This design comes from an exercise in tuning for small area, a short achievable clock period and few clock cycles on the open sky130 flow, not from production work.
In this exercise RTL edits were held to simulation tests only and were not proved equivalent to the original.
The series may have gaps, and a smaller design here may also do less where the tests do not look.

File: config.mk
export PLATFORM = sky130hd
export DESIGN_NAME = cpu
export DESIGN_NICKNAME = cpu
export VERILOG_FILES = /design/flow/design.v
export SDC_FILE = /design/flow/constraint.sdc
export NUM_CORES = 8
export LEC_CHECK = 0
export CAP_MARGIN = 20
export CORE_MARGIN = 2
export CORE_UTILIZATION = 40
export SLEW_MARGIN = 20
File: constraint.sdc
create_clock -name core_clock -period 10.0 [get_ports {clk}]
set_input_delay 2.0000 -clock core_clock [delete_from_list [all_inputs] [get_ports {clk}]]
set_output_delay 2.0000 -clock core_clock [all_outputs]
set_load 0.01 [all_outputs]
File: design.v
`default_nettype none
`timescale 1ns / 1ns
module alu (
  input  wire [31:0] operand1,
  input  wire [31:0] operand2,
  input  wire [ 3:0] operation,
  output reg  [31:0] result,
  output wire        zero
);
  localparam OP_ADD  = 4'b0000;
  localparam OP_SUB  = 4'b0001;
  localparam OP_AND  = 4'b0010;
  localparam OP_OR   = 4'b0011;
  localparam OP_XOR  = 4'b0100;
  localparam OP_SLL  = 4'b0101;
  localparam OP_SRL  = 4'b0110;
  localparam OP_SRA  = 4'b0111;
  localparam OP_SLT  = 4'b1000;
  localparam OP_SLTU = 4'b1001;
  wire signed [31:0] sign_op1;
  wire signed [31:0] sign_op2;
  assign sign_op1 = $signed(operand1);
  assign sign_op2 = $signed(operand2);
  assign zero = (result == 32'd0);
  always @( * )
  begin
    case (operation)
      OP_ADD:
        result =  operand1  +  operand2;
      OP_SUB: 
        result =  sign_op1  -  sign_op2;
      OP_AND: 
        result =  operand1  &  operand2;
      OP_OR: 
        result =  operand1  |  operand2;
      OP_XOR: 
        result =  operand1  ^  operand2;
      OP_SLL:
        result =  operand1 <<  operand2[4:0];
      OP_SRL:
        result =  operand1  >> operand2[4:0];
      OP_SRA:
        result =  sign_op1 >>> operand2[4:0];
      OP_SLT:
        result = (sign_op1  <  sign_op2) ? 32'd1 : 32'd0;
      OP_SLTU:
        result = (operand1  <  operand2) ? 32'd1 : 32'd0;
      default:
        result = 32'd0;
    endcase
  end
endmodule
`default_nettype none
`timescale 1ns / 1ns
module register_file (
  input  wire        clk,
  input  wire        rst_n,
  input  wire        we,
  input  wire [ 4:0] rd,
  input  wire [ 4:0] rs1,
  input  wire [ 4:0] rs2,
  input  wire [31:0] rd_data,
  output wire [31:0] rs1_data,
  output wire [31:0] rs2_data
);
  reg [31:0] registers[31:1];
  assign rs1_data  = (rs1 != 5'd0) ? registers[rs1] : 32'd0;
  assign rs2_data  = (rs2 != 5'd0) ? registers[rs2] : 32'd0;
  always @(posedge clk or negedge rst_n)
  begin
    if (!rst_n)
    begin
      registers[ 1] <= 32'd0;
      registers[ 2] <= 32'd0;
      registers[ 3] <= 32'd0;
      registers[ 4] <= 32'd0;
      registers[ 5] <= 32'd0;
      registers[ 6] <= 32'd0;
      registers[ 7] <= 32'd0;
      registers[ 8] <= 32'd0;
      registers[ 9] <= 32'd0;
      registers[10] <= 32'd0;
      registers[11] <= 32'd0;
      registers[12] <= 32'd0;
      registers[13] <= 32'd0;
      registers[14] <= 32'd0;
      registers[15] <= 32'd0;
      registers[16] <= 32'd0;
      registers[17] <= 32'd0;
      registers[18] <= 32'd0;
      registers[19] <= 32'd0;
      registers[20] <= 32'd0;
      registers[21] <= 32'd0;
      registers[22] <= 32'd0;
      registers[23] <= 32'd0;
      registers[24] <= 32'd0;
      registers[25] <= 32'd0;
      registers[26] <= 32'd0;
      registers[27] <= 32'd0;
      registers[28] <= 32'd0;
      registers[29] <= 32'd0;
      registers[30] <= 32'd0;
      registers[31] <= 32'd0;
    end
    else
    if (we && (rd != 5'd0))
      registers[rd] <= rd_data;
  end
endmodule
`default_nettype none
`timescale 1ns / 1ns
module cpu (
  input  wire        clk,
  input  wire        rst_n,
  output wire [31:0] address,
  output reg  [31:0] write_data,
  input  wire [31:0] read_data,
  output reg         we,
  output reg         re,
  input  wire        mem_busy
);
localparam [3:0]
    FETCH        = 4'd0,
    WAIT         = 4'd1,
    DECODE       = 4'd2,
    EXECUTE      = 4'd3,
    MEMORY       = 4'd4,
    MEMHALT      = 4'd5,
    WRITEBACK    = 4'd6,
    RMW_WAIT     = 4'd7,
    STORE_RMW    = 4'd8;
localparam [3:0]
    OP_ADD       = 4'b0000,
    OP_SUB       = 4'b0001,
    OP_AND       = 4'b0010,
    OP_OR        = 4'b0011,
    OP_XOR       = 4'b0100,
    OP_SLL       = 4'b0101,
    OP_SRL       = 4'b0110,
    OP_SRA       = 4'b0111,
    OP_SLT       = 4'b1000,
    OP_SLTU      = 4'b1001;
localparam [2:0]
    F3_ADD_SUB   = 3'b000,
    F3_SLL       = 3'b001,
    F3_SLT       = 3'b010,
    F3_SLTU      = 3'b011,
    F3_XOR       = 3'b100,
    F3_SRL_SRA   = 3'b101,
    F3_OR        = 3'b110,
    F3_AND       = 3'b111;
localparam [2:0]
    F3_LB        = 3'b000,
    F3_LH        = 3'b001,
    F3_LW        = 3'b010,
    F3_LBU       = 3'b100,
    F3_LHU       = 3'b101;
localparam [2:0]
    F3_SB        = 3'b000,
    F3_SH        = 3'b001,
    F3_SW        = 3'b010;
localparam [2:0]
    F3_BEQ       = 3'b000,
    F3_BNE       = 3'b001,
    F3_BLT       = 3'b100,
    F3_BGE       = 3'b101,
    F3_BLTU      = 3'b110,
    F3_BGEU      = 3'b111;
localparam [6:0]
    F7_ADD       = 7'b0000000,
    F7_SUB       = 7'b0100000,
    F7_SLL       = 7'b0000000,
    F7_SLT       = 7'b0000000,
    F7_SLTU      = 7'b0000000,
    F7_XOR       = 7'b0000000,
    F7_SRL       = 7'b0000000,
    F7_SRA       = 7'b0100000,
    F7_OR        = 7'b0000000,
    F7_AND       = 7'b0000000;
localparam [6:0]
    OPCODE_LUI      = 7'b0110111,
    OPCODE_AUIPC    = 7'b0010111,
    OPCODE_JAL      = 7'b1101111,
    OPCODE_JALR     = 7'b1100111,
    OPCODE_BRANCH   = 7'b1100011,
    OPCODE_LOAD     = 7'b0000011,
    OPCODE_STORE    = 7'b0100011,
    OPCODE_OP_IMM   = 7'b0010011,
    OPCODE_OP       = 7'b0110011;
  reg [31:0] PC;
  reg [31:0] inst;
  reg [31:0] address_reg;
  reg [31:0] reg_w_data;
  reg [31:0] alu_operand1;
  reg [31:0] alu_operand2;
  reg [31:0] imm;
  reg [ 4:0] reg_write_addr;
  reg [ 3:0] alu_op;
  reg [ 3:0] state;
  reg [ 3:0] next_state;
  reg [ 1:0] mem_offset;
  reg        reg_we;
  wire [31:0] rs1_data;
  wire [31:0] rs2_data;
  wire [31:0] alu_result;
  wire [ 6:0] opcode;
  wire [ 6:0] funct7;
  wire [ 4:0] rs1;
  wire [ 4:0] rs2;
  wire [ 4:0] rd;
  wire [ 2:0] funct3;
  wire        alu_zero;
  assign address = address_reg;
  assign opcode = inst[ 6: 0];
  assign funct7 = inst[31:25];
  assign rs1    = inst[19:15];
  assign rs2    = inst[24:20];
  assign rd     = inst[11: 7];
  assign funct3 = inst[14:12];
  register_file reg_file (
    .rst_n     (rst_n),
    .clk       (clk),
    .we        (reg_we),
    .rd        (reg_write_addr),
    .rs1       (rs1),
    .rs2       (rs2),
    .rd_data   (reg_w_data),
    .rs1_data  (rs1_data),
    .rs2_data  (rs2_data)
  );
  alu alu_inst (
    .operand1  (alu_operand1),
    .operand2  (alu_operand2),
    .operation (alu_op),
    .result    (alu_result),
    .zero      (alu_zero)
  );
  always @( * )
  begin
    case (opcode)
      OPCODE_OP_IMM,
      OPCODE_LOAD,
      OPCODE_JALR: 
        imm = {{20{inst[31]}}, inst[31:20]};
      OPCODE_STORE:
        imm = {{20{inst[31]}}, 
                   inst[31:25], 
                   inst[11:7]};
      OPCODE_BRANCH:
        imm = {{20{inst[31]}}, 
                   inst[7], 
                   inst[30:25], 
                   inst[11: 8], 
                   1'b0};
      OPCODE_LUI,
      OPCODE_AUIPC:
        imm = {inst[31: 12], 12'b0};
      OPCODE_JAL:
        imm = {{11{inst[31]}},
                   inst[31],
                   inst[19:12],
                   inst[20],
                   inst[30:21],
                   1'b0};
      default: imm = 32'd0;
    endcase
  end
  always @( * )
  begin
    case (state)
      FETCH:
        next_state = WAIT;
      WAIT:
        next_state = (mem_busy || re) ? WAIT : DECODE;
      DECODE:
        next_state = EXECUTE;
      EXECUTE:
      begin
        if (opcode == OPCODE_LOAD || opcode == OPCODE_STORE)
          next_state = MEMORY;
        else
          next_state = WRITEBACK;
      end
      MEMORY:
      begin
        if (opcode == OPCODE_LOAD)
          next_state = (mem_busy || re) ? MEMORY : MEMHALT;
        else
          if (opcode == OPCODE_STORE)
          begin
            if (funct3 == F3_SW)
              next_state = (mem_busy || re) ? MEMORY : MEMHALT;
            else
              if (funct3 == F3_SB || funct3 == F3_SH)
                next_state = (mem_busy || re) ? MEMORY : RMW_WAIT;
              else
                next_state = (mem_busy || re) ? MEMORY : MEMHALT;
          end
          else
            next_state = WRITEBACK;
      end
      RMW_WAIT:
        next_state = (mem_busy || re || we) ? RMW_WAIT  : STORE_RMW;
      STORE_RMW:
        next_state = (mem_busy || re || we) ? STORE_RMW : MEMHALT;
      MEMHALT:
        next_state = (mem_busy || re || we) ? MEMHALT   : WRITEBACK;
      WRITEBACK:
        next_state = FETCH;
      default:
        next_state = FETCH;
    endcase
  end
  always @(posedge clk or negedge rst_n)
  begin
    if (!rst_n)
    begin
      state       <= FETCH;
      PC          <= 32'h00004000;  
      inst        <= 32'h00000013;
      reg_we      <= 1'b0;
      re          <= 1'b0;
      we          <= 1'b0;
      write_data  <= 32'd0;
      address_reg <= 32'h00004000;
      mem_offset  <= 2'b00;
    end
    else
    begin
      state      <= next_state;
      reg_we     <= 1'b0;   
      write_data <= 32'd0;  
      re         <= 1'b0;
      we         <= 1'b0;
      case (state)
        FETCH:
        begin
          re          <= 1'b1;
          address_reg <= PC;
        end
        WAIT:
        begin
          re   <= 1'b0;
        end
        DECODE:
        begin
          inst <= read_data;
        end
        EXECUTE:
        begin
          case (opcode)
            OPCODE_OP:
            begin
              alu_operand1 <= rs1_data;
              alu_operand2 <= rs2_data;
              case (funct3)
                F3_ADD_SUB:
                  alu_op <= funct7[5] ? OP_SUB : OP_ADD;
                F3_AND:
                  alu_op <= OP_AND;
                F3_OR:
                  alu_op <= OP_OR;
                F3_XOR:
                  alu_op <= OP_XOR;
                F3_SLL:
                  alu_op <= OP_SLL;
                F3_SRL_SRA:
                  alu_op <= funct7[5] ? OP_SRA : OP_SRL;
                F3_SLT:
                  alu_op <= OP_SLT;
                F3_SLTU:
                  alu_op <= OP_SLTU;
                default:
                  alu_op <= 4'b1111;  
              endcase
            end
            OPCODE_OP_IMM:
            begin
              alu_operand1 <= rs1_data;
              if (funct3 == F3_SLL || funct3 == F3_SRL_SRA)
                alu_operand2 <= inst[24: 20];
              else
                alu_operand2 <= imm;
              case (funct3)
                F3_ADD_SUB:
                  alu_op <= OP_ADD;
                F3_AND:
                  alu_op <= OP_AND;
                F3_OR:
                  alu_op <= OP_OR;
                F3_XOR:
                  alu_op <= OP_XOR;
                F3_SLT:
                  alu_op <= OP_SLT;
                F3_SLTU:
                  alu_op <= OP_SLTU;
                F3_SLL:
                  alu_op <= OP_SLL;
                F3_SRL_SRA:
                  alu_op <= (inst[30]) ? OP_SRA : OP_SRL;
                default:
                  alu_op <= 4'b1111;
              endcase
            end
            OPCODE_LOAD:
            begin
              alu_operand1 <= rs1_data;
              alu_operand2 <= imm;
              alu_op       <= OP_ADD;
            end
            OPCODE_STORE:
            begin
              alu_operand1 <= rs1_data;
              alu_operand2 <= imm;
              alu_op       <= OP_ADD;
            end
           OPCODE_JAL:
            begin
              alu_operand1 <= PC;
              alu_operand2 <= imm;
              alu_op       <= OP_ADD;
            end
            OPCODE_JALR:
            begin
              alu_operand1 <= rs1_data;
              alu_operand2 <= imm;
              alu_op       <= OP_ADD;
            end
            OPCODE_BRANCH:
            begin
              alu_operand1 <= rs1_data;
              alu_operand2 <= rs2_data;
              alu_op       <= OP_SUB;
            end
            OPCODE_AUIPC:
            begin
              alu_operand1 <= PC;
              alu_operand2 <= imm;
              alu_op       <= OP_ADD;
            end
            OPCODE_LUI:
            begin
              alu_operand1 <= 32'd0;
              alu_operand2 <= imm;
              alu_op       <= OP_ADD;
            end
            default:
            begin
              alu_operand1 <= 32'd0;
              alu_operand2 <= 32'd0;
              alu_op       <= 4'b1111;
            end
          endcase
        end
        MEMORY:
        begin
          if (opcode == OPCODE_LOAD)
          begin
            re          <= 1'b1;
            address_reg <= alu_result & 32'hFFFFFFFC;
            mem_offset  <= alu_result[1: 0];
          end
          else
            if (opcode == OPCODE_STORE)
            begin
              if (funct3 == F3_SW)
              begin
                write_data  <= rs2_data;
                we          <= 1'b1;
                address_reg <= alu_result;
              end
              else
                if (funct3 == F3_SB || funct3 == F3_SH)
                begin
                  re          <= 1'b1;
                  address_reg <= alu_result & 32'hFFFFFFFC;
                  mem_offset  <= alu_result[1:0];
                end
            end
        end
        RMW_WAIT:
        begin
        end
        STORE_RMW:
        begin
          if (funct3 == F3_SB)
          begin
            case (mem_offset[1: 0])
              2'b00:
                write_data <= {read_data[31:8], rs2_data[7:0]};
              2'b01:
                write_data <= {read_data[31:16], rs2_data[7:0], read_data[7: 0]};
              2'b10:
                write_data <= {read_data[31:24], rs2_data[7:0], read_data[15: 0]};
              2'b11:
                write_data <= {rs2_data[7:0], read_data[23:0]};
              default:
                write_data <= read_data;
            endcase
          end
          else
            if (funct3 == F3_SH)
            begin
              if (mem_offset[1] == 1'b0)
                write_data <= {read_data[31: 16], rs2_data[15: 0]};
              else
                write_data <= {rs2_data[15: 0], read_data[15: 0]};
            end
            else
              write_data <= read_data;
          we <= 1'b1;
        end
        MEMHALT:
        begin
        end
        WRITEBACK:
        begin
          if (opcode == 7'b0000011)
          begin
            case (funct3)
              F3_LB:
              begin
                case (mem_offset[1: 0])
                  2'b00:   reg_w_data <= {{24{read_data[ 7]}}, read_data[ 7: 0]};
                  2'b01:   reg_w_data <= {{24{read_data[15]}}, read_data[15: 8]};
                  2'b10:   reg_w_data <= {{24{read_data[23]}}, read_data[23:16]};
                  2'b11:   reg_w_data <= {{24{read_data[31]}}, read_data[31:24]};
                  default: reg_w_data <= read_data;
                endcase
              end
              F3_LH:
              begin
                if (mem_offset[1] == 1'b0)
                  reg_w_data <= {{16{read_data[15]}}, read_data[15:0]};
                else
                  reg_w_data <= {{16{read_data[31]}}, read_data[31:16]};
              end
              F3_LW:
              begin
                reg_w_data <= read_data;
              end
              F3_LBU:
              begin
                case (mem_offset[1: 0])
                  2'b00:
                    reg_w_data <= {24'd0, read_data[ 7:0]};
                  2'b01:
                    reg_w_data <= {24'd0, read_data[15:8]};
                  2'b10:
                    reg_w_data <= {24'd0, read_data[23:16]};
                  2'b11:
                    reg_w_data <= {24'd0, read_data[31:24]};
                  default:
                    reg_w_data <= read_data;
                endcase
              end
              F3_LHU:
              begin
                if (mem_offset[1] == 1'b0)
                  reg_w_data <= {16'd0, read_data[15: 0]};
                else
                  reg_w_data <= {16'd0, read_data[31:16]};
              end
              default:
                reg_w_data <= read_data;
            endcase
          end
          else if (opcode == OPCODE_JAL || 
                   opcode == OPCODE_JALR)
            reg_w_data <= PC + 4;
          else if (opcode == OPCODE_LUI)
            reg_w_data <= imm;
          else if (opcode == OPCODE_AUIPC)
            reg_w_data <= PC + imm;
          else if (opcode == OPCODE_OP_IMM || 
                   opcode == OPCODE_OP)
            reg_w_data <= alu_result;
          else
            reg_w_data <= 32'd0;
          if (opcode == OPCODE_LOAD  || opcode == OPCODE_JAL    ||
              opcode == OPCODE_JALR  || opcode == OPCODE_LUI    ||
              opcode == OPCODE_AUIPC || opcode == OPCODE_OP_IMM ||
              opcode == OPCODE_OP)
          begin
            reg_write_addr <= rd;
            reg_we <= (rd != 5'd0);
          end
          else
            reg_we <= 1'b0;
          if (opcode == OPCODE_JAL)
            PC <= alu_result;
          else
            if (opcode == OPCODE_JALR)
              PC <= alu_result & ~32'd1;
            else
              if (opcode == OPCODE_BRANCH)
              begin
                case (funct3)
                  F3_BEQ:
                    PC <= (alu_zero) ? (PC + imm) : (PC + 4);
                  F3_BNE:
                    PC <= (!alu_zero) ? (PC + imm) : (PC + 4);
                  F3_BLT:
                    PC <= ($signed(rs1_data) < $signed(rs2_data)) ? (PC + imm) : (PC + 4);
                  F3_BGE:
                    PC <= ($signed(rs1_data) >= $signed(rs2_data)) ? (PC + imm) : (PC + 4);
                  F3_BLTU:
                    PC <= (rs1_data < rs2_data) ? (PC + imm) : (PC + 4);
                  F3_BGEU:
                    PC <= (rs1_data >= rs2_data) ? (PC + imm) : (PC + 4);
                  default: 
                    PC <= PC + 4;
                endcase
              end
              else
                PC <= PC + 4;
        end
        default: ;
      endcase
    end
  end
endmodule
File: run.sh
#!/bin/bash
# synth_recipe.tcl (not shown) runs the flow's synth.tcl, then flattens the netlist and writes it again
# the make line also repeats each setting of config.mk as NAME=value (left out here)
make -C /OpenROAD-flow-scripts/flow DESIGN_CONFIG=/design/flow/config.mk WORK_HOME=/design/flow/orfs CLKGATE_MAP_FILE= SYNTH_SCRIPT=/design/flow/synth_recipe.tcl finish
==> flow_metrics.tcl, run 1 <==
set metrics [dict create \
    drive_gt1_share_pct 25.3 \
    slew_viol_final 0 \
    cp.arrival_ns 8.40 \
    yosys_register_bits 1234 \
    cts.path.max_buffers 3 \
    skew_ns 0.0946 \
    grt_pass1_vias 66500 \
    cp-start-kind "flop" \
    syn_area_mm2 0.0739 \
    final_hold_viol_count 0 \
    maxCapViolations 0 \
    syn-instance-count 7005 \
    start_util_pct 40.3 \
    drc 0 \
    fin_crit_sh_pct 77.3 \
    port_buffers 100 \
    synth_cell_types 98 \
    grt_max_degree 174 \
    post_cts_resized 0 \
    worstSkewPairLatency_ns 0.87 \
    critPathBufInv 2 \
    drt-total-wl_um 398000 \
    fin_nets 7054 \
    hold_buffers 0 \
    cp.required_ns 10.67 \
    worstPathCellList "or3b_2 > nor2_4 > buf_4 > a22o_1 > a221oi_1 > nand3_1 > or3_1 > inv_1 > ha_1 > nor2b_1 > o21ai_0 > nand2b_1 > a21oi_1 > o221ai_1 > a21oi_1 > xor2_1 > a21bo_2 > a21boi_1 > a21o_1 > mux2i_1 > o21ai_0" \
    critPathTopFamily "compound AO/OA/AOI/OAI gates" \
    critPathKind "reg -> reg" \
    synth_warnings 4 \
    hold_slack_ns 0.478 \
    drt_iter0_markers 14400 \
    fmax_ghz 0.129 \
    num_rows 157 \
    die_area_mm2 0.188 \
    hold_class "reg -> reg" \
    wire_per_inst_um 42.1 \
    numCtsBuffers 139 \
    htree_num_levels 4 \
    final_cell_mix "1,124 x dfrtp_1, 1,053 x mux2_2, 641 x a22oi_1" \
    setup_tns_ns 0 \
    worstHoldStart "address_reg[14]" \
    crit_slowest_cell "a21o_1" \
    cts.clk_slew.worst_paths_ns 0.06 \
    post_cts_buffers 0 \
    grt_remaining_overflow 0 \
    slowest_delay_ns 0.89 \
    vias 70900 \
    rsz0062_at_grt "no" \
    numClockSinks 1234 \
    synthArstFlopShare_pct 91.5 \
    max_slew_margin_pct 18.3 \
    crit_start "inst[20]" \
    worstPathMaxFanout 23 \
    grt_pass1_wl_um 542000 \
    cts_tree "done" \
    status "complete, no violations" \
    synth_area_per_cell_um2 10.5 \
    area_growth_pct 12.7 \
    ys_seq_area_share_pct 42.5 \
    antenna_found_initial 21 \
    cts_root_buffer "clkbuf_16" \
    gp_congestion 1.04 \
    setup_viol 0 \
    synth_enable_flop_cells 105 \
    ys.flop_type "dfrtp_1" \
    tightest_slew_ns 1.23 \
    r2r-start "inst[20]" \
    largest_reg_flops 992 \
    grt_usage_pct 41.0 \
    layout_min_cycle_time_ns 7.73 \
]
Testbench counts for the RTL of run 1, summed over its fixed seeds: cycles 714,085.
## run 1: cells by family after synthesis
| kind of cell | synth area share (%) |
|---|---|
| AO/OA/AOI/OAI | 20.8 |
| XOR/XNOR | 0.984 |
| adder cells (fa/ha/maj) | 2.81 |
| buffers and inverters | 4.43 |
| flip-flops | 42.5 |
| multiplexers | 18.9 |
| AND/OR/NAND/NOR | 9.49 |
## run 1: cells in the mapped netlist (all sizes together) (43+ instances only)
cell type,count,area (um2)
a221oi,182,1590
or4,60,454
nor4,43,288
a21oi,238,1200
o22ai,71,444
nor2,300,1130
nand3,234,1170
mux2i,96,961
nand4,124,776
xnor2,51,447
nor2b,46,288
a21o,61,458
a22oi,641,4810
buf,151,733
clkbuf,509,1910
a222oi,71,711
nor3,56,280
mux4,50,1130
mux2,1055,11900
inv,162,608
o21ai,251,1260
edfxtp,105,3150
a22o,224,1960
dfrtp,1124,28100
nand2,346,1300
ha,161,2010
a211oi,51,383
## run 1: worst paths after layout
kind                                              end  slack, ns  cells after the start
setup / recovery                                PC[8]       2.27                     21
max in group asynchronous  reg_file.registers[18][11]       5.75                      4
hold / removal                        address_reg[14]       0.48                      2
min in group asynchronous   reg_file.registers[18][2]       1.12                      1
hold reg to reg                       address_reg[14]       0.48                      2
setup reg to reg                                PC[8]       2.27                     21
## run 1: cell type report
type / count / area (um2)
fill: 17100 / 100000
multi-input combinational: 4943 / 39900
sequential: 1234 / 31400
clock buffer: 195 / 4010
timing repair buffer: 369 / 3240
tap: 2464 / 3080
clock inverter: 61 / 913
inverter: 168 / 631
antenna: 16 / 40.0
## run 1: per-layer routing
layer | up-vias | track usage, % | wire length (um)
li1 | 26800 | - | -
met1 | 35200 | 50.5 | 142000
met2 | 6782 | 57.9 | 160000
met3 | 2110 | 17.0 | 58900
met4 | 25 | 28.5 | 37000
met5 | - | 0.286 | 277
## run 1: stage by stage
step	worst slack [ns]	cells	utilization, %	cell area [um2]
floorplan	0.426	7005	-	73900
global placement	2.82	9163	42.6	78000
detailed placement	2.76	9168	42.6	78100
CTS	2.72	9424	45.3	83000
global route	2.14	9434	45.4	83200
finish	2.27	9450	45.4	83200
Run 1, the whole layout, all layers:
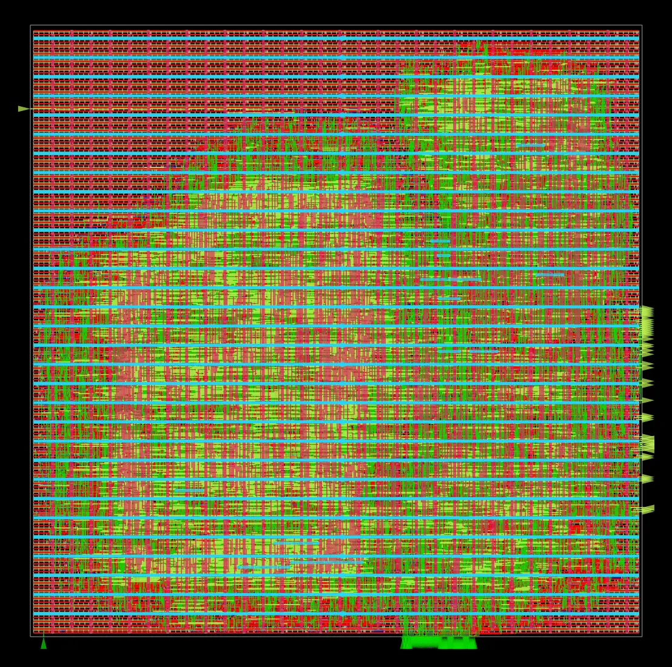
Die Width: 434 um
Boundary Pins: 101
die outline height: 434 um

Run 1, where the registers sit:
Other sequential cells in the stronger grey, the rest of the logic in the fainter grey.
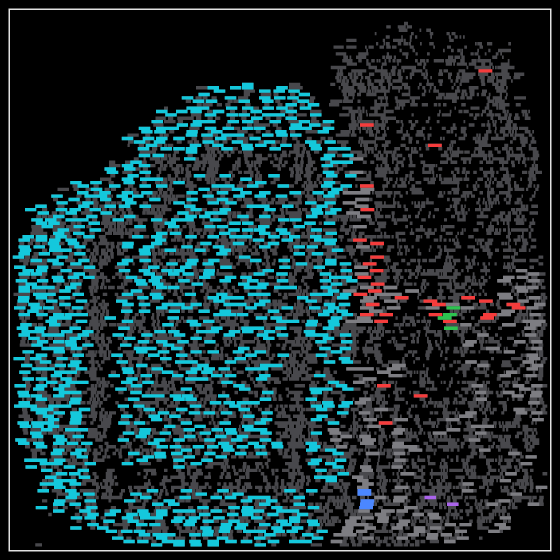
| colour | netlist name | placed flops |
|---|---|---|
| blue | reg_write_addr | 5 |
| purple | mem_offset | 2 |
| green | alu_op | 4 |
| red | alu_operand2 | 32 |
| cyan | reg_file.registers | 992 |
area taken by flip-flops and latches: 0.0314 mm2
Final Util: 45.4%
fraction of area in registers: 37.7%

Run 1, placement view:
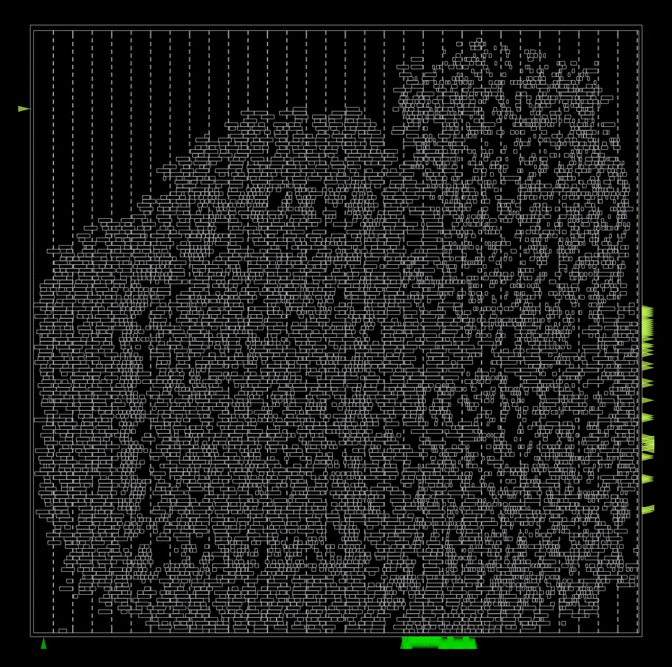
fillers: 17,100
Final Non-Filler Cells: 9,450
# Taps: 2,464
total core area: 0.183 mm2
seq_cells: 1,234

Run 1, routed metal, one colour a layer:
Only two layers are drawn.
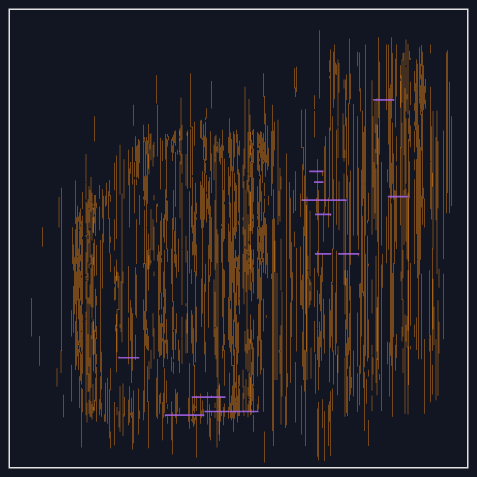

## Run 2: files that changed since run 1, shown whole
==> design.v <==
`default_nettype none
`timescale 1ns / 1ns
module alu (
  input  wire [31:0] operand1,
  input  wire [31:0] operand2,
  input  wire [ 2:0] op_f3,
  input  wire        use_f3,
  input  wire        sub,
  input  wire        sra,
  output reg  [31:0] result,
  output wire [31:0] sum,
  output wire        eq,
  output wire        lt,
  output wire        ltu
);
  wire        do_sub = sub | (use_f3 & (op_f3 == 3'b010 || op_f3 == 3'b011));
  wire [32:0] addr   = {1'b0, operand1} + {1'b0, operand2 ^ {32{do_sub}}} + {32'd0, do_sub};
  assign sum = addr[31:0];
  assign eq  = (operand1 == operand2);
  assign ltu = ~addr[32];
  assign lt  = (operand1[31] == operand2[31]) ? addr[31] : operand1[31];
  wire        left = (op_f3 == 3'b001);
  reg  [31:0] sh_in;
  wire [31:0] sh_out;
  reg  [31:0] sh_rev;
  integer i;
  always @(*) begin
    for (i = 0; i < 32; i = i + 1)
      sh_in[i] = left ? operand1[31 - i] : operand1[i];
  end
  wire [32:0] sh_ext = {sra & operand1[31], sh_in};
  wire [32:0] sh_res = $signed(sh_ext) >>> operand2[4:0];
  assign sh_out = sh_res[31:0];
  always @(*) begin
    for (i = 0; i < 32; i = i + 1)
      sh_rev[i] = sh_out[31 - i];
  end
  always @(*) begin
    if (!use_f3)
      result = sum;
    else
      case (op_f3)
        3'b000: result = sum;
        3'b001: result = sh_rev;
        3'b010: result = {31'd0, lt};
        3'b011: result = {31'd0, ltu};
        3'b100: result = operand1 ^ operand2;
        3'b101: result = sh_out;
        3'b110: result = operand1 | operand2;
        default: result = operand1 & operand2;
      endcase
  end
endmodule
`default_nettype none
`timescale 1ns / 1ns
module register_file (
  input  wire        clk,
  input  wire        rst_n,
  input  wire        we,
  input  wire [ 4:0] rd,
  input  wire [ 4:0] rs1,
  input  wire [ 4:0] rs2,
  input  wire [31:0] rd_data,
  output wire [31:0] rs1_data,
  output wire [31:0] rs2_data
);
  reg [31:0] registers [1:31];
  reg [31:1] valid;
  always @(posedge clk)
    if (we && (rd != 5'd0))
      registers[rd] <= rd_data;
  always @(posedge clk or negedge rst_n)
    if (!rst_n)
      valid <= 31'd0;
    else if (we && (rd != 5'd0))
      valid[rd] <= 1'b1;
  wire v1 = (rs1 != 5'd0) && valid[rs1];
  wire v2 = (rs2 != 5'd0) && valid[rs2];
  assign rs1_data = v1 ? registers[rs1] : 32'd0;
  assign rs2_data = v2 ? registers[rs2] : 32'd0;
endmodule
`default_nettype none
`timescale 1ns / 1ns
module cpu (
  input  wire        clk,
  input  wire        rst_n,
  output wire [31:0] address,
  output reg  [31:0] write_data,
  input  wire [31:0] read_data,
  output wire        we,
  output wire        re,
  input  wire        mem_busy
);
  wire go = ~mem_busy;
  reg        s_data;       
  reg        s_dwr;        
  reg [29:0] fa;           
  reg [31:0] daddr;        
  assign address = s_data ? daddr : {fa, 2'b00};
  assign re      = ~(s_data & s_dwr) & go;
  assign we      = s_data & s_dwr & go;
  wire fetch = ~s_data;
  reg        m_ld, m_sbh;
  reg [ 4:0] m_rd;
  reg [ 2:0] m_f3;
  reg        w_ld, w_sbh;
  reg [ 4:0] w_rd;
  reg [ 2:0] w_f3;
  reg [ 1:0] w_off;
  wire m_rreq = s_data & ~s_dwr;    
  reg        r_v;          
  reg        ir_v;         
  reg [31:0] ir;
  reg [29:0] pc_d;         
  wire        d_v   = ir_v | r_v;
  wire [31:0] inst  = ir_v ? ir : read_data;
  wire [4:0] op     = inst[6:2];
  wire       i_u    = op[2] & op[0];                  
  wire       i_lui  = i_u & op[3];
  wire       i_jal  = op[1];
  wire       i_jalr = op[4] & ~op[1] & op[0];
  wire       i_br   = op[4] & ~op[0];
  wire       i_ld   = ~op[4] & ~op[3] & ~op[2];
  wire       i_st   = ~op[4] & op[3] & ~op[2];
  wire       i_opi  = ~op[4] & ~op[3] & op[2] & ~op[0];
  wire       i_op   = ~op[4] & op[3] & op[2] & ~op[0];
  wire [4:0] rs1 = inst[19:15];
  wire [4:0] rs2 = inst[24:20];
  wire [4:0] rd  = inst[11:7];
  wire [2:0] f3  = inst[14:12];
  wire use1 = ~(i_u | i_jal);
  wire use2 = i_op | i_br | i_st;
  wire wrd  = ~(i_br | i_st) & (rd != 5'd0);
  wire [31:0] imm_i = {{20{inst[31]}}, inst[31:20]};
  wire [31:0] imm_s = {{20{inst[31]}}, inst[31:25], inst[11:7]};
  wire [31:0] imm_u = {inst[31:12], 12'd0};
  wire [29:0] off_b = {{20{inst[31]}}, inst[7], inst[30:25], inst[11:9]};
  wire [29:0] off_j = {{12{inst[31]}}, inst[19:12], inst[20], inst[30:22]};
  wire [29:0] d_tgt  = pc_d + (i_jal ? off_j : off_b);
  wire [29:0] pc_d1  = pc_d + 30'd1;
  wire        d_pred = d_v & (i_jal | (i_br & inst[31]));
  wire [31:0] rf1, rf2;
  reg         w_wen;
  reg  [ 4:0] w_addr;
  reg  [31:0] w_data;
  register_file reg_file (
    .clk      (clk),
    .rst_n    (rst_n),
    .we       (w_wen),
    .rd       (w_addr),
    .rs1      (rs1),
    .rs2      (rs2),
    .rd_data  (w_data),
    .rs1_data (rf1),
    .rs2_data (rf2)
  );
  reg        e_v;
  reg [31:0] e_op1, e_op2, e_aux;
  reg [ 4:0] e_rd;         
  reg [ 2:0] e_f3;
  reg        e_usef3, e_sub, e_sra;
  reg        e_ld, e_sbh, e_sw, e_br, e_jalr, e_link, e_pred;
  wire        e_mem = e_ld | e_sbh | e_sw;
  wire [31:0] alu_res, alu_sum;
  wire        alu_eq, alu_lt, alu_ltu;
  alu alu_inst (
    .operand1 (e_op1),
    .operand2 (e_op2),
    .op_f3    (e_f3),
    .use_f3   (e_usef3),
    .sub      (e_sub),
    .sra      (e_sra),
    .result   (alu_res),
    .sum      (alu_sum),
    .eq       (alu_eq),
    .lt       (alu_lt),
    .ltu      (alu_ltu)
  );
  wire [31:0] e_res = e_link ? e_aux : alu_res;
  wire        e_wr  = (e_rd != 5'd0) & ~e_ld;     
  reg taken;
  always @(*) begin
    case (e_f3)
      3'b000:  taken = alu_eq;
      3'b001:  taken = ~alu_eq;
      3'b100:  taken = alu_lt;
      3'b101:  taken = ~alu_lt;
      3'b110:  taken = alu_ltu;
      default: taken = ~alu_ltu;
    endcase
  end
  wire mem_block = (m_rreq & m_sbh) | w_sbh;
  wire e_hold    = (e_wr & w_ld) | (e_mem & mem_block);
  wire e_adv     = e_v & ~e_hold;
  wire e_redir   = e_adv & ((e_br & (taken ^ e_pred)) | e_jalr);
  wire [29:0] e_tgt = e_jalr ? alu_sum[31:2] : e_aux[31:2];
  wire e_issue   = e_adv & e_mem;
  wire ld_e = e_v & e_ld;
  wire ld_m = m_rreq & m_ld;
  wire hz1  = use1 & (rs1 != 5'd0) &
              ((ld_e & (e_rd == rs1)) | (ld_m & (m_rd == rs1)) | (w_ld & (w_rd == rs1)));
  wire hz2  = use2 & (rs2 != 5'd0) &
              ((ld_e & (e_rd == rs2)) | (ld_m & (m_rd == rs2)) | (w_ld & (w_rd == rs2)));
  wire hz3  = wrd & ((ld_e & (e_rd == rd)) | (ld_m & (m_rd == rd)));
  wire fw1 = e_v & e_wr & (e_rd == rs1);
  wire fw2 = e_v & e_wr & (e_rd == rs2);
  wire [31:0] v1 = fw1 ? e_res : rf1;
  wire [31:0] v2 = fw2 ? e_res : rf2;
  wire e_free = ~e_v | e_adv;
  wire d_adv  = d_v & ~hz1 & ~hz2 & ~hz3 & e_free & ~e_redir;
  reg  [ 7:0] ld_b;
  wire [15:0] ld_h = w_off[1] ? read_data[31:16] : read_data[15:0];
  always @(*) begin
    case (w_off)
      2'b00:   ld_b = read_data[ 7: 0];
      2'b01:   ld_b = read_data[15: 8];
      2'b10:   ld_b = read_data[23:16];
      default: ld_b = read_data[31:24];
    endcase
  end
  wire [31:0] ld_val = w_f3[1] ? read_data :
                       w_f3[0] ? {{16{~w_f3[2] & ld_h[15]}}, ld_h} :
                                 {{24{~w_f3[2] & ld_b[7]}}, ld_b};
  reg [31:0] st_merge;
  always @(*) begin
    st_merge = read_data;
    if (w_f3[0]) begin
      if (w_off[1]) st_merge[31:16] = write_data[15:0];
      else          st_merge[15: 0] = write_data[15:0];
    end else begin
      case (w_off)
        2'b00:   st_merge[ 7: 0] = write_data[7:0];
        2'b01:   st_merge[15: 8] = write_data[7:0];
        2'b10:   st_merge[23:16] = write_data[7:0];
        default: st_merge[31:24] = write_data[7:0];
      endcase
    end
  end
  always @(*) begin
    if (w_ld) begin
      w_wen  = go;
      w_addr = w_rd;
      w_data = ld_val;
    end else begin
      w_wen  = go & e_adv & e_wr;
      w_addr = e_rd;
      w_data = e_res;
    end
  end
  wire drop  = ~d_adv & ir_v & r_v;                
  wire queue = d_adv & ir_v & r_v & ~d_pred;       
  wire kill  = e_redir | d_pred | drop;            
  wire ir_v_n = ~e_redir & (d_adv ? queue : d_v);
  wire ir_ld  = ~e_redir & (queue | (~d_adv & ~ir_v & r_v));
  always @(posedge clk or negedge rst_n) begin
    if (!rst_n) begin
      s_data <= 1'b0;
      s_dwr  <= 1'b0;
      fa     <= 30'h00001000;
      r_v    <= 1'b0;
      ir_v   <= 1'b0;
      e_v    <= 1'b0;
      m_ld   <= 1'b0;
      m_sbh  <= 1'b0;
      w_ld   <= 1'b0;
      w_sbh  <= 1'b0;
    end else if (go) begin
      if (w_sbh) begin
        s_data <= 1'b1;
        s_dwr  <= 1'b1;
      end else if (e_issue) begin
        s_data <= 1'b1;
        s_dwr  <= e_sw;
      end else begin
        s_data <= 1'b0;
        s_dwr  <= 1'b0;
      end
      if (e_issue) begin
        m_ld  <= e_ld;
        m_sbh <= e_sbh;
      end
      w_ld  <= m_rreq & m_ld;
      w_sbh <= m_rreq & m_sbh;
      if (e_redir)
        fa <= e_tgt;
      else if (d_pred)
        fa <= d_tgt;
      else if (drop)
        fa <= pc_d1;
      else if (fetch)
        fa <= fa + 30'd1;
      r_v  <= fetch & ~kill;
      ir_v <= ir_v_n;
      e_v  <= (e_v & e_hold) | d_adv;
    end
  end
  always @(posedge clk) begin
    if (go) begin
      if (e_issue) begin
        daddr      <= alu_sum;
        write_data <= e_aux;
        m_rd       <= e_rd;
        m_f3       <= e_f3;
      end else if (w_sbh) begin
        write_data <= st_merge;
      end
      w_rd  <= m_rd;
      w_f3  <= m_f3;
      w_off <= daddr[1:0];
      if (ir_ld)
        ir <= read_data;
      pc_d <= ir_v_n ? (queue ? pc_d1 : pc_d) : fa;
      if (e_free) begin
        e_op1   <= i_lui ? 32'd0 : (i_u | i_jal) ? {pc_d, 2'b00} : v1;
        e_op2   <= (i_op | i_br) ? v2 : i_u ? imm_u : i_st ? imm_s : imm_i;
        e_aux   <= i_st ? v2 : (i_jal | i_jalr | (i_br & inst[31])) ? {pc_d1, 2'b00} : {d_tgt, 2'b00};
        e_rd    <= wrd ? rd : 5'd0;
        e_f3    <= f3;
        e_usef3 <= i_op | i_opi;
        e_sub   <= (i_op & inst[30] & (f3 == 3'b000)) | i_br;
        e_sra   <= (i_op | i_opi) & inst[30];
        e_ld    <= i_ld;
        e_sbh   <= i_st & (f3[1:0] != 2'b10);
        e_sw    <= i_st & (f3[1:0] == 2'b10);
        e_br    <= i_br;
        e_jalr  <= i_jalr;
        e_link  <= i_jal | i_jalr;
        e_pred  <= inst[31];
      end
    end
  end
endmodule
Run 2, routed metal, one colour a layer:
Only two layers are drawn.
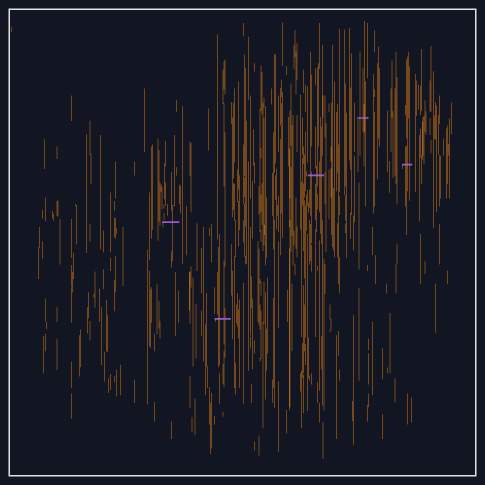
| colour | layer | wire length |
|---|---|---|
| purple | met5 | 59.8 um |
| orange | met4 | 22.1 mm |
total vias in the final route: 68,900
post-DR wirelength/cell: 31.6 um
gr usage total: 33.3%
final wirelength: 333,000 um

==> flow_metrics.tcl, run 2 <==
set metrics [dict create \
    status "complete, no violations" \
    grt_max_degree 161 \
    worstPathMaxFanout 52 \
    core_area_mm2 0.190 \
    hold_buffers 0 \
    cts.clk_slew.worst_paths_ns 0.06 \
    yosysTopAreaCell "edfxtp_1" \
    cp.required_ns 10.70 \
    drive_gt1_share_pct 8.30 \
    synth.area.top_cells "edfxtp_1 49%, nand2_1 11%, nand3_1 6.2%, a311oi_1 3.9%, ha_1 2.3%" \
    synthArstFlopShare_pct 5.31 \
    syn_area_mm2 0.0763 \
    final_cell_mix "2,248 x nand2_1, 1,248 x edfxtp_1, 943 x nand3_1" \
    max_slew_margin_pct 7.42 \
    crit_cells 15 \
    slew_viol_final 0 \
    start_util_pct 40.2 \
    regArea_mm2 0.0392 \
    synth_cell_types 97 \
    synth_area_per_cell_um2 9.45 \
    layout_min_cycle_time_ns 7.05 \
    numCtsBuffers 153 \
    grt_pass1_vias 63200 \
    dp.cells 10300 \
    slowest_delay_ns 0.91 \
    firstDrtPassIters 6 \
    numClockSinks 1318 \
    largest_reg_flops 992 \
    crit_slowest_cell "mux2i_4" \
    stdcell_count 10500 \
    design_area_mm2 0.0851 \
    die_area_mm2 0.194 \
    r2r-start "e_usef3" \
    worstSkewPairLatency_ns 0.84 \
    ys_top_cells_by_count "2,250 x nand2_1, 1,248 x edfxtp_1, 943 x nand3_1" \
    ys.flop_type "edfxtp_1" \
    die_h_um 441 \
    post_cts_resized 0 \
    fin_crit_sh_pct 70.5 \
    die_x_um 441 \
    cts_tree "done" \
    maxCapViolations 0 \
    hold_slack_ns 0.428 \
    io_pins 101 \
    drt_iter0_markers 11700 \
    area_growth_pct 11.7 \
    place_area_mm2 0.0804 \
    gp_congestion 1.03 \
    skew_ns 0.0441 \
    preCtsSetupSlack_ns 2.30 \
    fill_cells 17800 \
    r2r_setup_slack_ns 3.22 \
    fmax_ghz 0.142 \
    htree_num_levels 4 \
    worst_slack_ns 2.95 \
    holdPathStages 0 \
    synth_enable_flop_cells 1248 \
    tightest_slew_ns 1.37 \
    cp-start-kind "input pin" \
    cp.arrival_ns 7.75 \
    place_hpwl_um 211000 \
    grt_remaining_overflow 0 \
    synth_warnings 3 \
    multi_input_area_mm2 0.0348 \
    worst_r2r_endpoint "reg_file.registers[8][26]" \
    cts_root_buffer "clkbuf_16" \
    rr_worst_depth 17 \
    syn-instance-count 8070 \
    grt_pass1_wl_um 469000 \
    critPathBufInv 4 \
    critPathTopFamily "buffers and inverters" \
    port_buffers 100 \
    yosysTopAreaCellShare_pct 49.1 \
    post_cts_buffers 0 \
    hold_class "reg -> reg" \
    final_hold_viol_count 0 \
    drc 0 \
    yosys_register_bits 1318 \
    fin_util_pct 44.9 \
    ys_seq_area_share_pct 51.4 \
    fin_nets 8085 \
    worstPathCellList "clkdlybuf4s50_1 > mux2i_4 > buf_4 > xnor2_1 > nor4_1 > a2bb2oi_1 > a21oi_1 > nor4b_4 > nand4_1 > o31a_1 > buf_4 > o41ai_4 > buf_4 > a21oi_1 > a22o_1" \
    final_common_cell "nand2_1" \
    cts.path.max_buffers 3 \
    crit_start "read_data[17]" \
    antenna_found_initial 17 \
    synth_most_common_cell "nand2_1" \
    setup_viol 0 \
    endpoint "fa[23]" \
    num_rows 160 \
]
Testbench counts for the RTL of run 2, summed over its fixed seeds: cycles 151,969.
Run 2, routed metal per tile:
Bar = 100 um. The die is cut into 22 by 22 equal tiles; white is low, dark blue is high, scaled to the fullest tile. Values are wire area over tile area, all layers added.
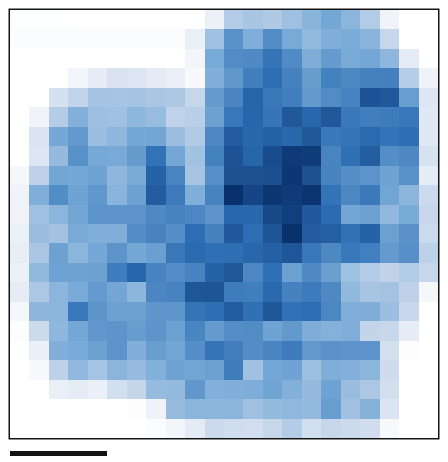
mean over tiles: 0.30
fullest tile: 0.69
densest ninth of the die: centre
emptiest ninth of the die: upper left
nearly empty tiles: 14%
tiles over half the peak: 48%

## run 2: changes by cell type after synthesis, moves of 206 or more
| cell | previous run | this run |
|---|---|---|
| nand3_1 | 234 | 943 |
| edfxtp_1 | 105 | 1248 |
| nand2_1 | 346 | 2250 |
| dfrtp_1 | 1124 | 69 |
| mux2_2 | 1053 | 67 |
| a22o_1 | 224 | 18 |
| a311oi_1 | 4 | 341 |
| a22oi_1 | 641 | 22 |
## run 2: layout make-up
cell class                      instances  share of cell area [%]
Inverter                              131                   0.613
Multi-Input combinational cell       5987                    40.8
Tap cell                             2511                    3.69
Sequential cell                      1318                    46.1
Timing Repair Buffer                  315                    3.25
Antenna cell                            9                  0.0265
Clock inverter                         68                   0.698
Clock buffer                          202                    4.82
## run 2: how the worst min path moves through the flow
stage | from | end
6_report | m_f3[1] | w_f3[1]
5_1_grt | m_f3[1] | w_f3[1]
4_1_cts | m_f3[2] | w_f3[2]
3_5_place_dp | m_f3[2] | w_f3[2]
3_3_place_gp | m_f3[0] | w_f3[0]
2_1_floorplan | m_f3[0] | w_f3[0]
## run 2: per-layer routing
metal | GRT usage, % | wire length (um)
met4 | 19.3 | 22100
met1 | 45.6 | 130000
met3 | 7.71 | 41100
met2 | 48.3 | 140000
met5 | 0 | 59
## run 2: kinds of logic after synthesis
group                      count (synthesis)  share of synthesized area, %
DFF                                     1318                          51.4
and+or+nand+nor                         3907                          22.0
xor gates and xnor gates                 185                          2.14
adders and majority gates                144                          2.38
AOI/OAI and AO/OA                       1490                          13.6
muxes                                    261                          4.56
buffers and inverters                    765                          3.87
## run 2: worst reg2reg max path, stage by stage, from the launching register on
cell      delay, ns
edfxtp_1       0.35
buf_4          0.29
a31oi_4        0.26
buf_4          0.46
xnor2_1        0.16
ha_1           0.36
and3_1         0.24
and3_1         0.22
a221o_1        0.39
a211oi_1       0.56
a311oi_1       0.26
o31a_1         0.37
nor2_1         0.13
xnor2_1        0.35
a221oi_1       0.22
a21oi_1        0.80
nor2_1         0.17
a21oi_4        0.78
Run 2, placement view:
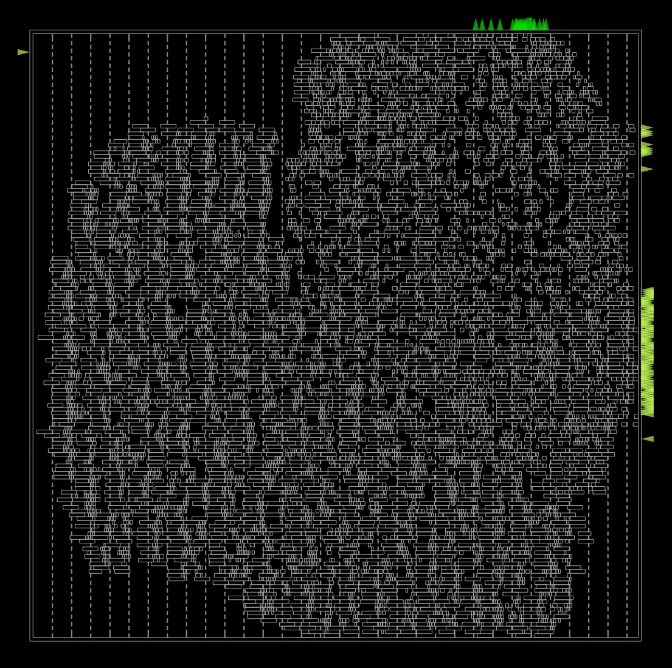

==> run 2 -> run 3 <==
--- a/config.mk
+++ b/config.mk
@@ -8,4 +8,5 @@
 export CAP_MARGIN = 20
 export CORE_MARGIN = 2
 export CORE_UTILIZATION = 40
+export SETUP_SLACK_MARGIN = 5
 export SLEW_MARGIN = 20
Run 3, placement view:
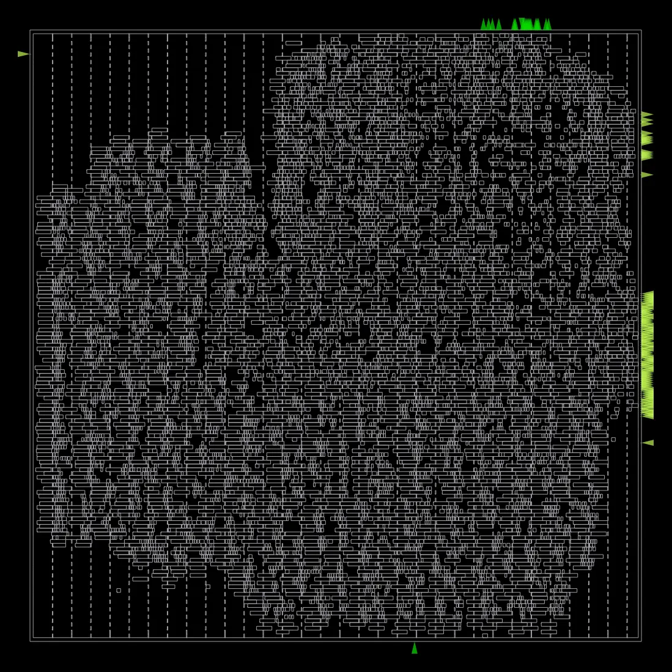
# Taps: 2,511
# rows: 160
fillers: 17,400

Run 3, the whole layout, all layers:
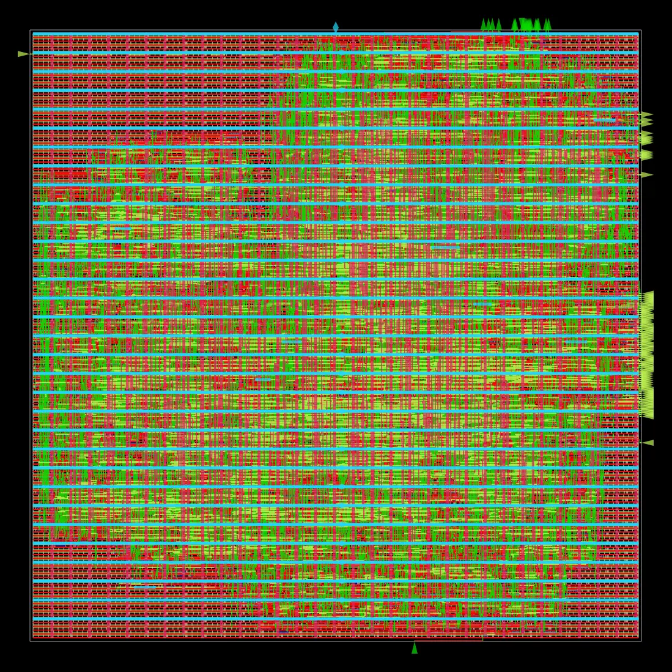
Final Non-Filler Cells: 10,800
final wirelength: 369,000 um

==> flow_metrics.tcl, run 3 <==
set metrics [dict create \
    yosysTopAreaCellShare_pct 49.1 \
    slew_viol_final 0 \
    r2r-start "e_f3[2]" \
    critPathTopFamily "compound AO/OA/AOI/OAI gates" \
    detail-route-antenna-nets 0 \
    grt_remaining_overflow 0 \
    worstPathMaxFanout 15 \
    hold_buffers 0 \
    fin_crit_sh_pct 52.3 \
    dp.cells 10300 \
    synth_most_common_cell "nand2_1" \
    multi_input_area_mm2 0.0372 \
    skew_ns 0.0384 \
    grt_pass1_wl_um 507000 \
    firstDrtPassIters 9 \
    cp-start-kind "flop" \
    maxCapViolations 0 \
    port_buffers 100 \
    cts_tree "done" \
    synth_enable_flop_cells 1248 \
    synth_cell_types 97 \
    vias 72200 \
    ys.flop_type "edfxtp_1" \
    yosys_register_bits 1318 \
    drt_iter0_markers 12400 \
    cts.path.max_buffers 3 \
    die_area_mm2 0.194 \
    critPathBufInv 8 \
    drc 0 \
    die_x_um 441 \
    worstHoldStart "m_f3[2]" \
    die_h_um 441 \
    max_flop_register "reg_file.registers" \
    ys_top_cells_by_count "2,250 x nand2_1, 1,248 x edfxtp_1, 943 x nand3_1" \
    slowest_delay_ns 0.44 \
    core_area_mm2 0.190 \
    fmax_ghz 0.191 \
    r2r_setup_slack_ns 4.77 \
    setup_tns_ns 0 \
    synth_area_per_cell_um2 9.45 \
    layout_min_cycle_time_ns 5.23 \
    synth_warnings 3 \
    worstSkewPairLatency_ns 0.84 \
    worstPathCellList "inv_2 > buf_12 > a31oi_4 > buf_12 > buf_6 > xnor2_4 > ha_4 > and3_4 > a2111o_1 > and2_4 > o311a_4 > buf_6 > a31oi_4 > buf_4 > o21ai_4 > a31oi_4 > xnor2_4 > a211oi_4 > a21oi_4 > nor2_2 > a21oi_4 > buf_12 > bufbuf_16" \
    final_hold_viol_count 0 \
    crit_slowest_cell "a2111o_1" \
    tightest_slew_ns 1.13 \
    drive_gt1_share_pct 15.3 \
    synth.area.top_cells "edfxtp_1 49%, nand2_1 11%, nand3_1 6.2%, a311oi_1 3.9%, ha_1 2.3%" \
    worst_r2r_endpoint "reg_file.registers[7][29]" \
    wire_per_inst_um 34.0 \
    start_util_pct 40.2 \
    grt_max_degree 133 \
    end_kind "flop" \
    yosysTopAreaCell "edfxtp_1" \
    holdPathStages 0 \
    rr_worst_depth 23 \
    regArea_mm2 0.0392 \
    hold_slack_ns 0.423 \
    rsz0062_at_grt "yes" \
    syn_area_mm2 0.0763 \
    cp.required_ns 10.67 \
    avgViaCountPerCell 6.66 \
    holdPathEnd "w_f3[2]" \
    grt_usage_pct 36.6 \
    status "complete, no violations" \
    cts.clk_slew.worst_paths_ns 0.06 \
    io_pins 101 \
    final_common_cell "nand2_1" \
    antenna_found_initial 17 \
    final_cell_mix "2,238 x nand2_1, 1,248 x edfxtp_1, 941 x nand3_1" \
    critPathKind "reg -> reg" \
    gp_congestion 1.02 \
    synthArstFlopShare_pct 5.31 \
    numClockSinks 1318 \
    numCtsBuffers 151 \
    syn-instance-count 8070 \
    setup_viol 0 \
    place_hpwl_um 214000 \
    cp.arrival_ns 5.89 \
    largest_reg_flops 992 \
    grt_pass1_vias 65300 \
    hold_class "reg -> reg" \
    max_slew_margin_pct 24.9 \
    fin_nets 8375 \
    cts_root_buffer "clkbuf_16" \
    ys_seq_area_share_pct 51.4 \
    area_growth_pct 19.8 \
    htree_num_levels 4 \
]
run 3: changes by cell type in the layout (fill, tap and decap cells not counted), moves of 25 or more:
cell	delta
a21oi_1	-56
a21oi_2	+49
buf_12	+70
buf_4	+112
buf_6	+46
ha_1	-27
mux2_4	+25
o21ai_0	-54
o21ai_1	+42
run 3: per-layer routing:
layer	vias to the layer above	track usage, %	routed length, um
met5	-	0	102
met4	16	23.3	28100
met3	1220	10.4	51200
met2	5819	51.5	151000
met1	35300	49.4	138000
li1	29900	-	-
run 3: metrics by stage:
stage          util, %  cell area (um2)  worst slack (ns)
4_1_cts           47.3            89700              4.76
5_1_grt           48.1            91400              4.77
2_1_floorplan        -            77100              4.39
3_3_place_gp      42.6            80800              2.53
3_5_place_dp      42.6            80800              2.53
6_report          48.2            91400              4.77
run 3: cell families after synthesis:
| group | synth area share [%] |
|---|---|
| adder cells (fa/ha/maj) | 2.38 |
| XOR/XNOR | 2.14 |
| buffers and inverters | 3.87 |
| flip-flops | 51.4 |
| AND/OR/NAND/NOR | 22.0 |
| multiplexers | 4.56 |
| AO/OA/AOI/OAI | 13.6 |
run 3: repair_timing:
action | in CTS | in global routing
gates resized for setup | 371 | 193
buffers inserted | 162 | 75
endpoints found under the setup margin | 1443 | 1036
gates cloned | 48 | 8
pin swaps | 72 | 75
run 3: final cells by class:
class                   count  share of cell area (%)
diodes                     11                  0.0301
clock buffers             194                    4.46
clock inverters            78                   0.735
inverters                 131                   0.623
multi-input cells        6012                    40.8
flip-flops and latches   1318                    42.9
well taps                2511                    3.44
repair buffers            575                    6.97
repair inverters            7                  0.0657
run 3: worst max-delay path by stage:
stage	from	end	slack (ns)	cells past startpoint
final	e_f3[2]	reg_file.registers[7][29]	4.77	23
after CTS	mem_busy	re	4.76	4
after global routing	e_f3[2]	reg_file.registers[18][27]	4.77	26
after detailed placement	read_data[20]	e_op2[18]	2.53	17
after global placement	read_data[20]	e_op2[18]	2.53	17
after floorplan	read_data[20]	e_op2[18]	4.39	23
Run 3, routed metal per tile:
Bar = 100 um. The die is cut into 22 by 22 equal tiles; white is low, dark blue is high, scaled to the fullest tile. Values are wire area over tile area, all layers added.
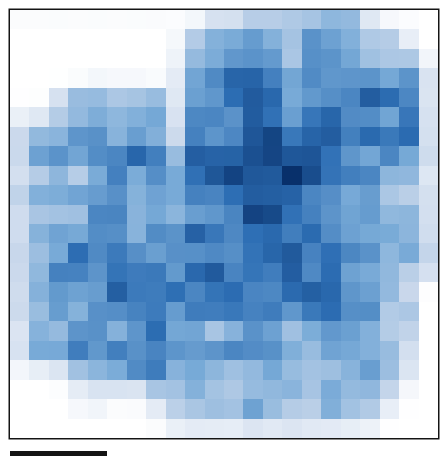

==> run 3 -> run 4 <==
--- a/config.mk
+++ b/config.mk
@@ -8,5 +8,5 @@
 export CAP_MARGIN = 20
 export CORE_MARGIN = 2
 export CORE_UTILIZATION = 40
-export SETUP_SLACK_MARGIN = 5
+export SETUP_SLACK_MARGIN = 3
 export SLEW_MARGIN = 20
Run 4, routed metal per tile:
Bar = 100 um. The die is cut into 22 by 22 equal tiles; white is low, dark blue is high, scaled to the fullest tile. Values are wire area over tile area, all layers added.
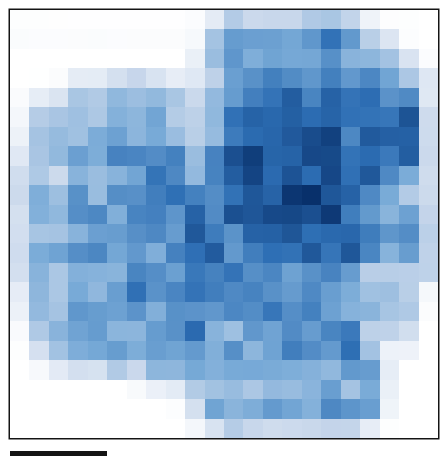
tiles over half the peak: 45%
emptiest ninth of the die: upper left
densest ninth of the die: centre
final wirelength: 329,000 um
total vias in the final route: 68,800
post-DR wirelength/cell: 31.2 um
gr usage total: 33.1%

==> flow_metrics.tcl, run 4 <==
set metrics [dict create \
    synth_area_per_cell_um2 9.45 \
    holdPathStages 0 \
    yosys_register_bits 1318 \
    preCtsSetupSlack_ns 2.57 \
    maxCapViolations 0 \
    die_h_um 441 \
    worstPathCellList "inv_1 > buf_4 > a31oi_4 > buf_4 > xnor2_1 > ha_1 > a21o_1 > a2111o_1 > and2_1 > o311a_1 > nand3_2 > nand2_1 > xnor3_1 > a21o_1 > a211oi_4 > buf_4 > o2111a_1 > buf_4" \
    final_cell_mix "2,248 x nand2_1, 1,248 x edfxtp_1, 943 x nand3_1" \
    drive_gt1_share_pct 8.55 \
    grt_pass1_vias 63400 \
    r2r-start "e_f3[2]" \
    ys.flop_type "edfxtp_1" \
    synth_cell_types 97 \
    cts_tree "done" \
    synth_fa_ha_area_share_pct 2.38 \
    synth_compound_area_share_pct 13.6 \
    cts.clk_slew.worst_paths_ns 0.06 \
    holdPathEnd "w_f3[2]" \
    ys_seq_area_share_pct 51.4 \
    start_util_pct 40.2 \
    cts.path.max_buffers 3 \
    synth_top_family_by_area "simple AND/OR/NAND/NOR gates" \
    port_buffers 100 \
    setup_tns_ns 0 \
    num_rows 160 \
    fin_nets 8096 \
    ys_top_cells_by_count "2,250 x nand2_1, 1,248 x edfxtp_1, 943 x nand3_1" \
    tightest_slew_ns 1.28 \
    r2r_setup_slack_ns 3.23 \
    fin_crit_sh_pct 67.7 \
    yosysTopAreaCellShare_pct 49.1 \
    place_area_mm2 0.0805 \
    final_common_cell "nand2_1" \
    final_hold_viol_count 0 \
    synth_most_common_cell "nand2_1" \
    grt_remaining_overflow 0 \
    gp_congestion 1.06 \
    worstPathMaxFanout 31 \
    antenna_found_initial 19 \
    syn_area_mm2 0.0763 \
    cp.required_ns 10.46 \
    die_x_um 441 \
    rr_worst_depth 18 \
    slew_viol_final 0 \
    cp.arrival_ns 7.23 \
    worst_slack_ns 3.23 \
    avgViaCountPerCell 6.52 \
    place_hpwl_um 208000 \
    numCtsBuffers 150 \
    max_slew_margin_pct 14.9 \
    synth.area.top_cells "edfxtp_1 49%, nand2_1 11%, nand3_1 6.2%, a311oi_1 3.9%, ha_1 2.3%" \
    crit_slowest_cell "a211oi_4" \
    slowest_delay_ns 0.81 \
    muxShareOfSynthArea_pct 4.56 \
    drc 0 \
    critPathKind "reg -> reg" \
    synth_xor_xnor_area_share_pct 2.14 \
    drt_iter0_markers 11000 \
    io_pins 101 \
    rsz0062_at_grt "no" \
    synthArstFlopShare_pct 5.31 \
    end_kind "flop" \
    hold_buffers 0 \
    fmax_ghz 0.148 \
    synth-simple-area-share_pct 22.0 \
    die_area_mm2 0.194 \
    grt_max_degree 144 \
    dp.cells 10300 \
    post_cts_resized 0 \
    worstSkewPairLatency_ns 0.81 \
    worstHoldStart "m_f3[2]" \
    status "complete, no violations" \
    htree_num_levels 4 \
    largest_reg_flops 992 \
    core_area_mm2 0.190 \
    max_flop_register "reg_file.registers" \
    post_cts_buffers 0 \
    setup_viol 0 \
    numClockSinks 1318 \
    stdcell_count 10600 \
    hold_class "reg -> reg" \
    area_growth_pct 11.9 \
    worst_r2r_endpoint "ir[3]" \
    firstDrtPassIters 6 \
    design_area_mm2 0.0853 \
    yosysTopAreaCell "edfxtp_1" \
    skew_ns 0.0274 \
    path_common_cell "buf_4" \
    syn-instance-count 8070 \
    cts_root_buffer "clkbuf_16" \
    cp-start-kind "flop" \
    layout_min_cycle_time_ns 6.77 \
    synth_warnings 3 \
    detail-route-antenna-nets 0 \
    grt_pass1_wl_um 467000 \
    synth_enable_flop_cells 1248 \
]
Run 4, placement view:
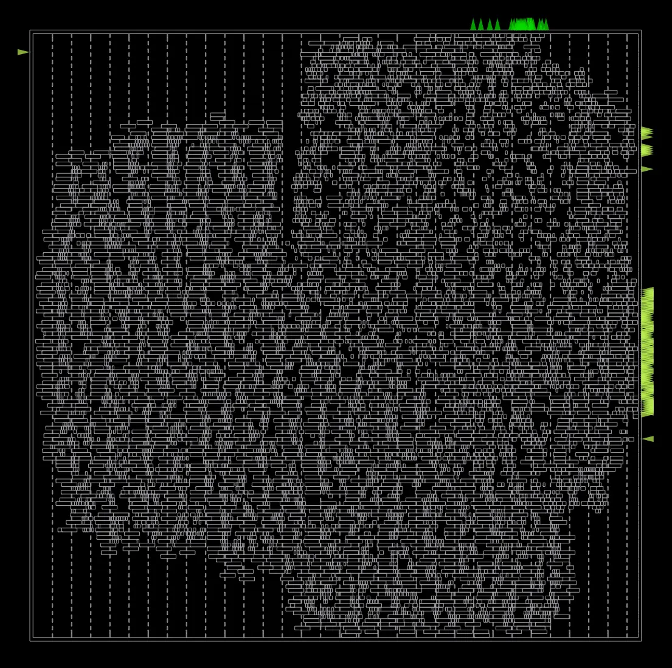
Final Util: 45.0%
fraction of area in registers: 46.0%
fillers: 17,800

-- run 4: area by class of cell --
cell class	count	area, um2	area share [%]
sequential	1318	39200	46.0
multi-input combinational	5987	34800	40.7
clock buffer	204	4120	4.83
tap	2511	3140	3.68
timing repair buffer	329	2830	3.32
clock inverter	68	701	0.821
inverter	131	522	0.612
antenna	3	7.51	0.00880
-- run 4: worst max-delay path by stage --
stage                       start  cells past startpoint   endpoint  slack [ns]
floorplan           read_data[21]                     14    pc_d[0]        3.21
global placement    read_data[16]                     15  e_op1[13]        2.63
detailed placement  read_data[16]                     15  e_op1[13]        2.57
CTS                       e_f3[2]                     18      ir[2]        3.36
global route              e_f3[2]                     19      ir[4]        3.05
finish                    e_f3[2]                     18      ir[3]        3.23
-- run 4: critical path: cells and delay by family, from the launching register on --
kind / cells / cell delay [ns]
buffers and inverters: 5 / 1.65
XOR/XNOR: 2 / 0.46
AND/OR/NAND/NOR: 3 / 0.49
flip-flops: 1 / 0.63
AO/OA/AOI/OAI: 7 / 2.82
adder cells (fa/ha/maj): 1 / 0.30
-- run 4: metal layers --
layer	global-route usage, %	vias to the layer above	routed length (um)
met2	48.1	4977	139000
met5	0	-	108
li1	-	29200	-
met1	45.5	33700	128000
met4	18.0	16	20100
met3	7.95	892	41700
-- run 4: through the flow --
stage	hold slack [ns]
final	0.427
after global routing	0.440
after CTS	0.425
after detailed placement	0.418
after global placement	0.403
after floorplan	0.400
-- run 4: cells by family (layout without fill, tap and decap cells) --
| group | count (synthesis) | after routing |
|---|---|---|
| adders and majority gates | 144 | 144 |
| xor gates and xnor gates | 185 | 185 |
| other | 0 | 3 |
| AOI/OAI and AO/OA | 1490 | 1490 |
| buffers and inverters | 765 | 732 |
| and+or+nand+nor | 3907 | 3907 |
| DFF | 1318 | 1318 |
| muxes | 261 | 261 |
Run 4, the whole layout, all layers:
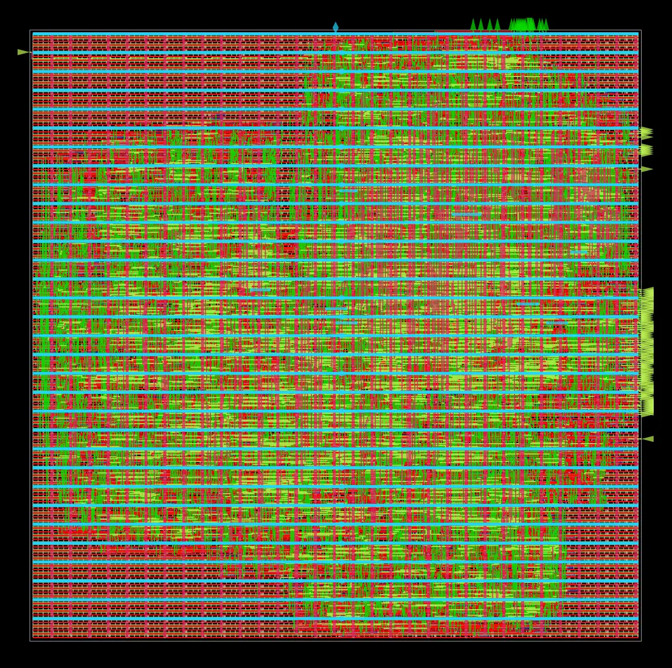

==> run 4 -> run 5 <==
--- a/design.v
+++ b/design.v
@@ -5,7 +5,7 @@
   input  wire [31:0] operand2,
   input  wire [ 2:0] op_f3,
   input  wire        use_f3,
-  input  wire        sub,
+  input  wire        sub,       
   input  wire        sra,
   output reg  [31:0] result,
   output wire [31:0] sum,
@@ -13,7 +13,7 @@
   output wire        lt,
   output wire        ltu
 );
-  wire        do_sub = sub | (use_f3 & (op_f3 == 3'b010 || op_f3 == 3'b011));
+  wire        do_sub = sub;
   wire [32:0] addr   = {1'b0, operand1} + {1'b0, operand2 ^ {32{do_sub}}} + {32'd0, do_sub};
   assign sum = addr[31:0];
   assign eq  = (operand1 == operand2);
@@ -74,10 +74,26 @@
       valid <= 31'd0;
     else if (we && (rd != 5'd0))
       valid[rd] <= 1'b1;
-  wire v1 = (rs1 != 5'd0) && valid[rs1];
-  wire v2 = (rs2 != 5'd0) && valid[rs2];
-  assign rs1_data = v1 ? registers[rs1] : 32'd0;
-  assign rs2_data = v2 ? registers[rs2] : 32'd0;
+  wire [31:1] sel1, sel2;
+  genvar g;
+  generate
+    for (g = 1; g < 32; g = g + 1) begin : dec
+      assign sel1[g] = (rs1 == g) & valid[g];
+      assign sel2[g] = (rs2 == g) & valid[g];
+    end
+  endgenerate
+  reg [31:0] r1, r2;
+  integer k;
+  always @(*) begin
+    r1 = 32'd0;
+    r2 = 32'd0;
+    for (k = 1; k < 32; k = k + 1) begin
+      r1 = r1 | ({32{sel1[k]}} & registers[k]);
+      r2 = r2 | ({32{sel2[k]}} & registers[k]);
+    end
+  end
+  assign rs1_data = r1;
+  assign rs2_data = r2;
 endmodule
 `default_nettype none
 `timescale 1ns / 1ns
@@ -317,7 +333,7 @@
         e_rd    <= wrd ? rd : 5'd0;
         e_f3    <= f3;
         e_usef3 <= i_op | i_opi;
-        e_sub   <= (i_op & inst[30] & (f3 == 3'b000)) | i_br;
+        e_sub   <= (i_op & inst[30] & (f3 == 3'b000)) | i_br | ((i_op | i_opi) & (f3[2:1] == 2'b01));
         e_sra   <= (i_op | i_opi) & inst[30];
         e_ld    <= i_ld;
         e_sbh   <= i_st & (f3[1:0] != 2'b10);
--- a/config.mk
+++ b/config.mk
@@ -8,5 +8,5 @@
 export CAP_MARGIN = 20
 export CORE_MARGIN = 2
 export CORE_UTILIZATION = 40
-export SETUP_SLACK_MARGIN = 3
+export SETUP_SLACK_MARGIN = 5
 export SLEW_MARGIN = 20
Run 5, the whole layout, all layers:
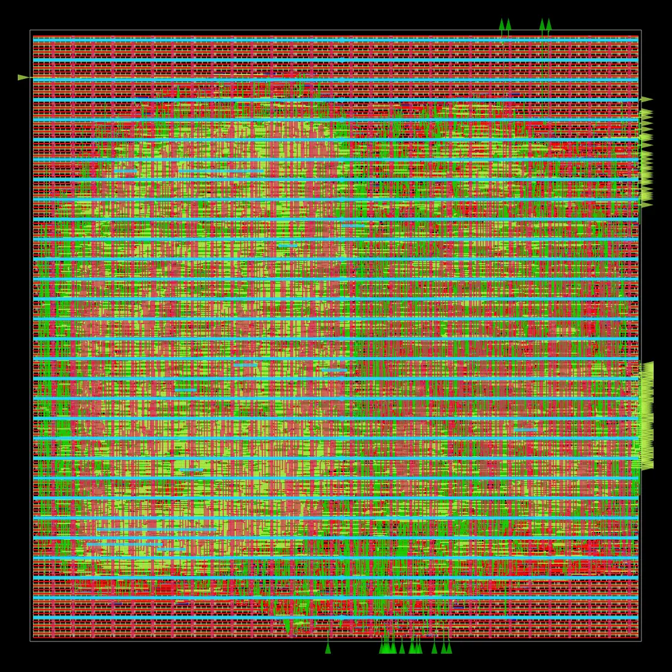
final wirelength: 366,000 um
# rows: 151
die outline height: 418 um

Run 5, routed metal per tile:
Bar = 100 um. The die is cut into 21 by 21 equal tiles; white is low, dark blue is high, scaled to the fullest tile. Values are wire area over tile area, all layers added.
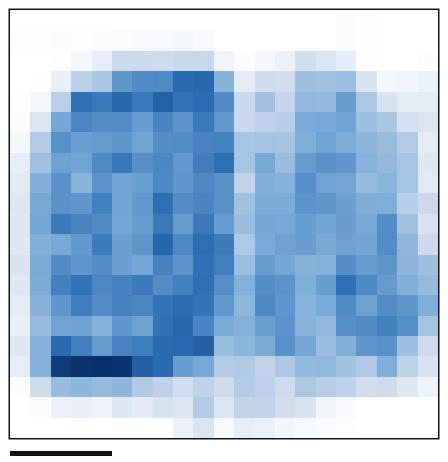
fullest tile: 1.0
nearly empty tiles: 15%
mean over tiles: 0.40
densest ninth of the die: centre
tiles over half the peak: 42%
emptiest ninth of the die: upper right

==> flow_metrics.tcl, run 5 <==
set metrics [dict create \
    design_area_mm2 0.0799 \
    holdPathStages 0 \
    grt_pass1_wl_um 486000 \
    core_area_mm2 0.170 \
    area_growth_pct 16.7 \
    avgViaCountPerCell 7.68 \
    hold_buffers 0 \
    place_area_mm2 0.0728 \
    tightest_slew_ns 1.23 \
    critPathKind "in -> reg" \
    preCtsSetupSlack_ns 2.93 \
    fmax_ghz 0.192 \
    grt_max_degree 70 \
    r2r-start "e_f3[0]" \
    muxShareOfSynthArea_pct 5.14 \
    rr_worst_depth 11 \
    synth_area_per_cell_um2 12.3 \
    ys_top_cells_by_count "1,248 x edfxtp_1, 349 x nand2_1, 339 x clkbuf_1" \
    worstPathMaxFanout 24 \
    maxCapViolations 0 \
    end_kind "flop" \
    setup_viol 0 \
    cp-start-kind "input pin" \
    synth_most_common_cell "edfxtp_1" \
    cts.clk_slew.worst_paths_ns 0.06 \
    ys.flop_type "edfxtp_1" \
    vias 61800 \
    grt_usage_pct 40.6 \
    synth_xor_xnor_area_share_pct 2.43 \
    synth_enable_flop_cells 1248 \
    cts_root_buffer "clkbuf_16" \
    die_area_mm2 0.174 \
    dp.cells 7693 \
    setup_tns_ns 0 \
    worstHoldStart "m_f3[0]" \
    synth_compound_area_share_pct 20.5 \
    grt_remaining_overflow 0 \
    yosysTopAreaCell "edfxtp_1" \
    stdcell_count 8044 \
    drive_gt1_share_pct 17.2 \
    firstDrtPassIters 12 \
    status "complete, no violations" \
    hold_slack_ns 0.422 \
    fin_nets 5874 \
    port_buffers 100 \
    rsz0062_at_grt "yes" \
    drt_iter0_markers 14500 \
    worstSkewPairLatency_ns 0.82 \
    yosys_register_bits 1318 \
    largest_reg_flops 992 \
    synth_fa_ha_area_share_pct 2.58 \
    start_util_pct 40.3 \
    fin_crit_sh_pct 52.0 \
    final_cell_mix "1,248 x edfxtp_1, 345 x nand2_1, 321 x a22oi_1" \
    detail-route-antenna-nets 0 \
    place_hpwl_um 230000 \
    fin_util_pct 47.1 \
    r2r_setup_slack_ns 4.90 \
    ys_seq_area_share_pct 57.3 \
    htree_num_levels 4 \
    worst_slack_ns 4.80 \
    numClockSinks 1318 \
    max_flop_register "reg_file.registers" \
    syn-instance-count 5583 \
    final_hold_viol_count 0 \
    skew_ns 0.0653 \
    final_common_cell "edfxtp_1" \
    antenna_found_initial 17 \
    cts.path.max_buffers 3 \
    max_slew_margin_pct 17.2 \
    slew_viol_final 0 \
    wire_per_inst_um 45.5 \
    drc 0 \
    syn_area_mm2 0.0684 \
    worst_r2r_endpoint "reg_file.registers[29][6]" \
    hold_class "reg -> reg" \
    cp.required_ns 10.64 \
    holdPathEnd "w_f3[0]" \
    synth_warnings 3 \
    synth-simple-area-share_pct 8.66 \
    yosysTopAreaCellShare_pct 54.8 \
    io_pins 101 \
]
Testbench counts for the RTL of run 5, summed over its fixed seeds: cycles 151,969.
[run 5: cell types whose count changed in the layout (fill, tap and decap cells not counted), sizes merged, moves of 52 or more]
cell / before / now
nand4: 28 / 150
a22oi: 22 / 322
and3: 152 / 84
o211ai: 96 / 44
a21oi: 339 / 236
nand2: 2251 / 349
nor2: 342 / 277
a311oi: 341 / 4
a221oi: 19 / 316
a222oi: 1 / 65
buf: 230 / 301
nand3: 944 / 139
a22o: 18 / 315
a31oi: 88 / 36
[run 5: layout make-up]
| class | count | area [um2] |
|---|---|---|
| Tap cell | 2218 | 2780 |
| Sequential cell | 1318 | 39200 |
| Fill cell | 15100 | 89800 |
| Inverter | 128 | 490 |
| Clock inverter | 96 | 1230 |
| Clock buffer | 161 | 3670 |
| Antenna cell | 14 | 35.0 |
| Timing Repair Buffer | 400 | 3610 |
| Multi-Input combinational cell | 3709 | 28800 |
[run 5: cell families (layout without fill, tap and decap cells)]
kind of cell    Yosys count  count (layout)
mux                     261             261
compound gates         1881            1885
buf+inv                 561             785
xor+xnor                190             190
fa+ha+maj               140             140
flops                  1318            1318
other cells               0              14
simple gates           1232            1233
[run 5: worst max path at each step]
stage	start	cells after the start	slack (ns)	end
after CTS	e_sub	14	4.89	reg_file.registers[15][27]
after global placement	read_data[23]	16	2.74	e_aux[31]
after detailed placement	read_data[23]	16	2.93	e_aux[31]
final	read_data[15]	13	4.80	e_op1[27]
after floorplan	read_data[3]	17	4.84	e_aux[22]
after global routing	e_f3[0]	13	4.90	e_aux[11]
[run 5: per-layer routing]
metal,vias up,global-route usage [%],wire [um]
met3,2136,17.1,58700
li1,22900,-,-
met1,29800,47.8,120000
met4,25,32.7,38600
met5,-,0.278,311
met2,6925,57.7,149000
[run 5: critical path: stages]
cell and delay (ns):
dlygate4sd2_1 0.51, inv_1 0.28, o32a_1 0.41, nor2_1 0.28, and3_2 0.59, buf_8 0.44
a22o_1 0.22, a221oi_1 0.05, nand4_1 0.16, nor3_1 0.07, buf_4 0.15, nor2_2 0.32
a221o_1 0.26
[run 5: what timing repair did]
action | in CTS | in global routing
cloned | 5 | 2
pin swaps | 22 | 30
setup endpoints to repair | 914 | 615
gates resized for setup | 217 | 126
setup buffers | 51 | 22
Run 5, where the registers sit:
Other sequential cells in the stronger grey, the rest of the logic in the fainter grey.
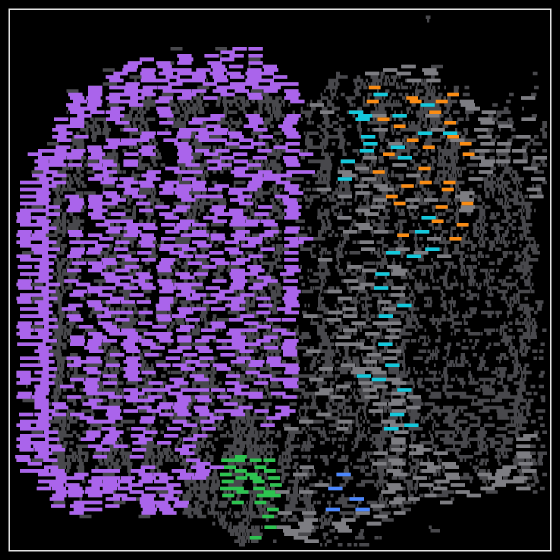

==> run 5 -> run 6 <==
--- a/design.v
+++ b/design.v
@@ -64,36 +64,58 @@
   output wire [31:0] rs1_data,
   output wire [31:0] rs2_data
 );
-  reg [31:0] registers [1:31];
-  reg [31:1] valid;
-  always @(posedge clk)
-    if (we && (rd != 5'd0))
-      registers[rd] <= rd_data;
+  reg  [31:1] valid;
+  wire [31:1] sel1, sel2;
+  wire [31:0] q [1:31];
+  genvar g, b;
+  generate
+    for (g = 1; g < 32; g = g + 1) begin : r
+      reg [31:0] x;
+      always @(posedge clk)
+        if (we && (rd == g))
+          x <= rd_data;
+      assign q[g]    = x;
+      assign sel1[g] = (rs1 == g) & valid[g];
+      assign sel2[g] = (rs2 == g) & valid[g];
+    end
+  endgenerate
   always @(posedge clk or negedge rst_n)
     if (!rst_n)
       valid <= 31'd0;
     else if (we && (rd != 5'd0))
       valid[rd] <= 1'b1;
-  wire [31:1] sel1, sel2;
-  genvar g;
   generate
-    for (g = 1; g < 32; g = g + 1) begin : dec
-      assign sel1[g] = (rs1 == g) & valid[g];
-      assign sel2[g] = (rs2 == g) & valid[g];
+    for (b = 0; b < 32; b = b + 1) begin : p
+      wire [31:1] col;
+      for (g = 1; g < 32; g = g + 1) begin : c
+        assign col[g] = q[g][b];
+      end
+      rf_rdbit u1 (.s(sel1), .d(col), .q(rs1_data[b]));
+      rf_rdbit u2 (.s(sel2), .d(col), .q(rs2_data[b]));
     end
   endgenerate
-  reg [31:0] r1, r2;
-  integer k;
-  always @(*) begin
-    r1 = 32'd0;
-    r2 = 32'd0;
-    for (k = 1; k < 32; k = k + 1) begin
-      r1 = r1 | ({32{sel1[k]}} & registers[k]);
-      r2 = r2 | ({32{sel2[k]}} & registers[k]);
+endmodule
+module rf_rdbit (
+  input  wire [31:1] s,
+  input  wire [31:1] d,
+  output wire        q
+);
+  wire [10:0] n;
+  genvar i;
+  generate
+    for (i = 0; i < 10; i = i + 1) begin : g
+      rf_aoi3 u (.s0(s[3*i+1]), .d0(d[3*i+1]), .s1(s[3*i+2]), .d1(d[3*i+2]),
+                 .s2(s[3*i+3]), .d2(d[3*i+3]), .y(n[i]));
     end
-  end
-  assign rs1_data = r1;
-  assign rs2_data = r2;
+  endgenerate
+  assign n[10] = ~(s[31] & d[31]);
+  assign q = ~&n;
+endmodule
+module rf_aoi3 (
+  input  wire s0, d0, s1, d1, s2, d2,
+  output wire y
+);
+  assign y = ~((s0 & d0) | (s1 & d1) | (s2 & d2));
 endmodule
 `default_nettype none
 `timescale 1ns / 1ns
--- a/config.mk
+++ b/config.mk
@@ -10,3 +10,4 @@
 export CORE_UTILIZATION = 40
 export SETUP_SLACK_MARGIN = 5
 export SLEW_MARGIN = 20
+export SYNTH_HIERARCHICAL = 1
Run 6, where the registers sit:
Other sequential cells in the stronger grey, the rest of the logic in the fainter grey.
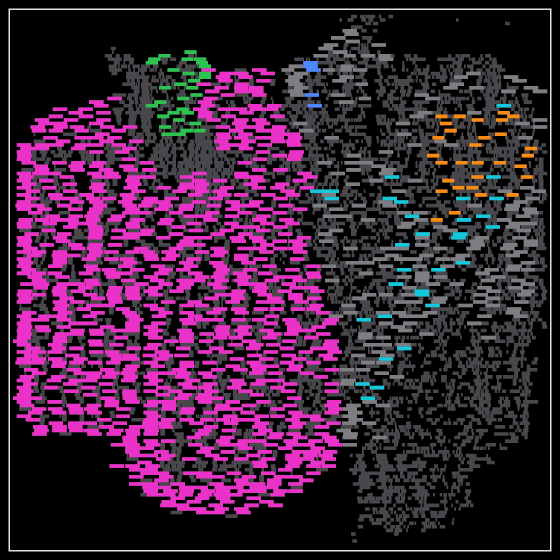
| colour | netlist name | placed flops |
|---|---|---|
| orange | fa | 30 |
| green | reg_file.valid | 31 |
| cyan | e_aux | 32 |
| magenta | reg_file.r.x | 992 |
| blue | e_rd | 5 |

==> flow_metrics.tcl, run 6 <==
set metrics [dict create \
    layout_min_cycle_time_ns 5.22 \
    cts.clk_slew.worst_paths_ns 0.06 \
    io_pins 101 \
    grt_remaining_overflow 0 \
    synth-simple-area-share_pct 9.02 \
    synth_compound_area_share_pct 19.5 \
    place_area_mm2 0.0713 \
    worstPathMaxFanout 34 \
    cts.path.max_buffers 3 \
    start_util_pct 40.3 \
    wire_per_inst_um 40.0 \
    synth_area_per_cell_um2 13.0 \
    drt_iter0_markers 15700 \
    grt_pass1_wl_um 419000 \
    syn-instance-count 5123 \
    gp_congestion 1.05 \
    synth_warnings 9 \
    final_common_cell "edfxtp_1" \
    max_slew_margin_pct 19.5 \
    ys_seq_area_share_pct 59.0 \
    synth_fa_ha_area_share_pct 2.70 \
    skew_ns 0.0845 \
    final_hold_viol_count 0 \
    hold_slack_ns 0.421 \
    synth_xor_xnor_area_share_pct 2.53 \
    vias 57600 \
    r2r_setup_slack_ns 4.87 \
    grt_max_degree 65 \
    syn_area_mm2 0.0664 \
    yosys_register_bits 1318 \
    muxShareOfSynthArea_pct 4.99 \
    synth_top_family_by_area "compound AO/OA/AOI/OAI gates" \
    setup_tns_ns 0 \
    numClockSinks 1318 \
    htree_num_levels 4 \
    cp-start-kind "input pin" \
    numCtsBuffers 142 \
    end_kind "flop" \
    fmax_ghz 0.191 \
    synth.area.top_cells "edfxtp_1 56%, a222oi_1 9.7%, ha_1 2.6%, dfrtp_1 2.6%, mux2i_1 2.3%" \
    rsz0062_at_grt "yes" \
    max_flop_register "reg_file.r.x" \
    synth_cell_types 101 \
    setup_viol 0 \
    place_hpwl_um 199000 \
    synth_enable_flop_cells 1248 \
    cts_tree "done" \
    largest_reg_flops 992 \
    yosysTopAreaCellShare_pct 56.4 \
    area_growth_pct 19.6 \
    dp.cells 7397 \
    core_area_mm2 0.165 \
    worstSkewPairLatency_ns 0.82 \
    ys_top_cells_by_count "1,248 x edfxtp_1, 641 x a222oi_1, 367 x nand2_1" \
    status "complete, no violations" \
    tightest_slew_ns 1.18 \
    yosysTopAreaCell "edfxtp_1" \
    fin_crit_sh_pct 52.2 \
    worst_slack_ns 4.78 \
    detail-route-antenna-nets 0 \
    firstDrtPassIters 29 \
    grt_usage_pct 35.2 \
    ys.flop_type "edfxtp_1" \
    slew_viol_final 0 \
    preCtsSetupSlack_ns 2.41 \
    port_buffers 100 \
    maxCapViolations 0 \
    drive_gt1_share_pct 18.8 \
    synth_most_common_cell "edfxtp_1" \
    cts_root_buffer "clkbuf_16" \
    grt_pass1_vias 52400 \
    final_cell_mix "1,248 x edfxtp_1, 641 x a222oi_1, 366 x nand2_1" \
    synthArstFlopShare_pct 5.31 \
    fin_nets 5724 \
    drc 0 \
    antenna_found_initial 23 \
    cp.arrival_ns 5.78 \
    die_area_mm2 0.169 \
    design_area_mm2 0.0795 \
    critPathKind "in -> reg" \
    hold_class "reg -> reg" \
    cp.required_ns 10.55 \
    avgViaCountPerCell 7.33 \
    stdcell_count 7855 \
]
Testbench counts for the RTL of run 6, summed over its fixed seeds: cycles 151,969.
Run 6, the whole layout, all layers:
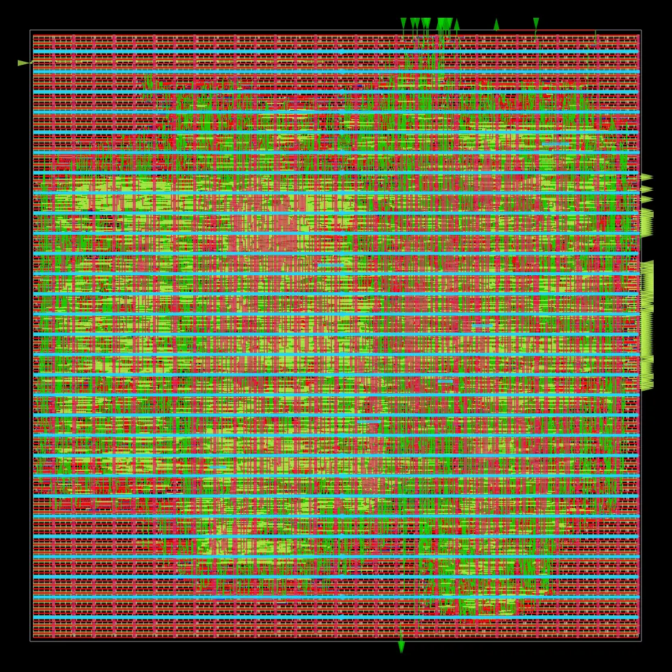
Final Util: 48.2%
final wirelength: 314,000 um
# rows: 149
Die Width: 412 um

[run 6: kinds of logic (layout without fill, tap and decap cells)]
logic type,Yosys count,in the layout
and+or+nand+nor,1233,1241
DFF,1318,1318
other,0,10
adders and majority gates,142,142
AOI/OAI and AO/OA,1606,1611
xor gates and xnor gates,189,189
buffers and inverters,359,877
muxes,276,278
[run 6: worst max-delay path: stages]
cell             delay [ns]
clkdlybuf4s50_1        0.69
mux2i_1                0.62
nor2_2                 0.09
buf_6                  0.22
a211o_1                0.38
a21oi_1                0.40
nor2_4                 0.18
nand2_1                0.34
a31o_4                 0.27
buf_4                  0.20
mux2_2                 0.35
[run 6: final timing paths]
| path | startpoint | endpoint | cells past startpoint |
|---|---|---|---|
| setup reg to reg | e_op1[3] | fa[25] | 23 |
| setup / recovery | read_data[5] | pc_d[8] | 11 |
| hold reg to reg | m_f3[1] | w_f3[1] | 0 |
| hold / removal | m_f3[1] | w_f3[1] | 0 |
| min in group asynchronous | rst_n | fa[29] | 1 |
| max in group asynchronous | rst_n | w_ld | 2 |
[run 6: area by class of cell]
| class | instances | area [um2] |
|---|---|---|
| antenna | 10 | 25.0 |
| sequential | 1318 | 39200 |
| clock buffer | 174 | 3690 |
| fill | 14500 | 85500 |
| tap | 2189 | 2740 |
| inverter | 157 | 607 |
| timing repair buffer | 467 | 4560 |
| clock inverter | 79 | 867 |
| multi-input combinational | 3461 | 27800 |
[run 6: metal layers]
metal  vias to the layer above  global-route usage, %  part of all wire, %
li1                      22700                      -                    -
met1                     28100                   43.5                   34
met2                      5560                   52.4                   42
met3                      1300                   12.3                   15
met4                        12                   22.7                  8.8
met5                         -                 0.0283                0.024
[run 6: per-module statistics from Yosys, one instance, submodules excluded]
module | copies in the design | flops+latches
rf_rdbit | 64 | 0
cpu | 1 | 295
alu | 1 | 0
rf_aoi3 | 640 | 0
register_file | 1 | 1023
[run 6: timing repair]
item | CTS | global route
endpoints found under the setup margin | 1026 | 657
pin swaps | 94 | 90
setup buffers | 99 | 67
hold buffers | 0 | 0
cloned | 18 | 9
gates resized for setup | 305 | 149
Run 6, placement view:
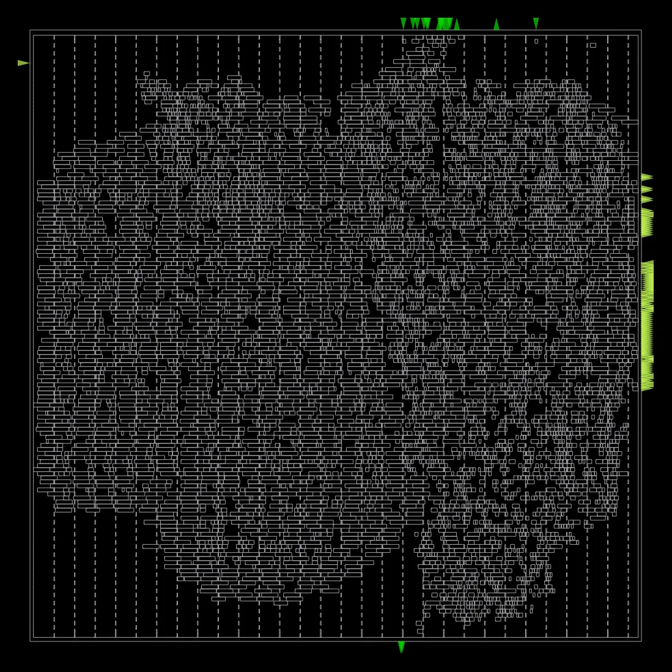

## Run 7: files that changed since run 6, shown whole
==> design.v <==
`default_nettype none
`timescale 1ns / 1ns
module alu (
  input  wire [31:0] operand1,
  input  wire [31:0] operand2,
  input  wire [31:0] link_data,
  input  wire        sub,
  input  wire        left,
  input  wire        sra,
  input  wire        s_add,
  input  wire        s_sh,
  input  wire        s_slt,
  input  wire        s_sltu,
  input  wire        s_xor,
  input  wire        s_or,
  input  wire        s_and,
  input  wire        s_link,
  output wire [31:0] result,
  output wire [31:0] sum,
  output wire        eq,
  output wire        lt,
  output wire        ltu
);
  wire [32:0] addr = {1'b0, operand1} + {1'b0, operand2 ^ {32{sub}}} + {32'd0, sub};
  assign sum = addr[31:0];
  assign eq  = (operand1 == operand2);
  assign ltu = ~addr[32];
  assign lt  = (operand1[31] == operand2[31]) ? addr[31] : operand1[31];
  reg  [31:0] sh_in, sh_rev;
  integer i;
  always @(*) begin
    for (i = 0; i < 32; i = i + 1)
      sh_in[i] = left ? operand1[31 - i] : operand1[i];
  end
  wire [32:0] sh_res = $signed({sra & operand1[31], sh_in}) >>> operand2[4:0];
  wire [31:0] sh_out = sh_res[31:0];
  always @(*) begin
    for (i = 0; i < 32; i = i + 1)
      sh_rev[i] = sh_out[31 - i];
  end
  wire [31:0] p = operand1 ^ operand2;
  wire [31:0] g = operand1 & operand2;
  assign result = ({32{s_add}} & sum)
                | ({32{s_sh}} & (left ? sh_rev : sh_out))
                | {31'd0, (s_slt & lt) | (s_sltu & ltu)}
                | ({32{s_xor | s_or}} & p)
                | ({32{s_and | s_or}} & g)
                | ({32{s_link}} & link_data);
endmodule
`default_nettype none
`timescale 1ns / 1ns
module register_file (
  input  wire        clk,
  input  wire        rst_n,
  input  wire        we,
  input  wire [ 4:0] rd,
  input  wire [ 4:0] rs1,
  input  wire [ 4:0] rs2,
  input  wire [31:0] rd_data,
  input  wire        en1,
  input  wire        x1,
  input  wire [31:0] x1_data,
  output wire [31:0] rs1_data,
  output wire [31:0] rs2_data
);
  reg  [31:1] valid;
  wire [31:1] sel1, sel2;
  wire [31:0] q [1:31];
  genvar g, b;
  generate
    for (g = 1; g < 32; g = g + 1) begin : r
      reg [31:0] x;
      always @(posedge clk)
        if (we && (rd == g))
          x <= rd_data;
      assign q[g]    = x;
      assign sel1[g] = (rs1 == g) & valid[g] & en1;
      assign sel2[g] = (rs2 == g) & valid[g];
    end
  endgenerate
  always @(posedge clk or negedge rst_n)
    if (!rst_n)
      valid <= 31'd0;
    else if (we && (rd != 5'd0))
      valid[rd] <= 1'b1;
  generate
    for (b = 0; b < 32; b = b + 1) begin : p
      wire [31:1] col;
      for (g = 1; g < 32; g = g + 1) begin : c
        assign col[g] = q[g][b];
      end
      rf_rd32 u1 (.s({x1, sel1}), .d({x1_data[b], col}), .q(rs1_data[b]));
      rf_rd31 u2 (.s(sel2), .d(col), .q(rs2_data[b]));
    end
  endgenerate
endmodule
module rf_rd32 (
  input  wire [31:0] s,
  input  wire [31:0] d,
  output wire        q
);
  wire [10:0] n;
  genvar i;
  generate
    for (i = 0; i < 10; i = i + 1) begin : g
      rf_aoi3 u (.s0(s[3*i]), .d0(d[3*i]), .s1(s[3*i+1]), .d1(d[3*i+1]),
                 .s2(s[3*i+2]), .d2(d[3*i+2]), .y(n[i]));
    end
  endgenerate
  assign n[10] = ~((s[30] & d[30]) | (s[31] & d[31]));
  assign q = ~&n;
endmodule
module rf_rd31 (
  input  wire [31:1] s,
  input  wire [31:1] d,
  output wire        q
);
  wire [10:0] n;
  genvar i;
  generate
    for (i = 0; i < 10; i = i + 1) begin : g
      rf_aoi3 u (.s0(s[3*i+1]), .d0(d[3*i+1]), .s1(s[3*i+2]), .d1(d[3*i+2]),
                 .s2(s[3*i+3]), .d2(d[3*i+3]), .y(n[i]));
    end
  endgenerate
  assign n[10] = ~(s[31] & d[31]);
  assign q = ~&n;
endmodule
module rf_aoi3 (
  input  wire s0, d0, s1, d1, s2, d2,
  output wire y
);
  assign y = ~((s0 & d0) | (s1 & d1) | (s2 & d2));
endmodule
`default_nettype none
`timescale 1ns / 1ns
module cpu (
  input  wire        clk,
  input  wire        rst_n,
  output wire [31:0] address,
  output reg  [31:0] write_data,
  input  wire [31:0] read_data,
  output wire        we,
  output wire        re,
  input  wire        mem_busy
);
  wire go = ~mem_busy;
  reg        s_data;       
  reg        s_dwr;        
  reg [29:0] fa;           
  reg [31:0] daddr;        
  assign address = s_data ? daddr : {fa, 2'b00};
  assign re      = ~(s_data & s_dwr) & go;
  assign we      = s_data & s_dwr & go;
  wire fetch = ~s_data;
  reg        m_ld, m_sbh;
  reg [ 4:0] m_rd;
  reg [ 2:0] m_f3;
  reg        w_ld, w_sbh;
  reg [ 4:0] w_rd;
  reg [ 2:0] w_f3;
  reg [ 1:0] w_off;
  wire m_rreq = s_data & ~s_dwr;    
  reg        r_v;          
  reg [29:0] r_pc;         
  reg        ir_v;         
  reg [31:0] ir;
  reg [29:0] ir_pc;
  wire        d_v   = ir_v | r_v;
  wire [31:0] inst  = ir_v ? ir : read_data;
  wire [29:0] pc_d  = ir_v ? ir_pc : r_pc;
  wire [4:0] op     = inst[6:2];
  wire       i_u    = op[2] & op[0];                  
  wire       i_jal  = op[1];
  wire       i_jalr = op[4] & ~op[1] & op[0];
  wire       i_br   = op[4] & ~op[0];
  wire       i_ld   = ~op[4] & ~op[3] & ~op[2];
  wire       i_st   = ~op[4] & op[3] & ~op[2];
  wire       i_opi  = ~op[4] & ~op[3] & op[2] & ~op[0];
  wire       i_op   = ~op[4] & op[3] & op[2] & ~op[0];
  wire       i_alu  = i_op | i_opi;
  wire       i_link = i_jal | i_jalr;
  wire [4:0] rs1 = inst[19:15];
  wire [4:0] rs2 = inst[24:20];
  wire [4:0] rd  = inst[11:7];
  wire [2:0] f3  = inst[14:12];
  wire use1 = ~(i_u | i_jal);
  wire use2 = i_op | i_br | i_st;
  wire wrd  = ~(i_br | i_st) & (rd != 5'd0);
  wire [31:0] imm_i = {{20{inst[31]}}, inst[31:20]};
  wire [31:0] imm_s = {{20{inst[31]}}, inst[31:25], inst[11:7]};
  wire [31:0] imm_u = {inst[31:12], 12'd0};
  wire [29:0] off_b = {{20{inst[31]}}, inst[7], inst[30:25], inst[11:9]};
  wire [29:0] off_j = {{12{inst[31]}}, inst[19:12], inst[20], inst[30:22]};
  wire [29:0] d_tgt  = pc_d + (i_jal ? off_j : off_b);
  wire [29:0] pc_d1  = pc_d + 30'd1;
  wire        d_pred = d_v & (i_jal | (i_br & inst[31]));
  wire [31:0] v1, v2;
  reg         w_wen;
  reg  [ 4:0] w_addr;
  reg  [31:0] w_data;
  register_file reg_file (
    .clk      (clk),
    .rst_n    (rst_n),
    .we       (w_wen),
    .rd       (w_addr),
    .rs1      (rs1),
    .rs2      (rs2),
    .rd_data  (w_data),
    .en1      (use1),
    .x1       (i_u & ~op[3]),
    .x1_data  ({pc_d, 2'b00}),
    .rs1_data (v1),
    .rs2_data (v2)
  );
  wire [4:0] op_r   = ir[6:2];
  wire       r_u    = op_r[2] & op_r[0];
  wire       r_jal  = op_r[1];
  wire       r_br   = op_r[4] & ~op_r[0];
  wire       r_st   = ~op_r[4] & op_r[3] & ~op_r[2];
  wire       r_op   = ~op_r[4] & op_r[3] & op_r[2] & ~op_r[0];
  wire       r_use1 = ~(r_u | r_jal);
  wire       r_use2 = r_op | r_br | r_st;
  wire       r_wrd  = ~(r_br | r_st) & (ir[11:7] != 5'd0);
  reg        e_v;
  reg [31:0] e_op1, e_op2, e_aux, e_last;
  reg [ 4:0] e_rd;         
  reg [ 2:0] e_f3;
  reg        e_sub, e_left, e_sra;
  reg        e_sadd, e_ssh, e_sslt, e_ssltu, e_sxor, e_sor, e_sand, e_slink;
  reg        e_fw1, e_fw2, e_fwa;
  reg        e_ld, e_sbh, e_sw, e_br, e_jalr, e_pred;
  wire        e_mem = e_ld | e_sbh | e_sw;
  wire [31:0] a     = e_fw1 ? e_last : e_op1;
  wire [31:0] b     = e_fw2 ? e_last : e_op2;
  wire [31:0] st_d  = e_fwa ? e_last : e_aux;
  wire [31:0] e_res, alu_sum;
  wire        alu_eq, alu_lt, alu_ltu;
  alu alu_inst (
    .operand1  (a),
    .operand2  (b),
    .link_data (e_aux),
    .sub       (e_sub),
    .left      (e_left),
    .sra       (e_sra),
    .s_add     (e_sadd),
    .s_sh      (e_ssh),
    .s_slt     (e_sslt),
    .s_sltu    (e_ssltu),
    .s_xor     (e_sxor),
    .s_or      (e_sor),
    .s_and     (e_sand),
    .s_link    (e_slink),
    .result    (e_res),
    .sum       (alu_sum),
    .eq        (alu_eq),
    .lt        (alu_lt),
    .ltu       (alu_ltu)
  );
  wire e_wr = (e_rd != 5'd0) & ~e_ld;     
  reg taken;
  always @(*) begin
    case (e_f3)
      3'b000:  taken = alu_eq;
      3'b001:  taken = ~alu_eq;
      3'b100:  taken = alu_lt;
      3'b101:  taken = ~alu_lt;
      3'b110:  taken = alu_ltu;
      default: taken = ~alu_ltu;
    endcase
  end
  wire mem_block = (m_rreq & m_sbh) | w_sbh;
  wire e_hold    = (e_wr & w_ld) | (e_mem & mem_block);
  wire e_adv     = e_v & ~e_hold;
  wire e_redir   = e_adv & ((e_br & (taken ^ e_pred)) | e_jalr);
  wire [29:0] e_tgt = e_jalr ? alu_sum[31:2] : e_aux[31:2];
  wire e_issue   = e_adv & e_mem;
  wire e_free    = ~e_v | e_adv;
  wire ld_e = e_v & e_ld;
  wire ld_m = m_rreq & m_ld;
  function automatic hit_ld(input [4:0] r);
    hit_ld = (r != 5'd0) &
             ((ld_e & (e_rd == r)) | (ld_m & (m_rd == r)) | (w_ld & (w_rd == r)));
  endfunction
  function automatic hit_wr(input [4:0] r);
    hit_wr = (ld_e & (e_rd == r)) | (ld_m & (m_rd == r));
  endfunction
  wire hz   = (use1 & hit_ld(rs1)) | (use2 & hit_ld(rs2)) | (wrd & hit_wr(rd));
  wire hz_r = (r_use1 & hit_ld(ir[19:15])) | (r_use2 & hit_ld(ir[24:20])) |
              (r_wrd & hit_wr(ir[11:7]));
  wire d_adv  = d_v & ~hz & e_free & ~e_redir;
  function automatic fw(input [4:0] r);
    fw = e_v & e_wr & (e_rd == r);
  endfunction
  reg  [ 7:0] ld_b;
  wire [15:0] ld_h = w_off[1] ? read_data[31:16] : read_data[15:0];
  always @(*) begin
    case (w_off)
      2'b00:   ld_b = read_data[ 7: 0];
      2'b01:   ld_b = read_data[15: 8];
      2'b10:   ld_b = read_data[23:16];
      default: ld_b = read_data[31:24];
    endcase
  end
  wire [31:0] ld_val = w_f3[1] ? read_data :
                       w_f3[0] ? {{16{~w_f3[2] & ld_h[15]}}, ld_h} :
                                 {{24{~w_f3[2] & ld_b[7]}}, ld_b};
  reg [31:0] st_merge;
  always @(*) begin
    st_merge = read_data;
    if (w_f3[0]) begin
      if (w_off[1]) st_merge[31:16] = write_data[15:0];
      else          st_merge[15: 0] = write_data[15:0];
    end else begin
      case (w_off)
        2'b00:   st_merge[ 7: 0] = write_data[7:0];
        2'b01:   st_merge[15: 8] = write_data[7:0];
        2'b10:   st_merge[23:16] = write_data[7:0];
        default: st_merge[31:24] = write_data[7:0];
      endcase
    end
  end
  always @(*) begin
    if (w_ld) begin
      w_wen  = go;
      w_addr = w_rd;
      w_data = ld_val;
    end else begin
      w_wen  = go & e_adv & e_wr;
      w_addr = e_rd;
      w_data = e_res;
    end
  end
  wire drop  = ~d_adv & ir_v & r_v;                
  wire queue = d_adv & ir_v & r_v & ~d_pred;       
  wire kill  = e_redir | d_pred | drop;            
  wire ir_v_n = ~e_redir & (d_adv ? queue : d_v);
  wire ir_en  = ~ir_v | (~hz_r & e_free);
  always @(posedge clk or negedge rst_n) begin
    if (!rst_n) begin
      s_data <= 1'b0;
      s_dwr  <= 1'b0;
      fa     <= 30'h00001000;
      r_v    <= 1'b0;
      ir_v   <= 1'b0;
      e_v    <= 1'b0;
      m_ld   <= 1'b0;
      m_sbh  <= 1'b0;
      w_ld   <= 1'b0;
      w_sbh  <= 1'b0;
    end else if (go) begin
      if (w_sbh) begin
        s_data <= 1'b1;
        s_dwr  <= 1'b1;
      end else if (e_issue) begin
        s_data <= 1'b1;
        s_dwr  <= e_sw;
      end else begin
        s_data <= 1'b0;
        s_dwr  <= 1'b0;
      end
      if (e_issue) begin
        m_ld  <= e_ld;
        m_sbh <= e_sbh;
      end
      w_ld  <= m_rreq & m_ld;
      w_sbh <= m_rreq & m_sbh;
      if (e_redir)
        fa <= e_tgt;
      else if (d_pred)
        fa <= d_tgt;
      else if (drop)
        fa <= r_pc;
      else if (fetch)
        fa <= fa + 30'd1;
      r_v  <= fetch & ~kill;
      ir_v <= ir_v_n;
      e_v  <= (e_v & e_hold) | d_adv;
    end
  end
  always @(posedge clk) begin
    if (go) begin
      if (e_issue) begin
        daddr      <= alu_sum;
        write_data <= st_d;
        m_rd       <= e_rd;
        m_f3       <= e_f3;
      end else if (w_sbh) begin
        write_data <= st_merge;
      end
      w_rd  <= m_rd;
      w_f3  <= m_f3;
      w_off <= daddr[1:0];
      r_pc <= fa;
      if (ir_en) begin
        ir    <= read_data;
        ir_pc <= r_pc;
      end
      if (e_adv)
        e_last <= e_res;
      if (e_free) begin
        e_op1   <= v1;
        e_op2   <= (i_op | i_br) ? v2 : i_u ? imm_u : i_st ? imm_s : imm_i;
        e_aux   <= i_st ? v2 : (i_link | (i_br & inst[31])) ? {pc_d1, 2'b00} : {d_tgt, 2'b00};
        e_rd    <= wrd ? rd : 5'd0;
        e_f3    <= f3;
        e_sub   <= (i_op & inst[30] & (f3 == 3'b000)) | i_br | (i_alu & (f3[2:1] == 2'b01));
        e_left  <= (f3 == 3'b001);
        e_sra   <= inst[30];
        e_sadd  <= ~i_link & (~i_alu | (f3 == 3'b000));
        e_ssh   <= i_alu & (f3[1:0] == 2'b01);
        e_sslt  <= i_alu & (f3 == 3'b010);
        e_ssltu <= i_alu & (f3 == 3'b011);
        e_sxor  <= i_alu & (f3 == 3'b100);
        e_sor   <= i_alu & (f3 == 3'b110);
        e_sand  <= i_alu & (f3 == 3'b111);
        e_slink <= i_link;
        e_fw1   <= use1 & fw(rs1);
        e_fw2   <= (i_op | i_br) & fw(rs2);
        e_fwa   <= i_st & fw(rs2);
        e_ld    <= i_ld;
        e_sbh   <= i_st & (f3[1:0] != 2'b10);
        e_sw    <= i_st & (f3[1:0] == 2'b10);
        e_br    <= i_br;
        e_jalr  <= i_jalr;
        e_pred  <= inst[31];
      end
    end
  end
endmodule
==> config.mk <==
export PLATFORM = sky130hd
export DESIGN_NAME = cpu
export DESIGN_NICKNAME = cpu
export VERILOG_FILES = /design/flow/design.v
export SDC_FILE = /design/flow/constraint.sdc
export NUM_CORES = 8
export LEC_CHECK = 0
export CAP_MARGIN = 20
export CORE_MARGIN = 2
export CORE_UTILIZATION = 40
export CTS_BUF_LIST = sky130_fd_sc_hd__clkbuf_16
export CTS_CLUSTER_DIAMETER = 60
export CTS_CLUSTER_SIZE = 20
export SETUP_SLACK_MARGIN = 5
export SLEW_MARGIN = 20
export SYNTH_HIERARCHICAL = 1
Run 7, placement view:
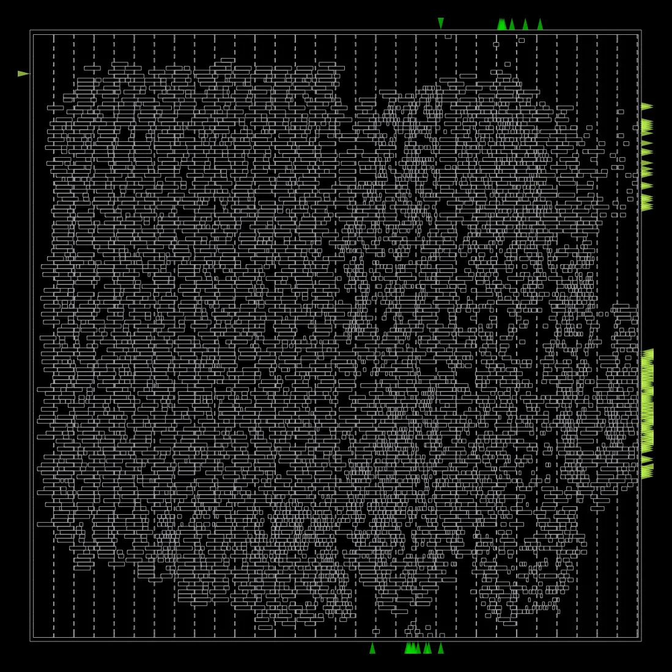
# rows: 152
# Taps: 2,310
Final Non-Filler Cells: 7,771

==> flow_metrics.tcl, run 7 <==
set metrics [dict create \
    cts.clk_slew.worst_paths_ns 0.08 \
    rsz0062_at_grt "yes" \
    place_hpwl_um 204000 \
    synth_most_common_cell "edfxtp_1" \
    max_slew_margin_pct 19.6 \
    worstPathCellList "buf_6 > buf_12 > buf_16 > mux2_4 > xor2_2 > ha_4 > buf_4 > buf_4 > o211a_1 > a211oi_2 > o211ai_1 > a21oi_2 > a21oi_2 > a31oi_2 > xor2_1 > xnor2_1 > a31o_1 > o21ai_4 > buf_4 > buf_16 > nand2_2 > a21oi_1 > o41ai_4" \
    ys_top_cells_by_count "1,320 x edfxtp_1, 671 x a222oi_1, 318 x nand2_1" \
    status "complete, no violations" \
    antenna_found_initial 14 \
    area_growth_pct 17.8 \
    worstSkewPairLatency_ns 0.83 \
    syn_area_mm2 0.0690 \
    grt_pass1_vias 51200 \
    synthArstFlopShare_pct 5.04 \
    cts_tree "done" \
    avgViaCountPerCell 7.32 \
    die_area_mm2 0.176 \
    synth_enable_flop_cells 1320 \
    cts_root_buffer "clkbuf_16" \
    grt_pass1_wl_um 422000 \
    core_area_mm2 0.172 \
    die_x_um 419 \
    crit_slowest_cell "a21oi_1" \
    cts.path.max_buffers 3 \
    dp.cells 7405 \
    fin_nets 5512 \
    final_common_cell "edfxtp_1" \
    synth_cell_types 112 \
    grt_remaining_overflow 0 \
    htree_num_levels 3 \
    setup_tns_ns 0 \
    ys_seq_area_share_pct 60.0 \
    ys.flop_type "edfxtp_1" \
    max_flop_register "reg_file.r.x" \
    yosysTopAreaCellShare_pct 57.5 \
    end_kind "flop" \
    tightest_slew_ns 1.20 \
    final_cell_mix "1,320 x edfxtp_1, 671 x a222oi_1, 297 x nand2_1" \
    critPathBufInv 7 \
    numClockSinks 1390 \
    syn-instance-count 5013 \
    layout_min_cycle_time_ns 5.33 \
    yosysTopAreaCell "edfxtp_1" \
    final_hold_viol_count 0 \
    critPathTopFamily "compound AO/OA/AOI/OAI gates" \
    grt_max_degree 71 \
    port_buffers 100 \
    drive_gt1_share_pct 20.9 \
    drc 0 \
    critPathKind "reg -> reg" \
    detail-route-antenna-nets 0 \
    slew_viol_final 0 \
]
Testbench counts for the RTL of run 7, summed over its fixed seeds: cycles 151,969.
Run 7, routed metal per tile:
Bar = 100 um. The die is cut into 21 by 21 equal tiles; white is low, dark blue is high, scaled to the fullest tile. Values are wire area over tile area, all layers added.
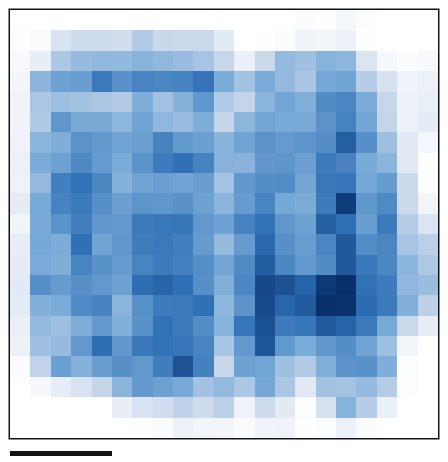
fullest tile: 0.79
densest ninth of the die: centre
mean over tiles: 0.33
nearly empty tiles: 13%
emptiest ninth of the die: upper right
tiles over half the peak: 45%
post-DR wirelength/cell: 41.0 um
gr usage total: 34.5%
total vias in the final route: 56,900
final wirelength: 318,000 um

-- run 7: per-layer routing --
layer	share of wire [%]	track usage [%]	vias to the layer above
li1	-	-	22400
met1	36	44.8	28600
met2	43	52.4	4977
met3	15	10.5	852
met4	6.6	16.8	16
met5	0.031	0	-
-- run 7: worst paths after layout --
kind / start / to / slack [ns] / depth (start not counted)
max: e_fw2 / fa[26] / 4.67 / 23
min: m_f3[0] / w_f3[0] / 0.43 / 0
max reg2reg: e_fw2 / fa[26] / 4.67 / 23
min reg2reg: m_f3[0] / w_f3[0] / 0.43 / 0
max in group asynchronous: rst_n / s_data / 7.74 / 2
min in group asynchronous: rst_n / fa[9] / 1.25 / 1
-- run 7: through the flow --
step	cell area, um2	setup slack (ns)	hold WS (ns)	util, %
final	81200	4.67	0.426	47.4
after global routing	81200	4.58	0.433	47.4
after CTS	79800	4.78	0.426	46.5
after detailed placement	73900	3.12	0.421	43.1
after global placement	73900	3.01	0.404	43.1
after floorplan	69300	4.51	0.400	-
-- run 7: repair_timing --
action | 4_1_cts | 5_1_grt
endpoints found under the setup margin | 601 | 499
hold endpoints to repair | 0 | 0
setup buffers | 83 | 51
gates resized for setup | 240 | 155
hold buffers | 0 | 0
pin swaps | 92 | 64
cloned | 15 | 12
-- run 7: cells by family (layout without fill, tap and decap cells) --
| group | after synthesis | count (layout) | synth area share [%] |
|---|---|---|---|
| compound gates | 1517 | 1519 | 18.4 |
| xor+xnor | 220 | 220 | 2.81 |
| fa+ha+maj | 108 | 108 | 1.98 |
| buf+inv | 301 | 738 | 1.88 |
| flops | 1390 | 1390 | 60.0 |
| mux | 318 | 321 | 5.92 |
| other cells | 1 | 7 | 0.00544 |
| simple gates | 1158 | 1158 | 8.98 |
-- run 7: final cells by class --
| cell class | count | area [um2] |
|---|---|---|
| diodes | 5 | 12.5 |
| flip-flops and latches | 1390 | 41400 |
| fillers | 15100 | 90300 |
| multi-input cells | 3328 | 28200 |
| well taps | 2310 | 2890 |
| clock inverters | 88 | 1070 |
| repair buffers | 447 | 4510 |
| inverters | 92 | 368 |
| clock buffers | 111 | 2780 |
Run 7, where the registers sit:
Other sequential cells in the stronger grey, the rest of the logic in the fainter grey.
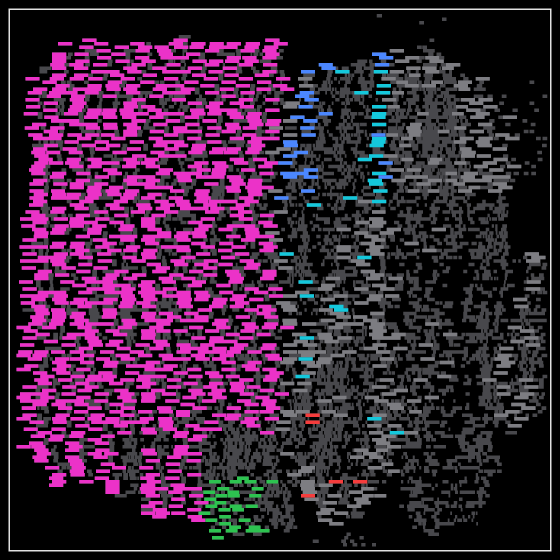

--- run 8: outline of the changes from run 7 ---
design.v: 430 -> 433 lines; modules unchanged: 4
  alu: edited, 47 -> 72 lines
  cpu: edited, 294 -> 272 lines
==> module alu as of run 8 <==
module alu (
  input  wire [31:0] operand1,
  input  wire [31:0] operand2,
  input  wire [31:0] link_data,
  input  wire        sub,
  input  wire        left,
  input  wire        sra,
  input  wire        s_add,
  input  wire        s_sh,
  input  wire        s_slt,
  input  wire        s_sltu,
  input  wire        s_xor,
  input  wire        s_or,
  input  wire        s_and,
  input  wire        s_link,
  output wire [31:0] result,
  output wire [31:0] sum,
  output wire        eq,
  output wire        lt,
  output wire        ltu
);
  wire [31:0] addr = operand1 + (operand2 ^ {32{sub}}) + {31'd0, sub};
  assign sum = addr;
  assign eq  = (operand1 == operand2);
  wire [31:0] l0 = ~operand1 & operand2;
  wire [31:0] e0 = ~(operand1 ^ operand2);
  wire [15:0] l1, e1;
  wire [ 7:0] l2, e2;
  wire [ 3:0] l3, e3;
  wire [ 1:0] l4, e4;
  genvar k;
  generate
    for (k = 0; k < 16; k = k + 1) begin : c1
      assign l1[k] = l0[2*k+1] | (e0[2*k+1] & l0[2*k]);
      assign e1[k] = e0[2*k+1] & e0[2*k];
    end
    for (k = 0; k < 8; k = k + 1) begin : c2
      assign l2[k] = l1[2*k+1] | (e1[2*k+1] & l1[2*k]);
      assign e2[k] = e1[2*k+1] & e1[2*k];
    end
    for (k = 0; k < 4; k = k + 1) begin : c3
      assign l3[k] = l2[2*k+1] | (e2[2*k+1] & l2[2*k]);
      assign e3[k] = e2[2*k+1] & e2[2*k];
    end
    for (k = 0; k < 2; k = k + 1) begin : c4
      assign l4[k] = l3[2*k+1] | (e3[2*k+1] & l3[2*k]);
      assign e4[k] = e3[2*k+1] & e3[2*k];
    end
  endgenerate
  assign ltu = l4[1] | (e4[1] & l4[0]);
  assign lt  = (operand1[31] ^ operand2[31]) ? operand1[31] : ltu;
  reg  [31:0] sh_in, sh_rev;
  integer i;
  always @(*) begin
    for (i = 0; i < 32; i = i + 1)
      sh_in[i] = left ? operand1[31 - i] : operand1[i];
  end
  wire [32:0] sh_res = $signed({sra & operand1[31], sh_in}) >>> operand2[4:0];
  wire [31:0] sh_out = sh_res[31:0];
  always @(*) begin
    for (i = 0; i < 32; i = i + 1)
      sh_rev[i] = sh_out[31 - i];
  end
  wire [31:0] p = operand1 ^ operand2;
  wire [31:0] g = operand1 & operand2;
  assign result = ({32{s_add}} & sum)
                | ({32{s_sh}} & (left ? sh_rev : sh_out))
                | {31'd0, (s_slt & lt) | (s_sltu & ltu)}
                | ({32{s_xor | s_or}} & p)
                | ({32{s_and | s_or}} & g)
                | ({32{s_link}} & link_data);
endmodule
Run 8, where the registers sit:
Other sequential cells in the stronger grey, the rest of the logic in the fainter grey.
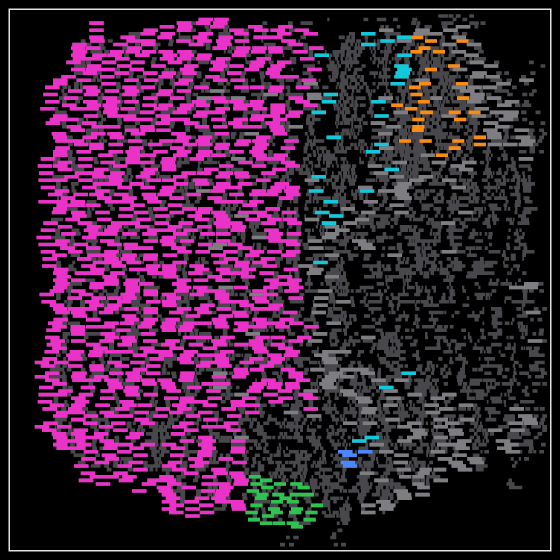
| colour | netlist name | placed flops |
|---|---|---|
| green | reg_file.valid | 31 |
| orange | fa | 30 |
| blue | e_rd | 5 |
| cyan | e_aux | 32 |
| magenta | reg_file.r.x | 992 |

Run 8, routed metal per tile:
Bar = 100 um. The die is cut into 21 by 21 equal tiles; white is low, dark blue is high, scaled to the fullest tile. Values are wire area over tile area, all layers added.
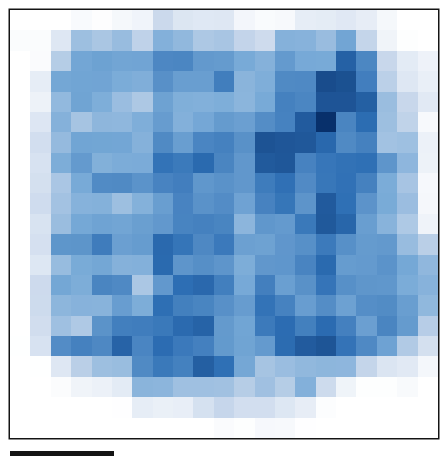
mean over tiles: 0.33
densest ninth of the die: centre
nearly empty tiles: 14%

==> flow_metrics.tcl, run 8 <==
set metrics [dict create \
    status "complete, no violations" \
    fill_cells 14600 \
    syn-instance-count 4900 \
    final_common_cell "edfxtp_1" \
    top_usage_layer "met2" \
    end_kind "flop" \
    worstHoldStart "m_f3[2]" \
    die_x_um 411 \
    fin_nets 5390 \
    cts.clk_slew.worst_paths_ns 0.07 \
    setup_tns_ns 0 \
    slew_viol_final 0 \
    grt_pass1_wl_um 417000 \
    max_flop_register "reg_file.r.x" \
    grt_max_degree 67 \
    rsz0062_at_grt "yes" \
    drt-total-wl_um 310000 \
    drive_gt1_share_pct 17.7 \
    stdcell_count 7503 \
    layout_min_cycle_time_ns 5.06 \
    final_cell_mix "1,260 x edfxtp_1, 641 x a222oi_1, 368 x nand2_1" \
    port_buffers 100 \
    ys_top_cells_by_count "1,260 x edfxtp_1, 641 x a222oi_1, 372 x nand2_1" \
    gr-usage-met1_pct 45.4 \
    crit_cells 21 \
    synth_enable_flop_cells 1260 \
    drc 0 \
    preCtsSetupSlack_ns 3.27 \
    grt_remaining_overflow 0 \
    yosysTopAreaCellShare_pct 57.1 \
    die_area_mm2 0.169 \
    cts_root_buffer "clkbuf_16" \
    holdPathStages 0 \
    critPathTopFamily "simple AND/OR/NAND/NOR gates" \
    grt_usage_pct 35.3 \
    gr-usage-met3_pct 10.5 \
    cts.path.max_buffers 3 \
    ys.flop_type "edfxtp_1" \
    synth_cell_types 116 \
    worstPathCellList "buf_12 > buf_12 > buf_12 > mux2_2 > ha_1 > nand4_1 > nor2_1 > nand4_1 > nand3_2 > mux2_4 > mux2i_4 > mux2_4 > or3_4 > a31o_4 > buf_12 > and4_4 > a21oi_4 > buf_4 > o31ai_1 > a21oi_1 > o31ai_2" \
    vias 55500 \
    fin_util_pct 46.9 \
]
Testbench counts for the RTL of run 8, summed over its fixed seeds: cycles 153,005.
==> run 8: layout make-up <==
class | instances | area (um2) | share of cell area (%)
multi-input combinational | 3288 | 26800 | 34.7
antenna | 13 | 32.5 | 0.0421
sequential | 1329 | 39600 | 51.2
inverter | 89 | 369 | 0.478
timing repair buffer | 398 | 3830 | 4.96
clock buffer | 113 | 2830 | 3.66
tap | 2189 | 2740 | 3.55
clock inverter | 84 | 1070 | 1.38
==> run 8: metal layers <==
layer / share of wire, % / vias up
met5: 0.027 / -
met4: 7.2 / 12
met3: 14 / 927
met2: 43 / 4910
met1: 35 / 27900
li1: - / 21800
==> run 8: cell families (layout without fill, tap and decap cells) <==
| logic type | count (synthesis) | after routing | share of synthesized area [%] |
|---|---|---|---|
| DFF | 1329 | 1329 | 59.7 |
| adders and majority gates | 139 | 139 | 2.65 |
| xor gates and xnor gates | 181 | 181 | 2.41 |
| buffers and inverters | 293 | 684 | 1.97 |
| AOI/OAI and AO/OA | 1530 | 1537 | 19.0 |
| other | 1 | 15 | 0.00565 |
| and+or+nand+nor | 1164 | 1166 | 9.13 |
| muxes | 263 | 263 | 5.20 |
==> run 8: modules after synthesis, one instance, submodules excluded <==
module | flip-flops and latches | cells | copies in the design | cell area, um2
rf_rd31 | 0 | 4 | 32 | 27.5
alu | 0 | 897 | 1 | 7120
rf_rd32 | 0 | 5 | 32 | 36.3
register_file | 1023 | 1285 | 1 | 32400
rf_aoi3 | 0 | 1 | 640 | 10.0
cpu | 306 | 1790 | 1 | 18400
==> run 8: per-stage QoR <==
| step | instance area (um2) |
|---|---|
| detailed placement | 70800 |
| CTS | 76500 |
| global placement | 70800 |
| finish | 77200 |
| global route | 77200 |
| floorplan | 66400 |
==> run 8: timing repair <==
item | in CTS | in global routing
gates cloned | 16 | 3
setup endpoints to repair | 932 | 607
pin swaps | 34 | 60
resized for setup | 198 | 107
buffers inserted | 72 | 27
hold buffers | 0 | 0

==> layout pictures side by side <==
The whole layout, all layers.
Plate I
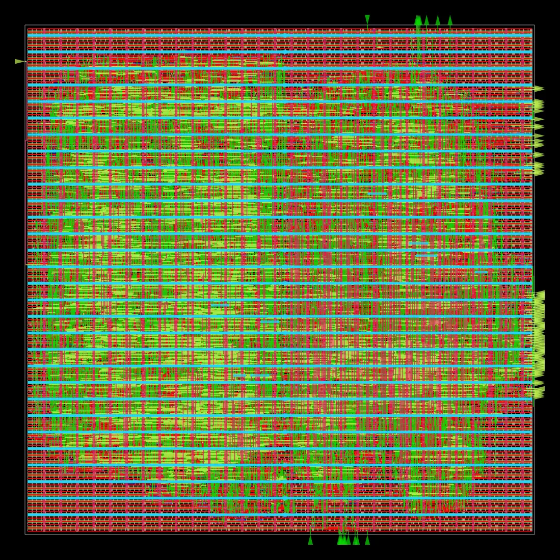
Plate II
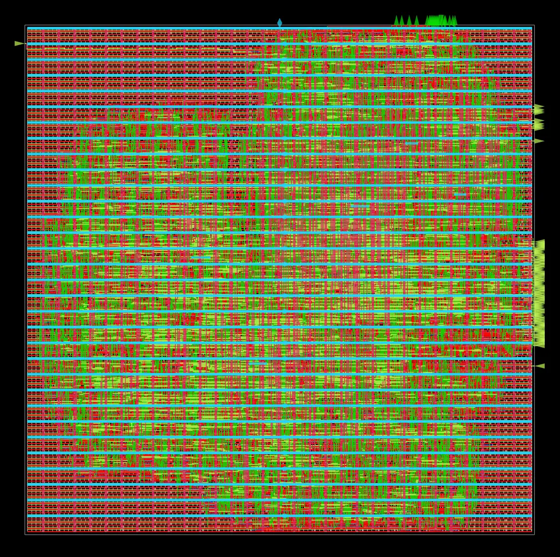
The one with the most cells is Plate II.
Plate II comes from run 2.
Plate I comes from run 7.

==> port drivers added, routing unchanged <==
The flow's constraints put no driver on any port. The routed layouts listed below were extracted and timed again, unchanged, in two steps. Step 1: set_driving_cell puts a clkbuf_16 on clk and a buf_2 on each other input, an assumption about the parent block. Step 2 moves the port delays by t, midway between the first and last clock arrival at a register: inputs arrive t later, outputs are due t later. That takes back most of the time a late clock gives input paths. Slacks: ideal / step 1 / step 2; pairs: ideal / step 1.
| run | shift t [ns] | setup slack, ns | clock arrival spread, ns | worst register clock-pin slew, ns | worst data-port slew with drivers (ns) |
|---|---|---|---|---|---|
| run 1 | 0.916 | 2.270 / 2.270 / 2.270 | 0.094 / 0.095 | 0.08 / 0.08 | 0.06 |
| run 2 | 0.901 | 2.950 / 3.008 / 2.107 | 0.045 / 0.044 | 0.07 / 0.07 | 0.06 |
| run 3 | 0.905 | 4.773 / 4.773 / 4.030 | 0.040 / 0.039 | 0.07 / 0.07 | 0.08 |
| run 4 | 0.889 | 3.228 / 3.228 / 2.451 | 0.035 / 0.035 | 0.07 / 0.07 | 0.04 |
| run 5 | 0.877 | 4.803 / 4.873 / 3.995 | 0.066 / 0.065 | 0.07 / 0.07 | 0.16 |
| run 6 | 0.857 | 4.776 / 4.831 / 3.974 | 0.084 / 0.085 | 0.08 / 0.08 | 0.04 |
| run 7 | 0.860 | 4.668 / 4.668 / 3.930 | 0.095 / 0.095 | 0.09 / 0.09 | 0.07 |
| run 8 | 0.836 | 4.944 / 4.944 / 4.188 | 0.066 / 0.066 | 0.09 / 0.09 | 0.13 |
After both steps setup and hold are still met in every run listed. The setup slack of run 2, which loses most, moves by +0.058 ns with the drivers and by -0.843 ns with both steps.
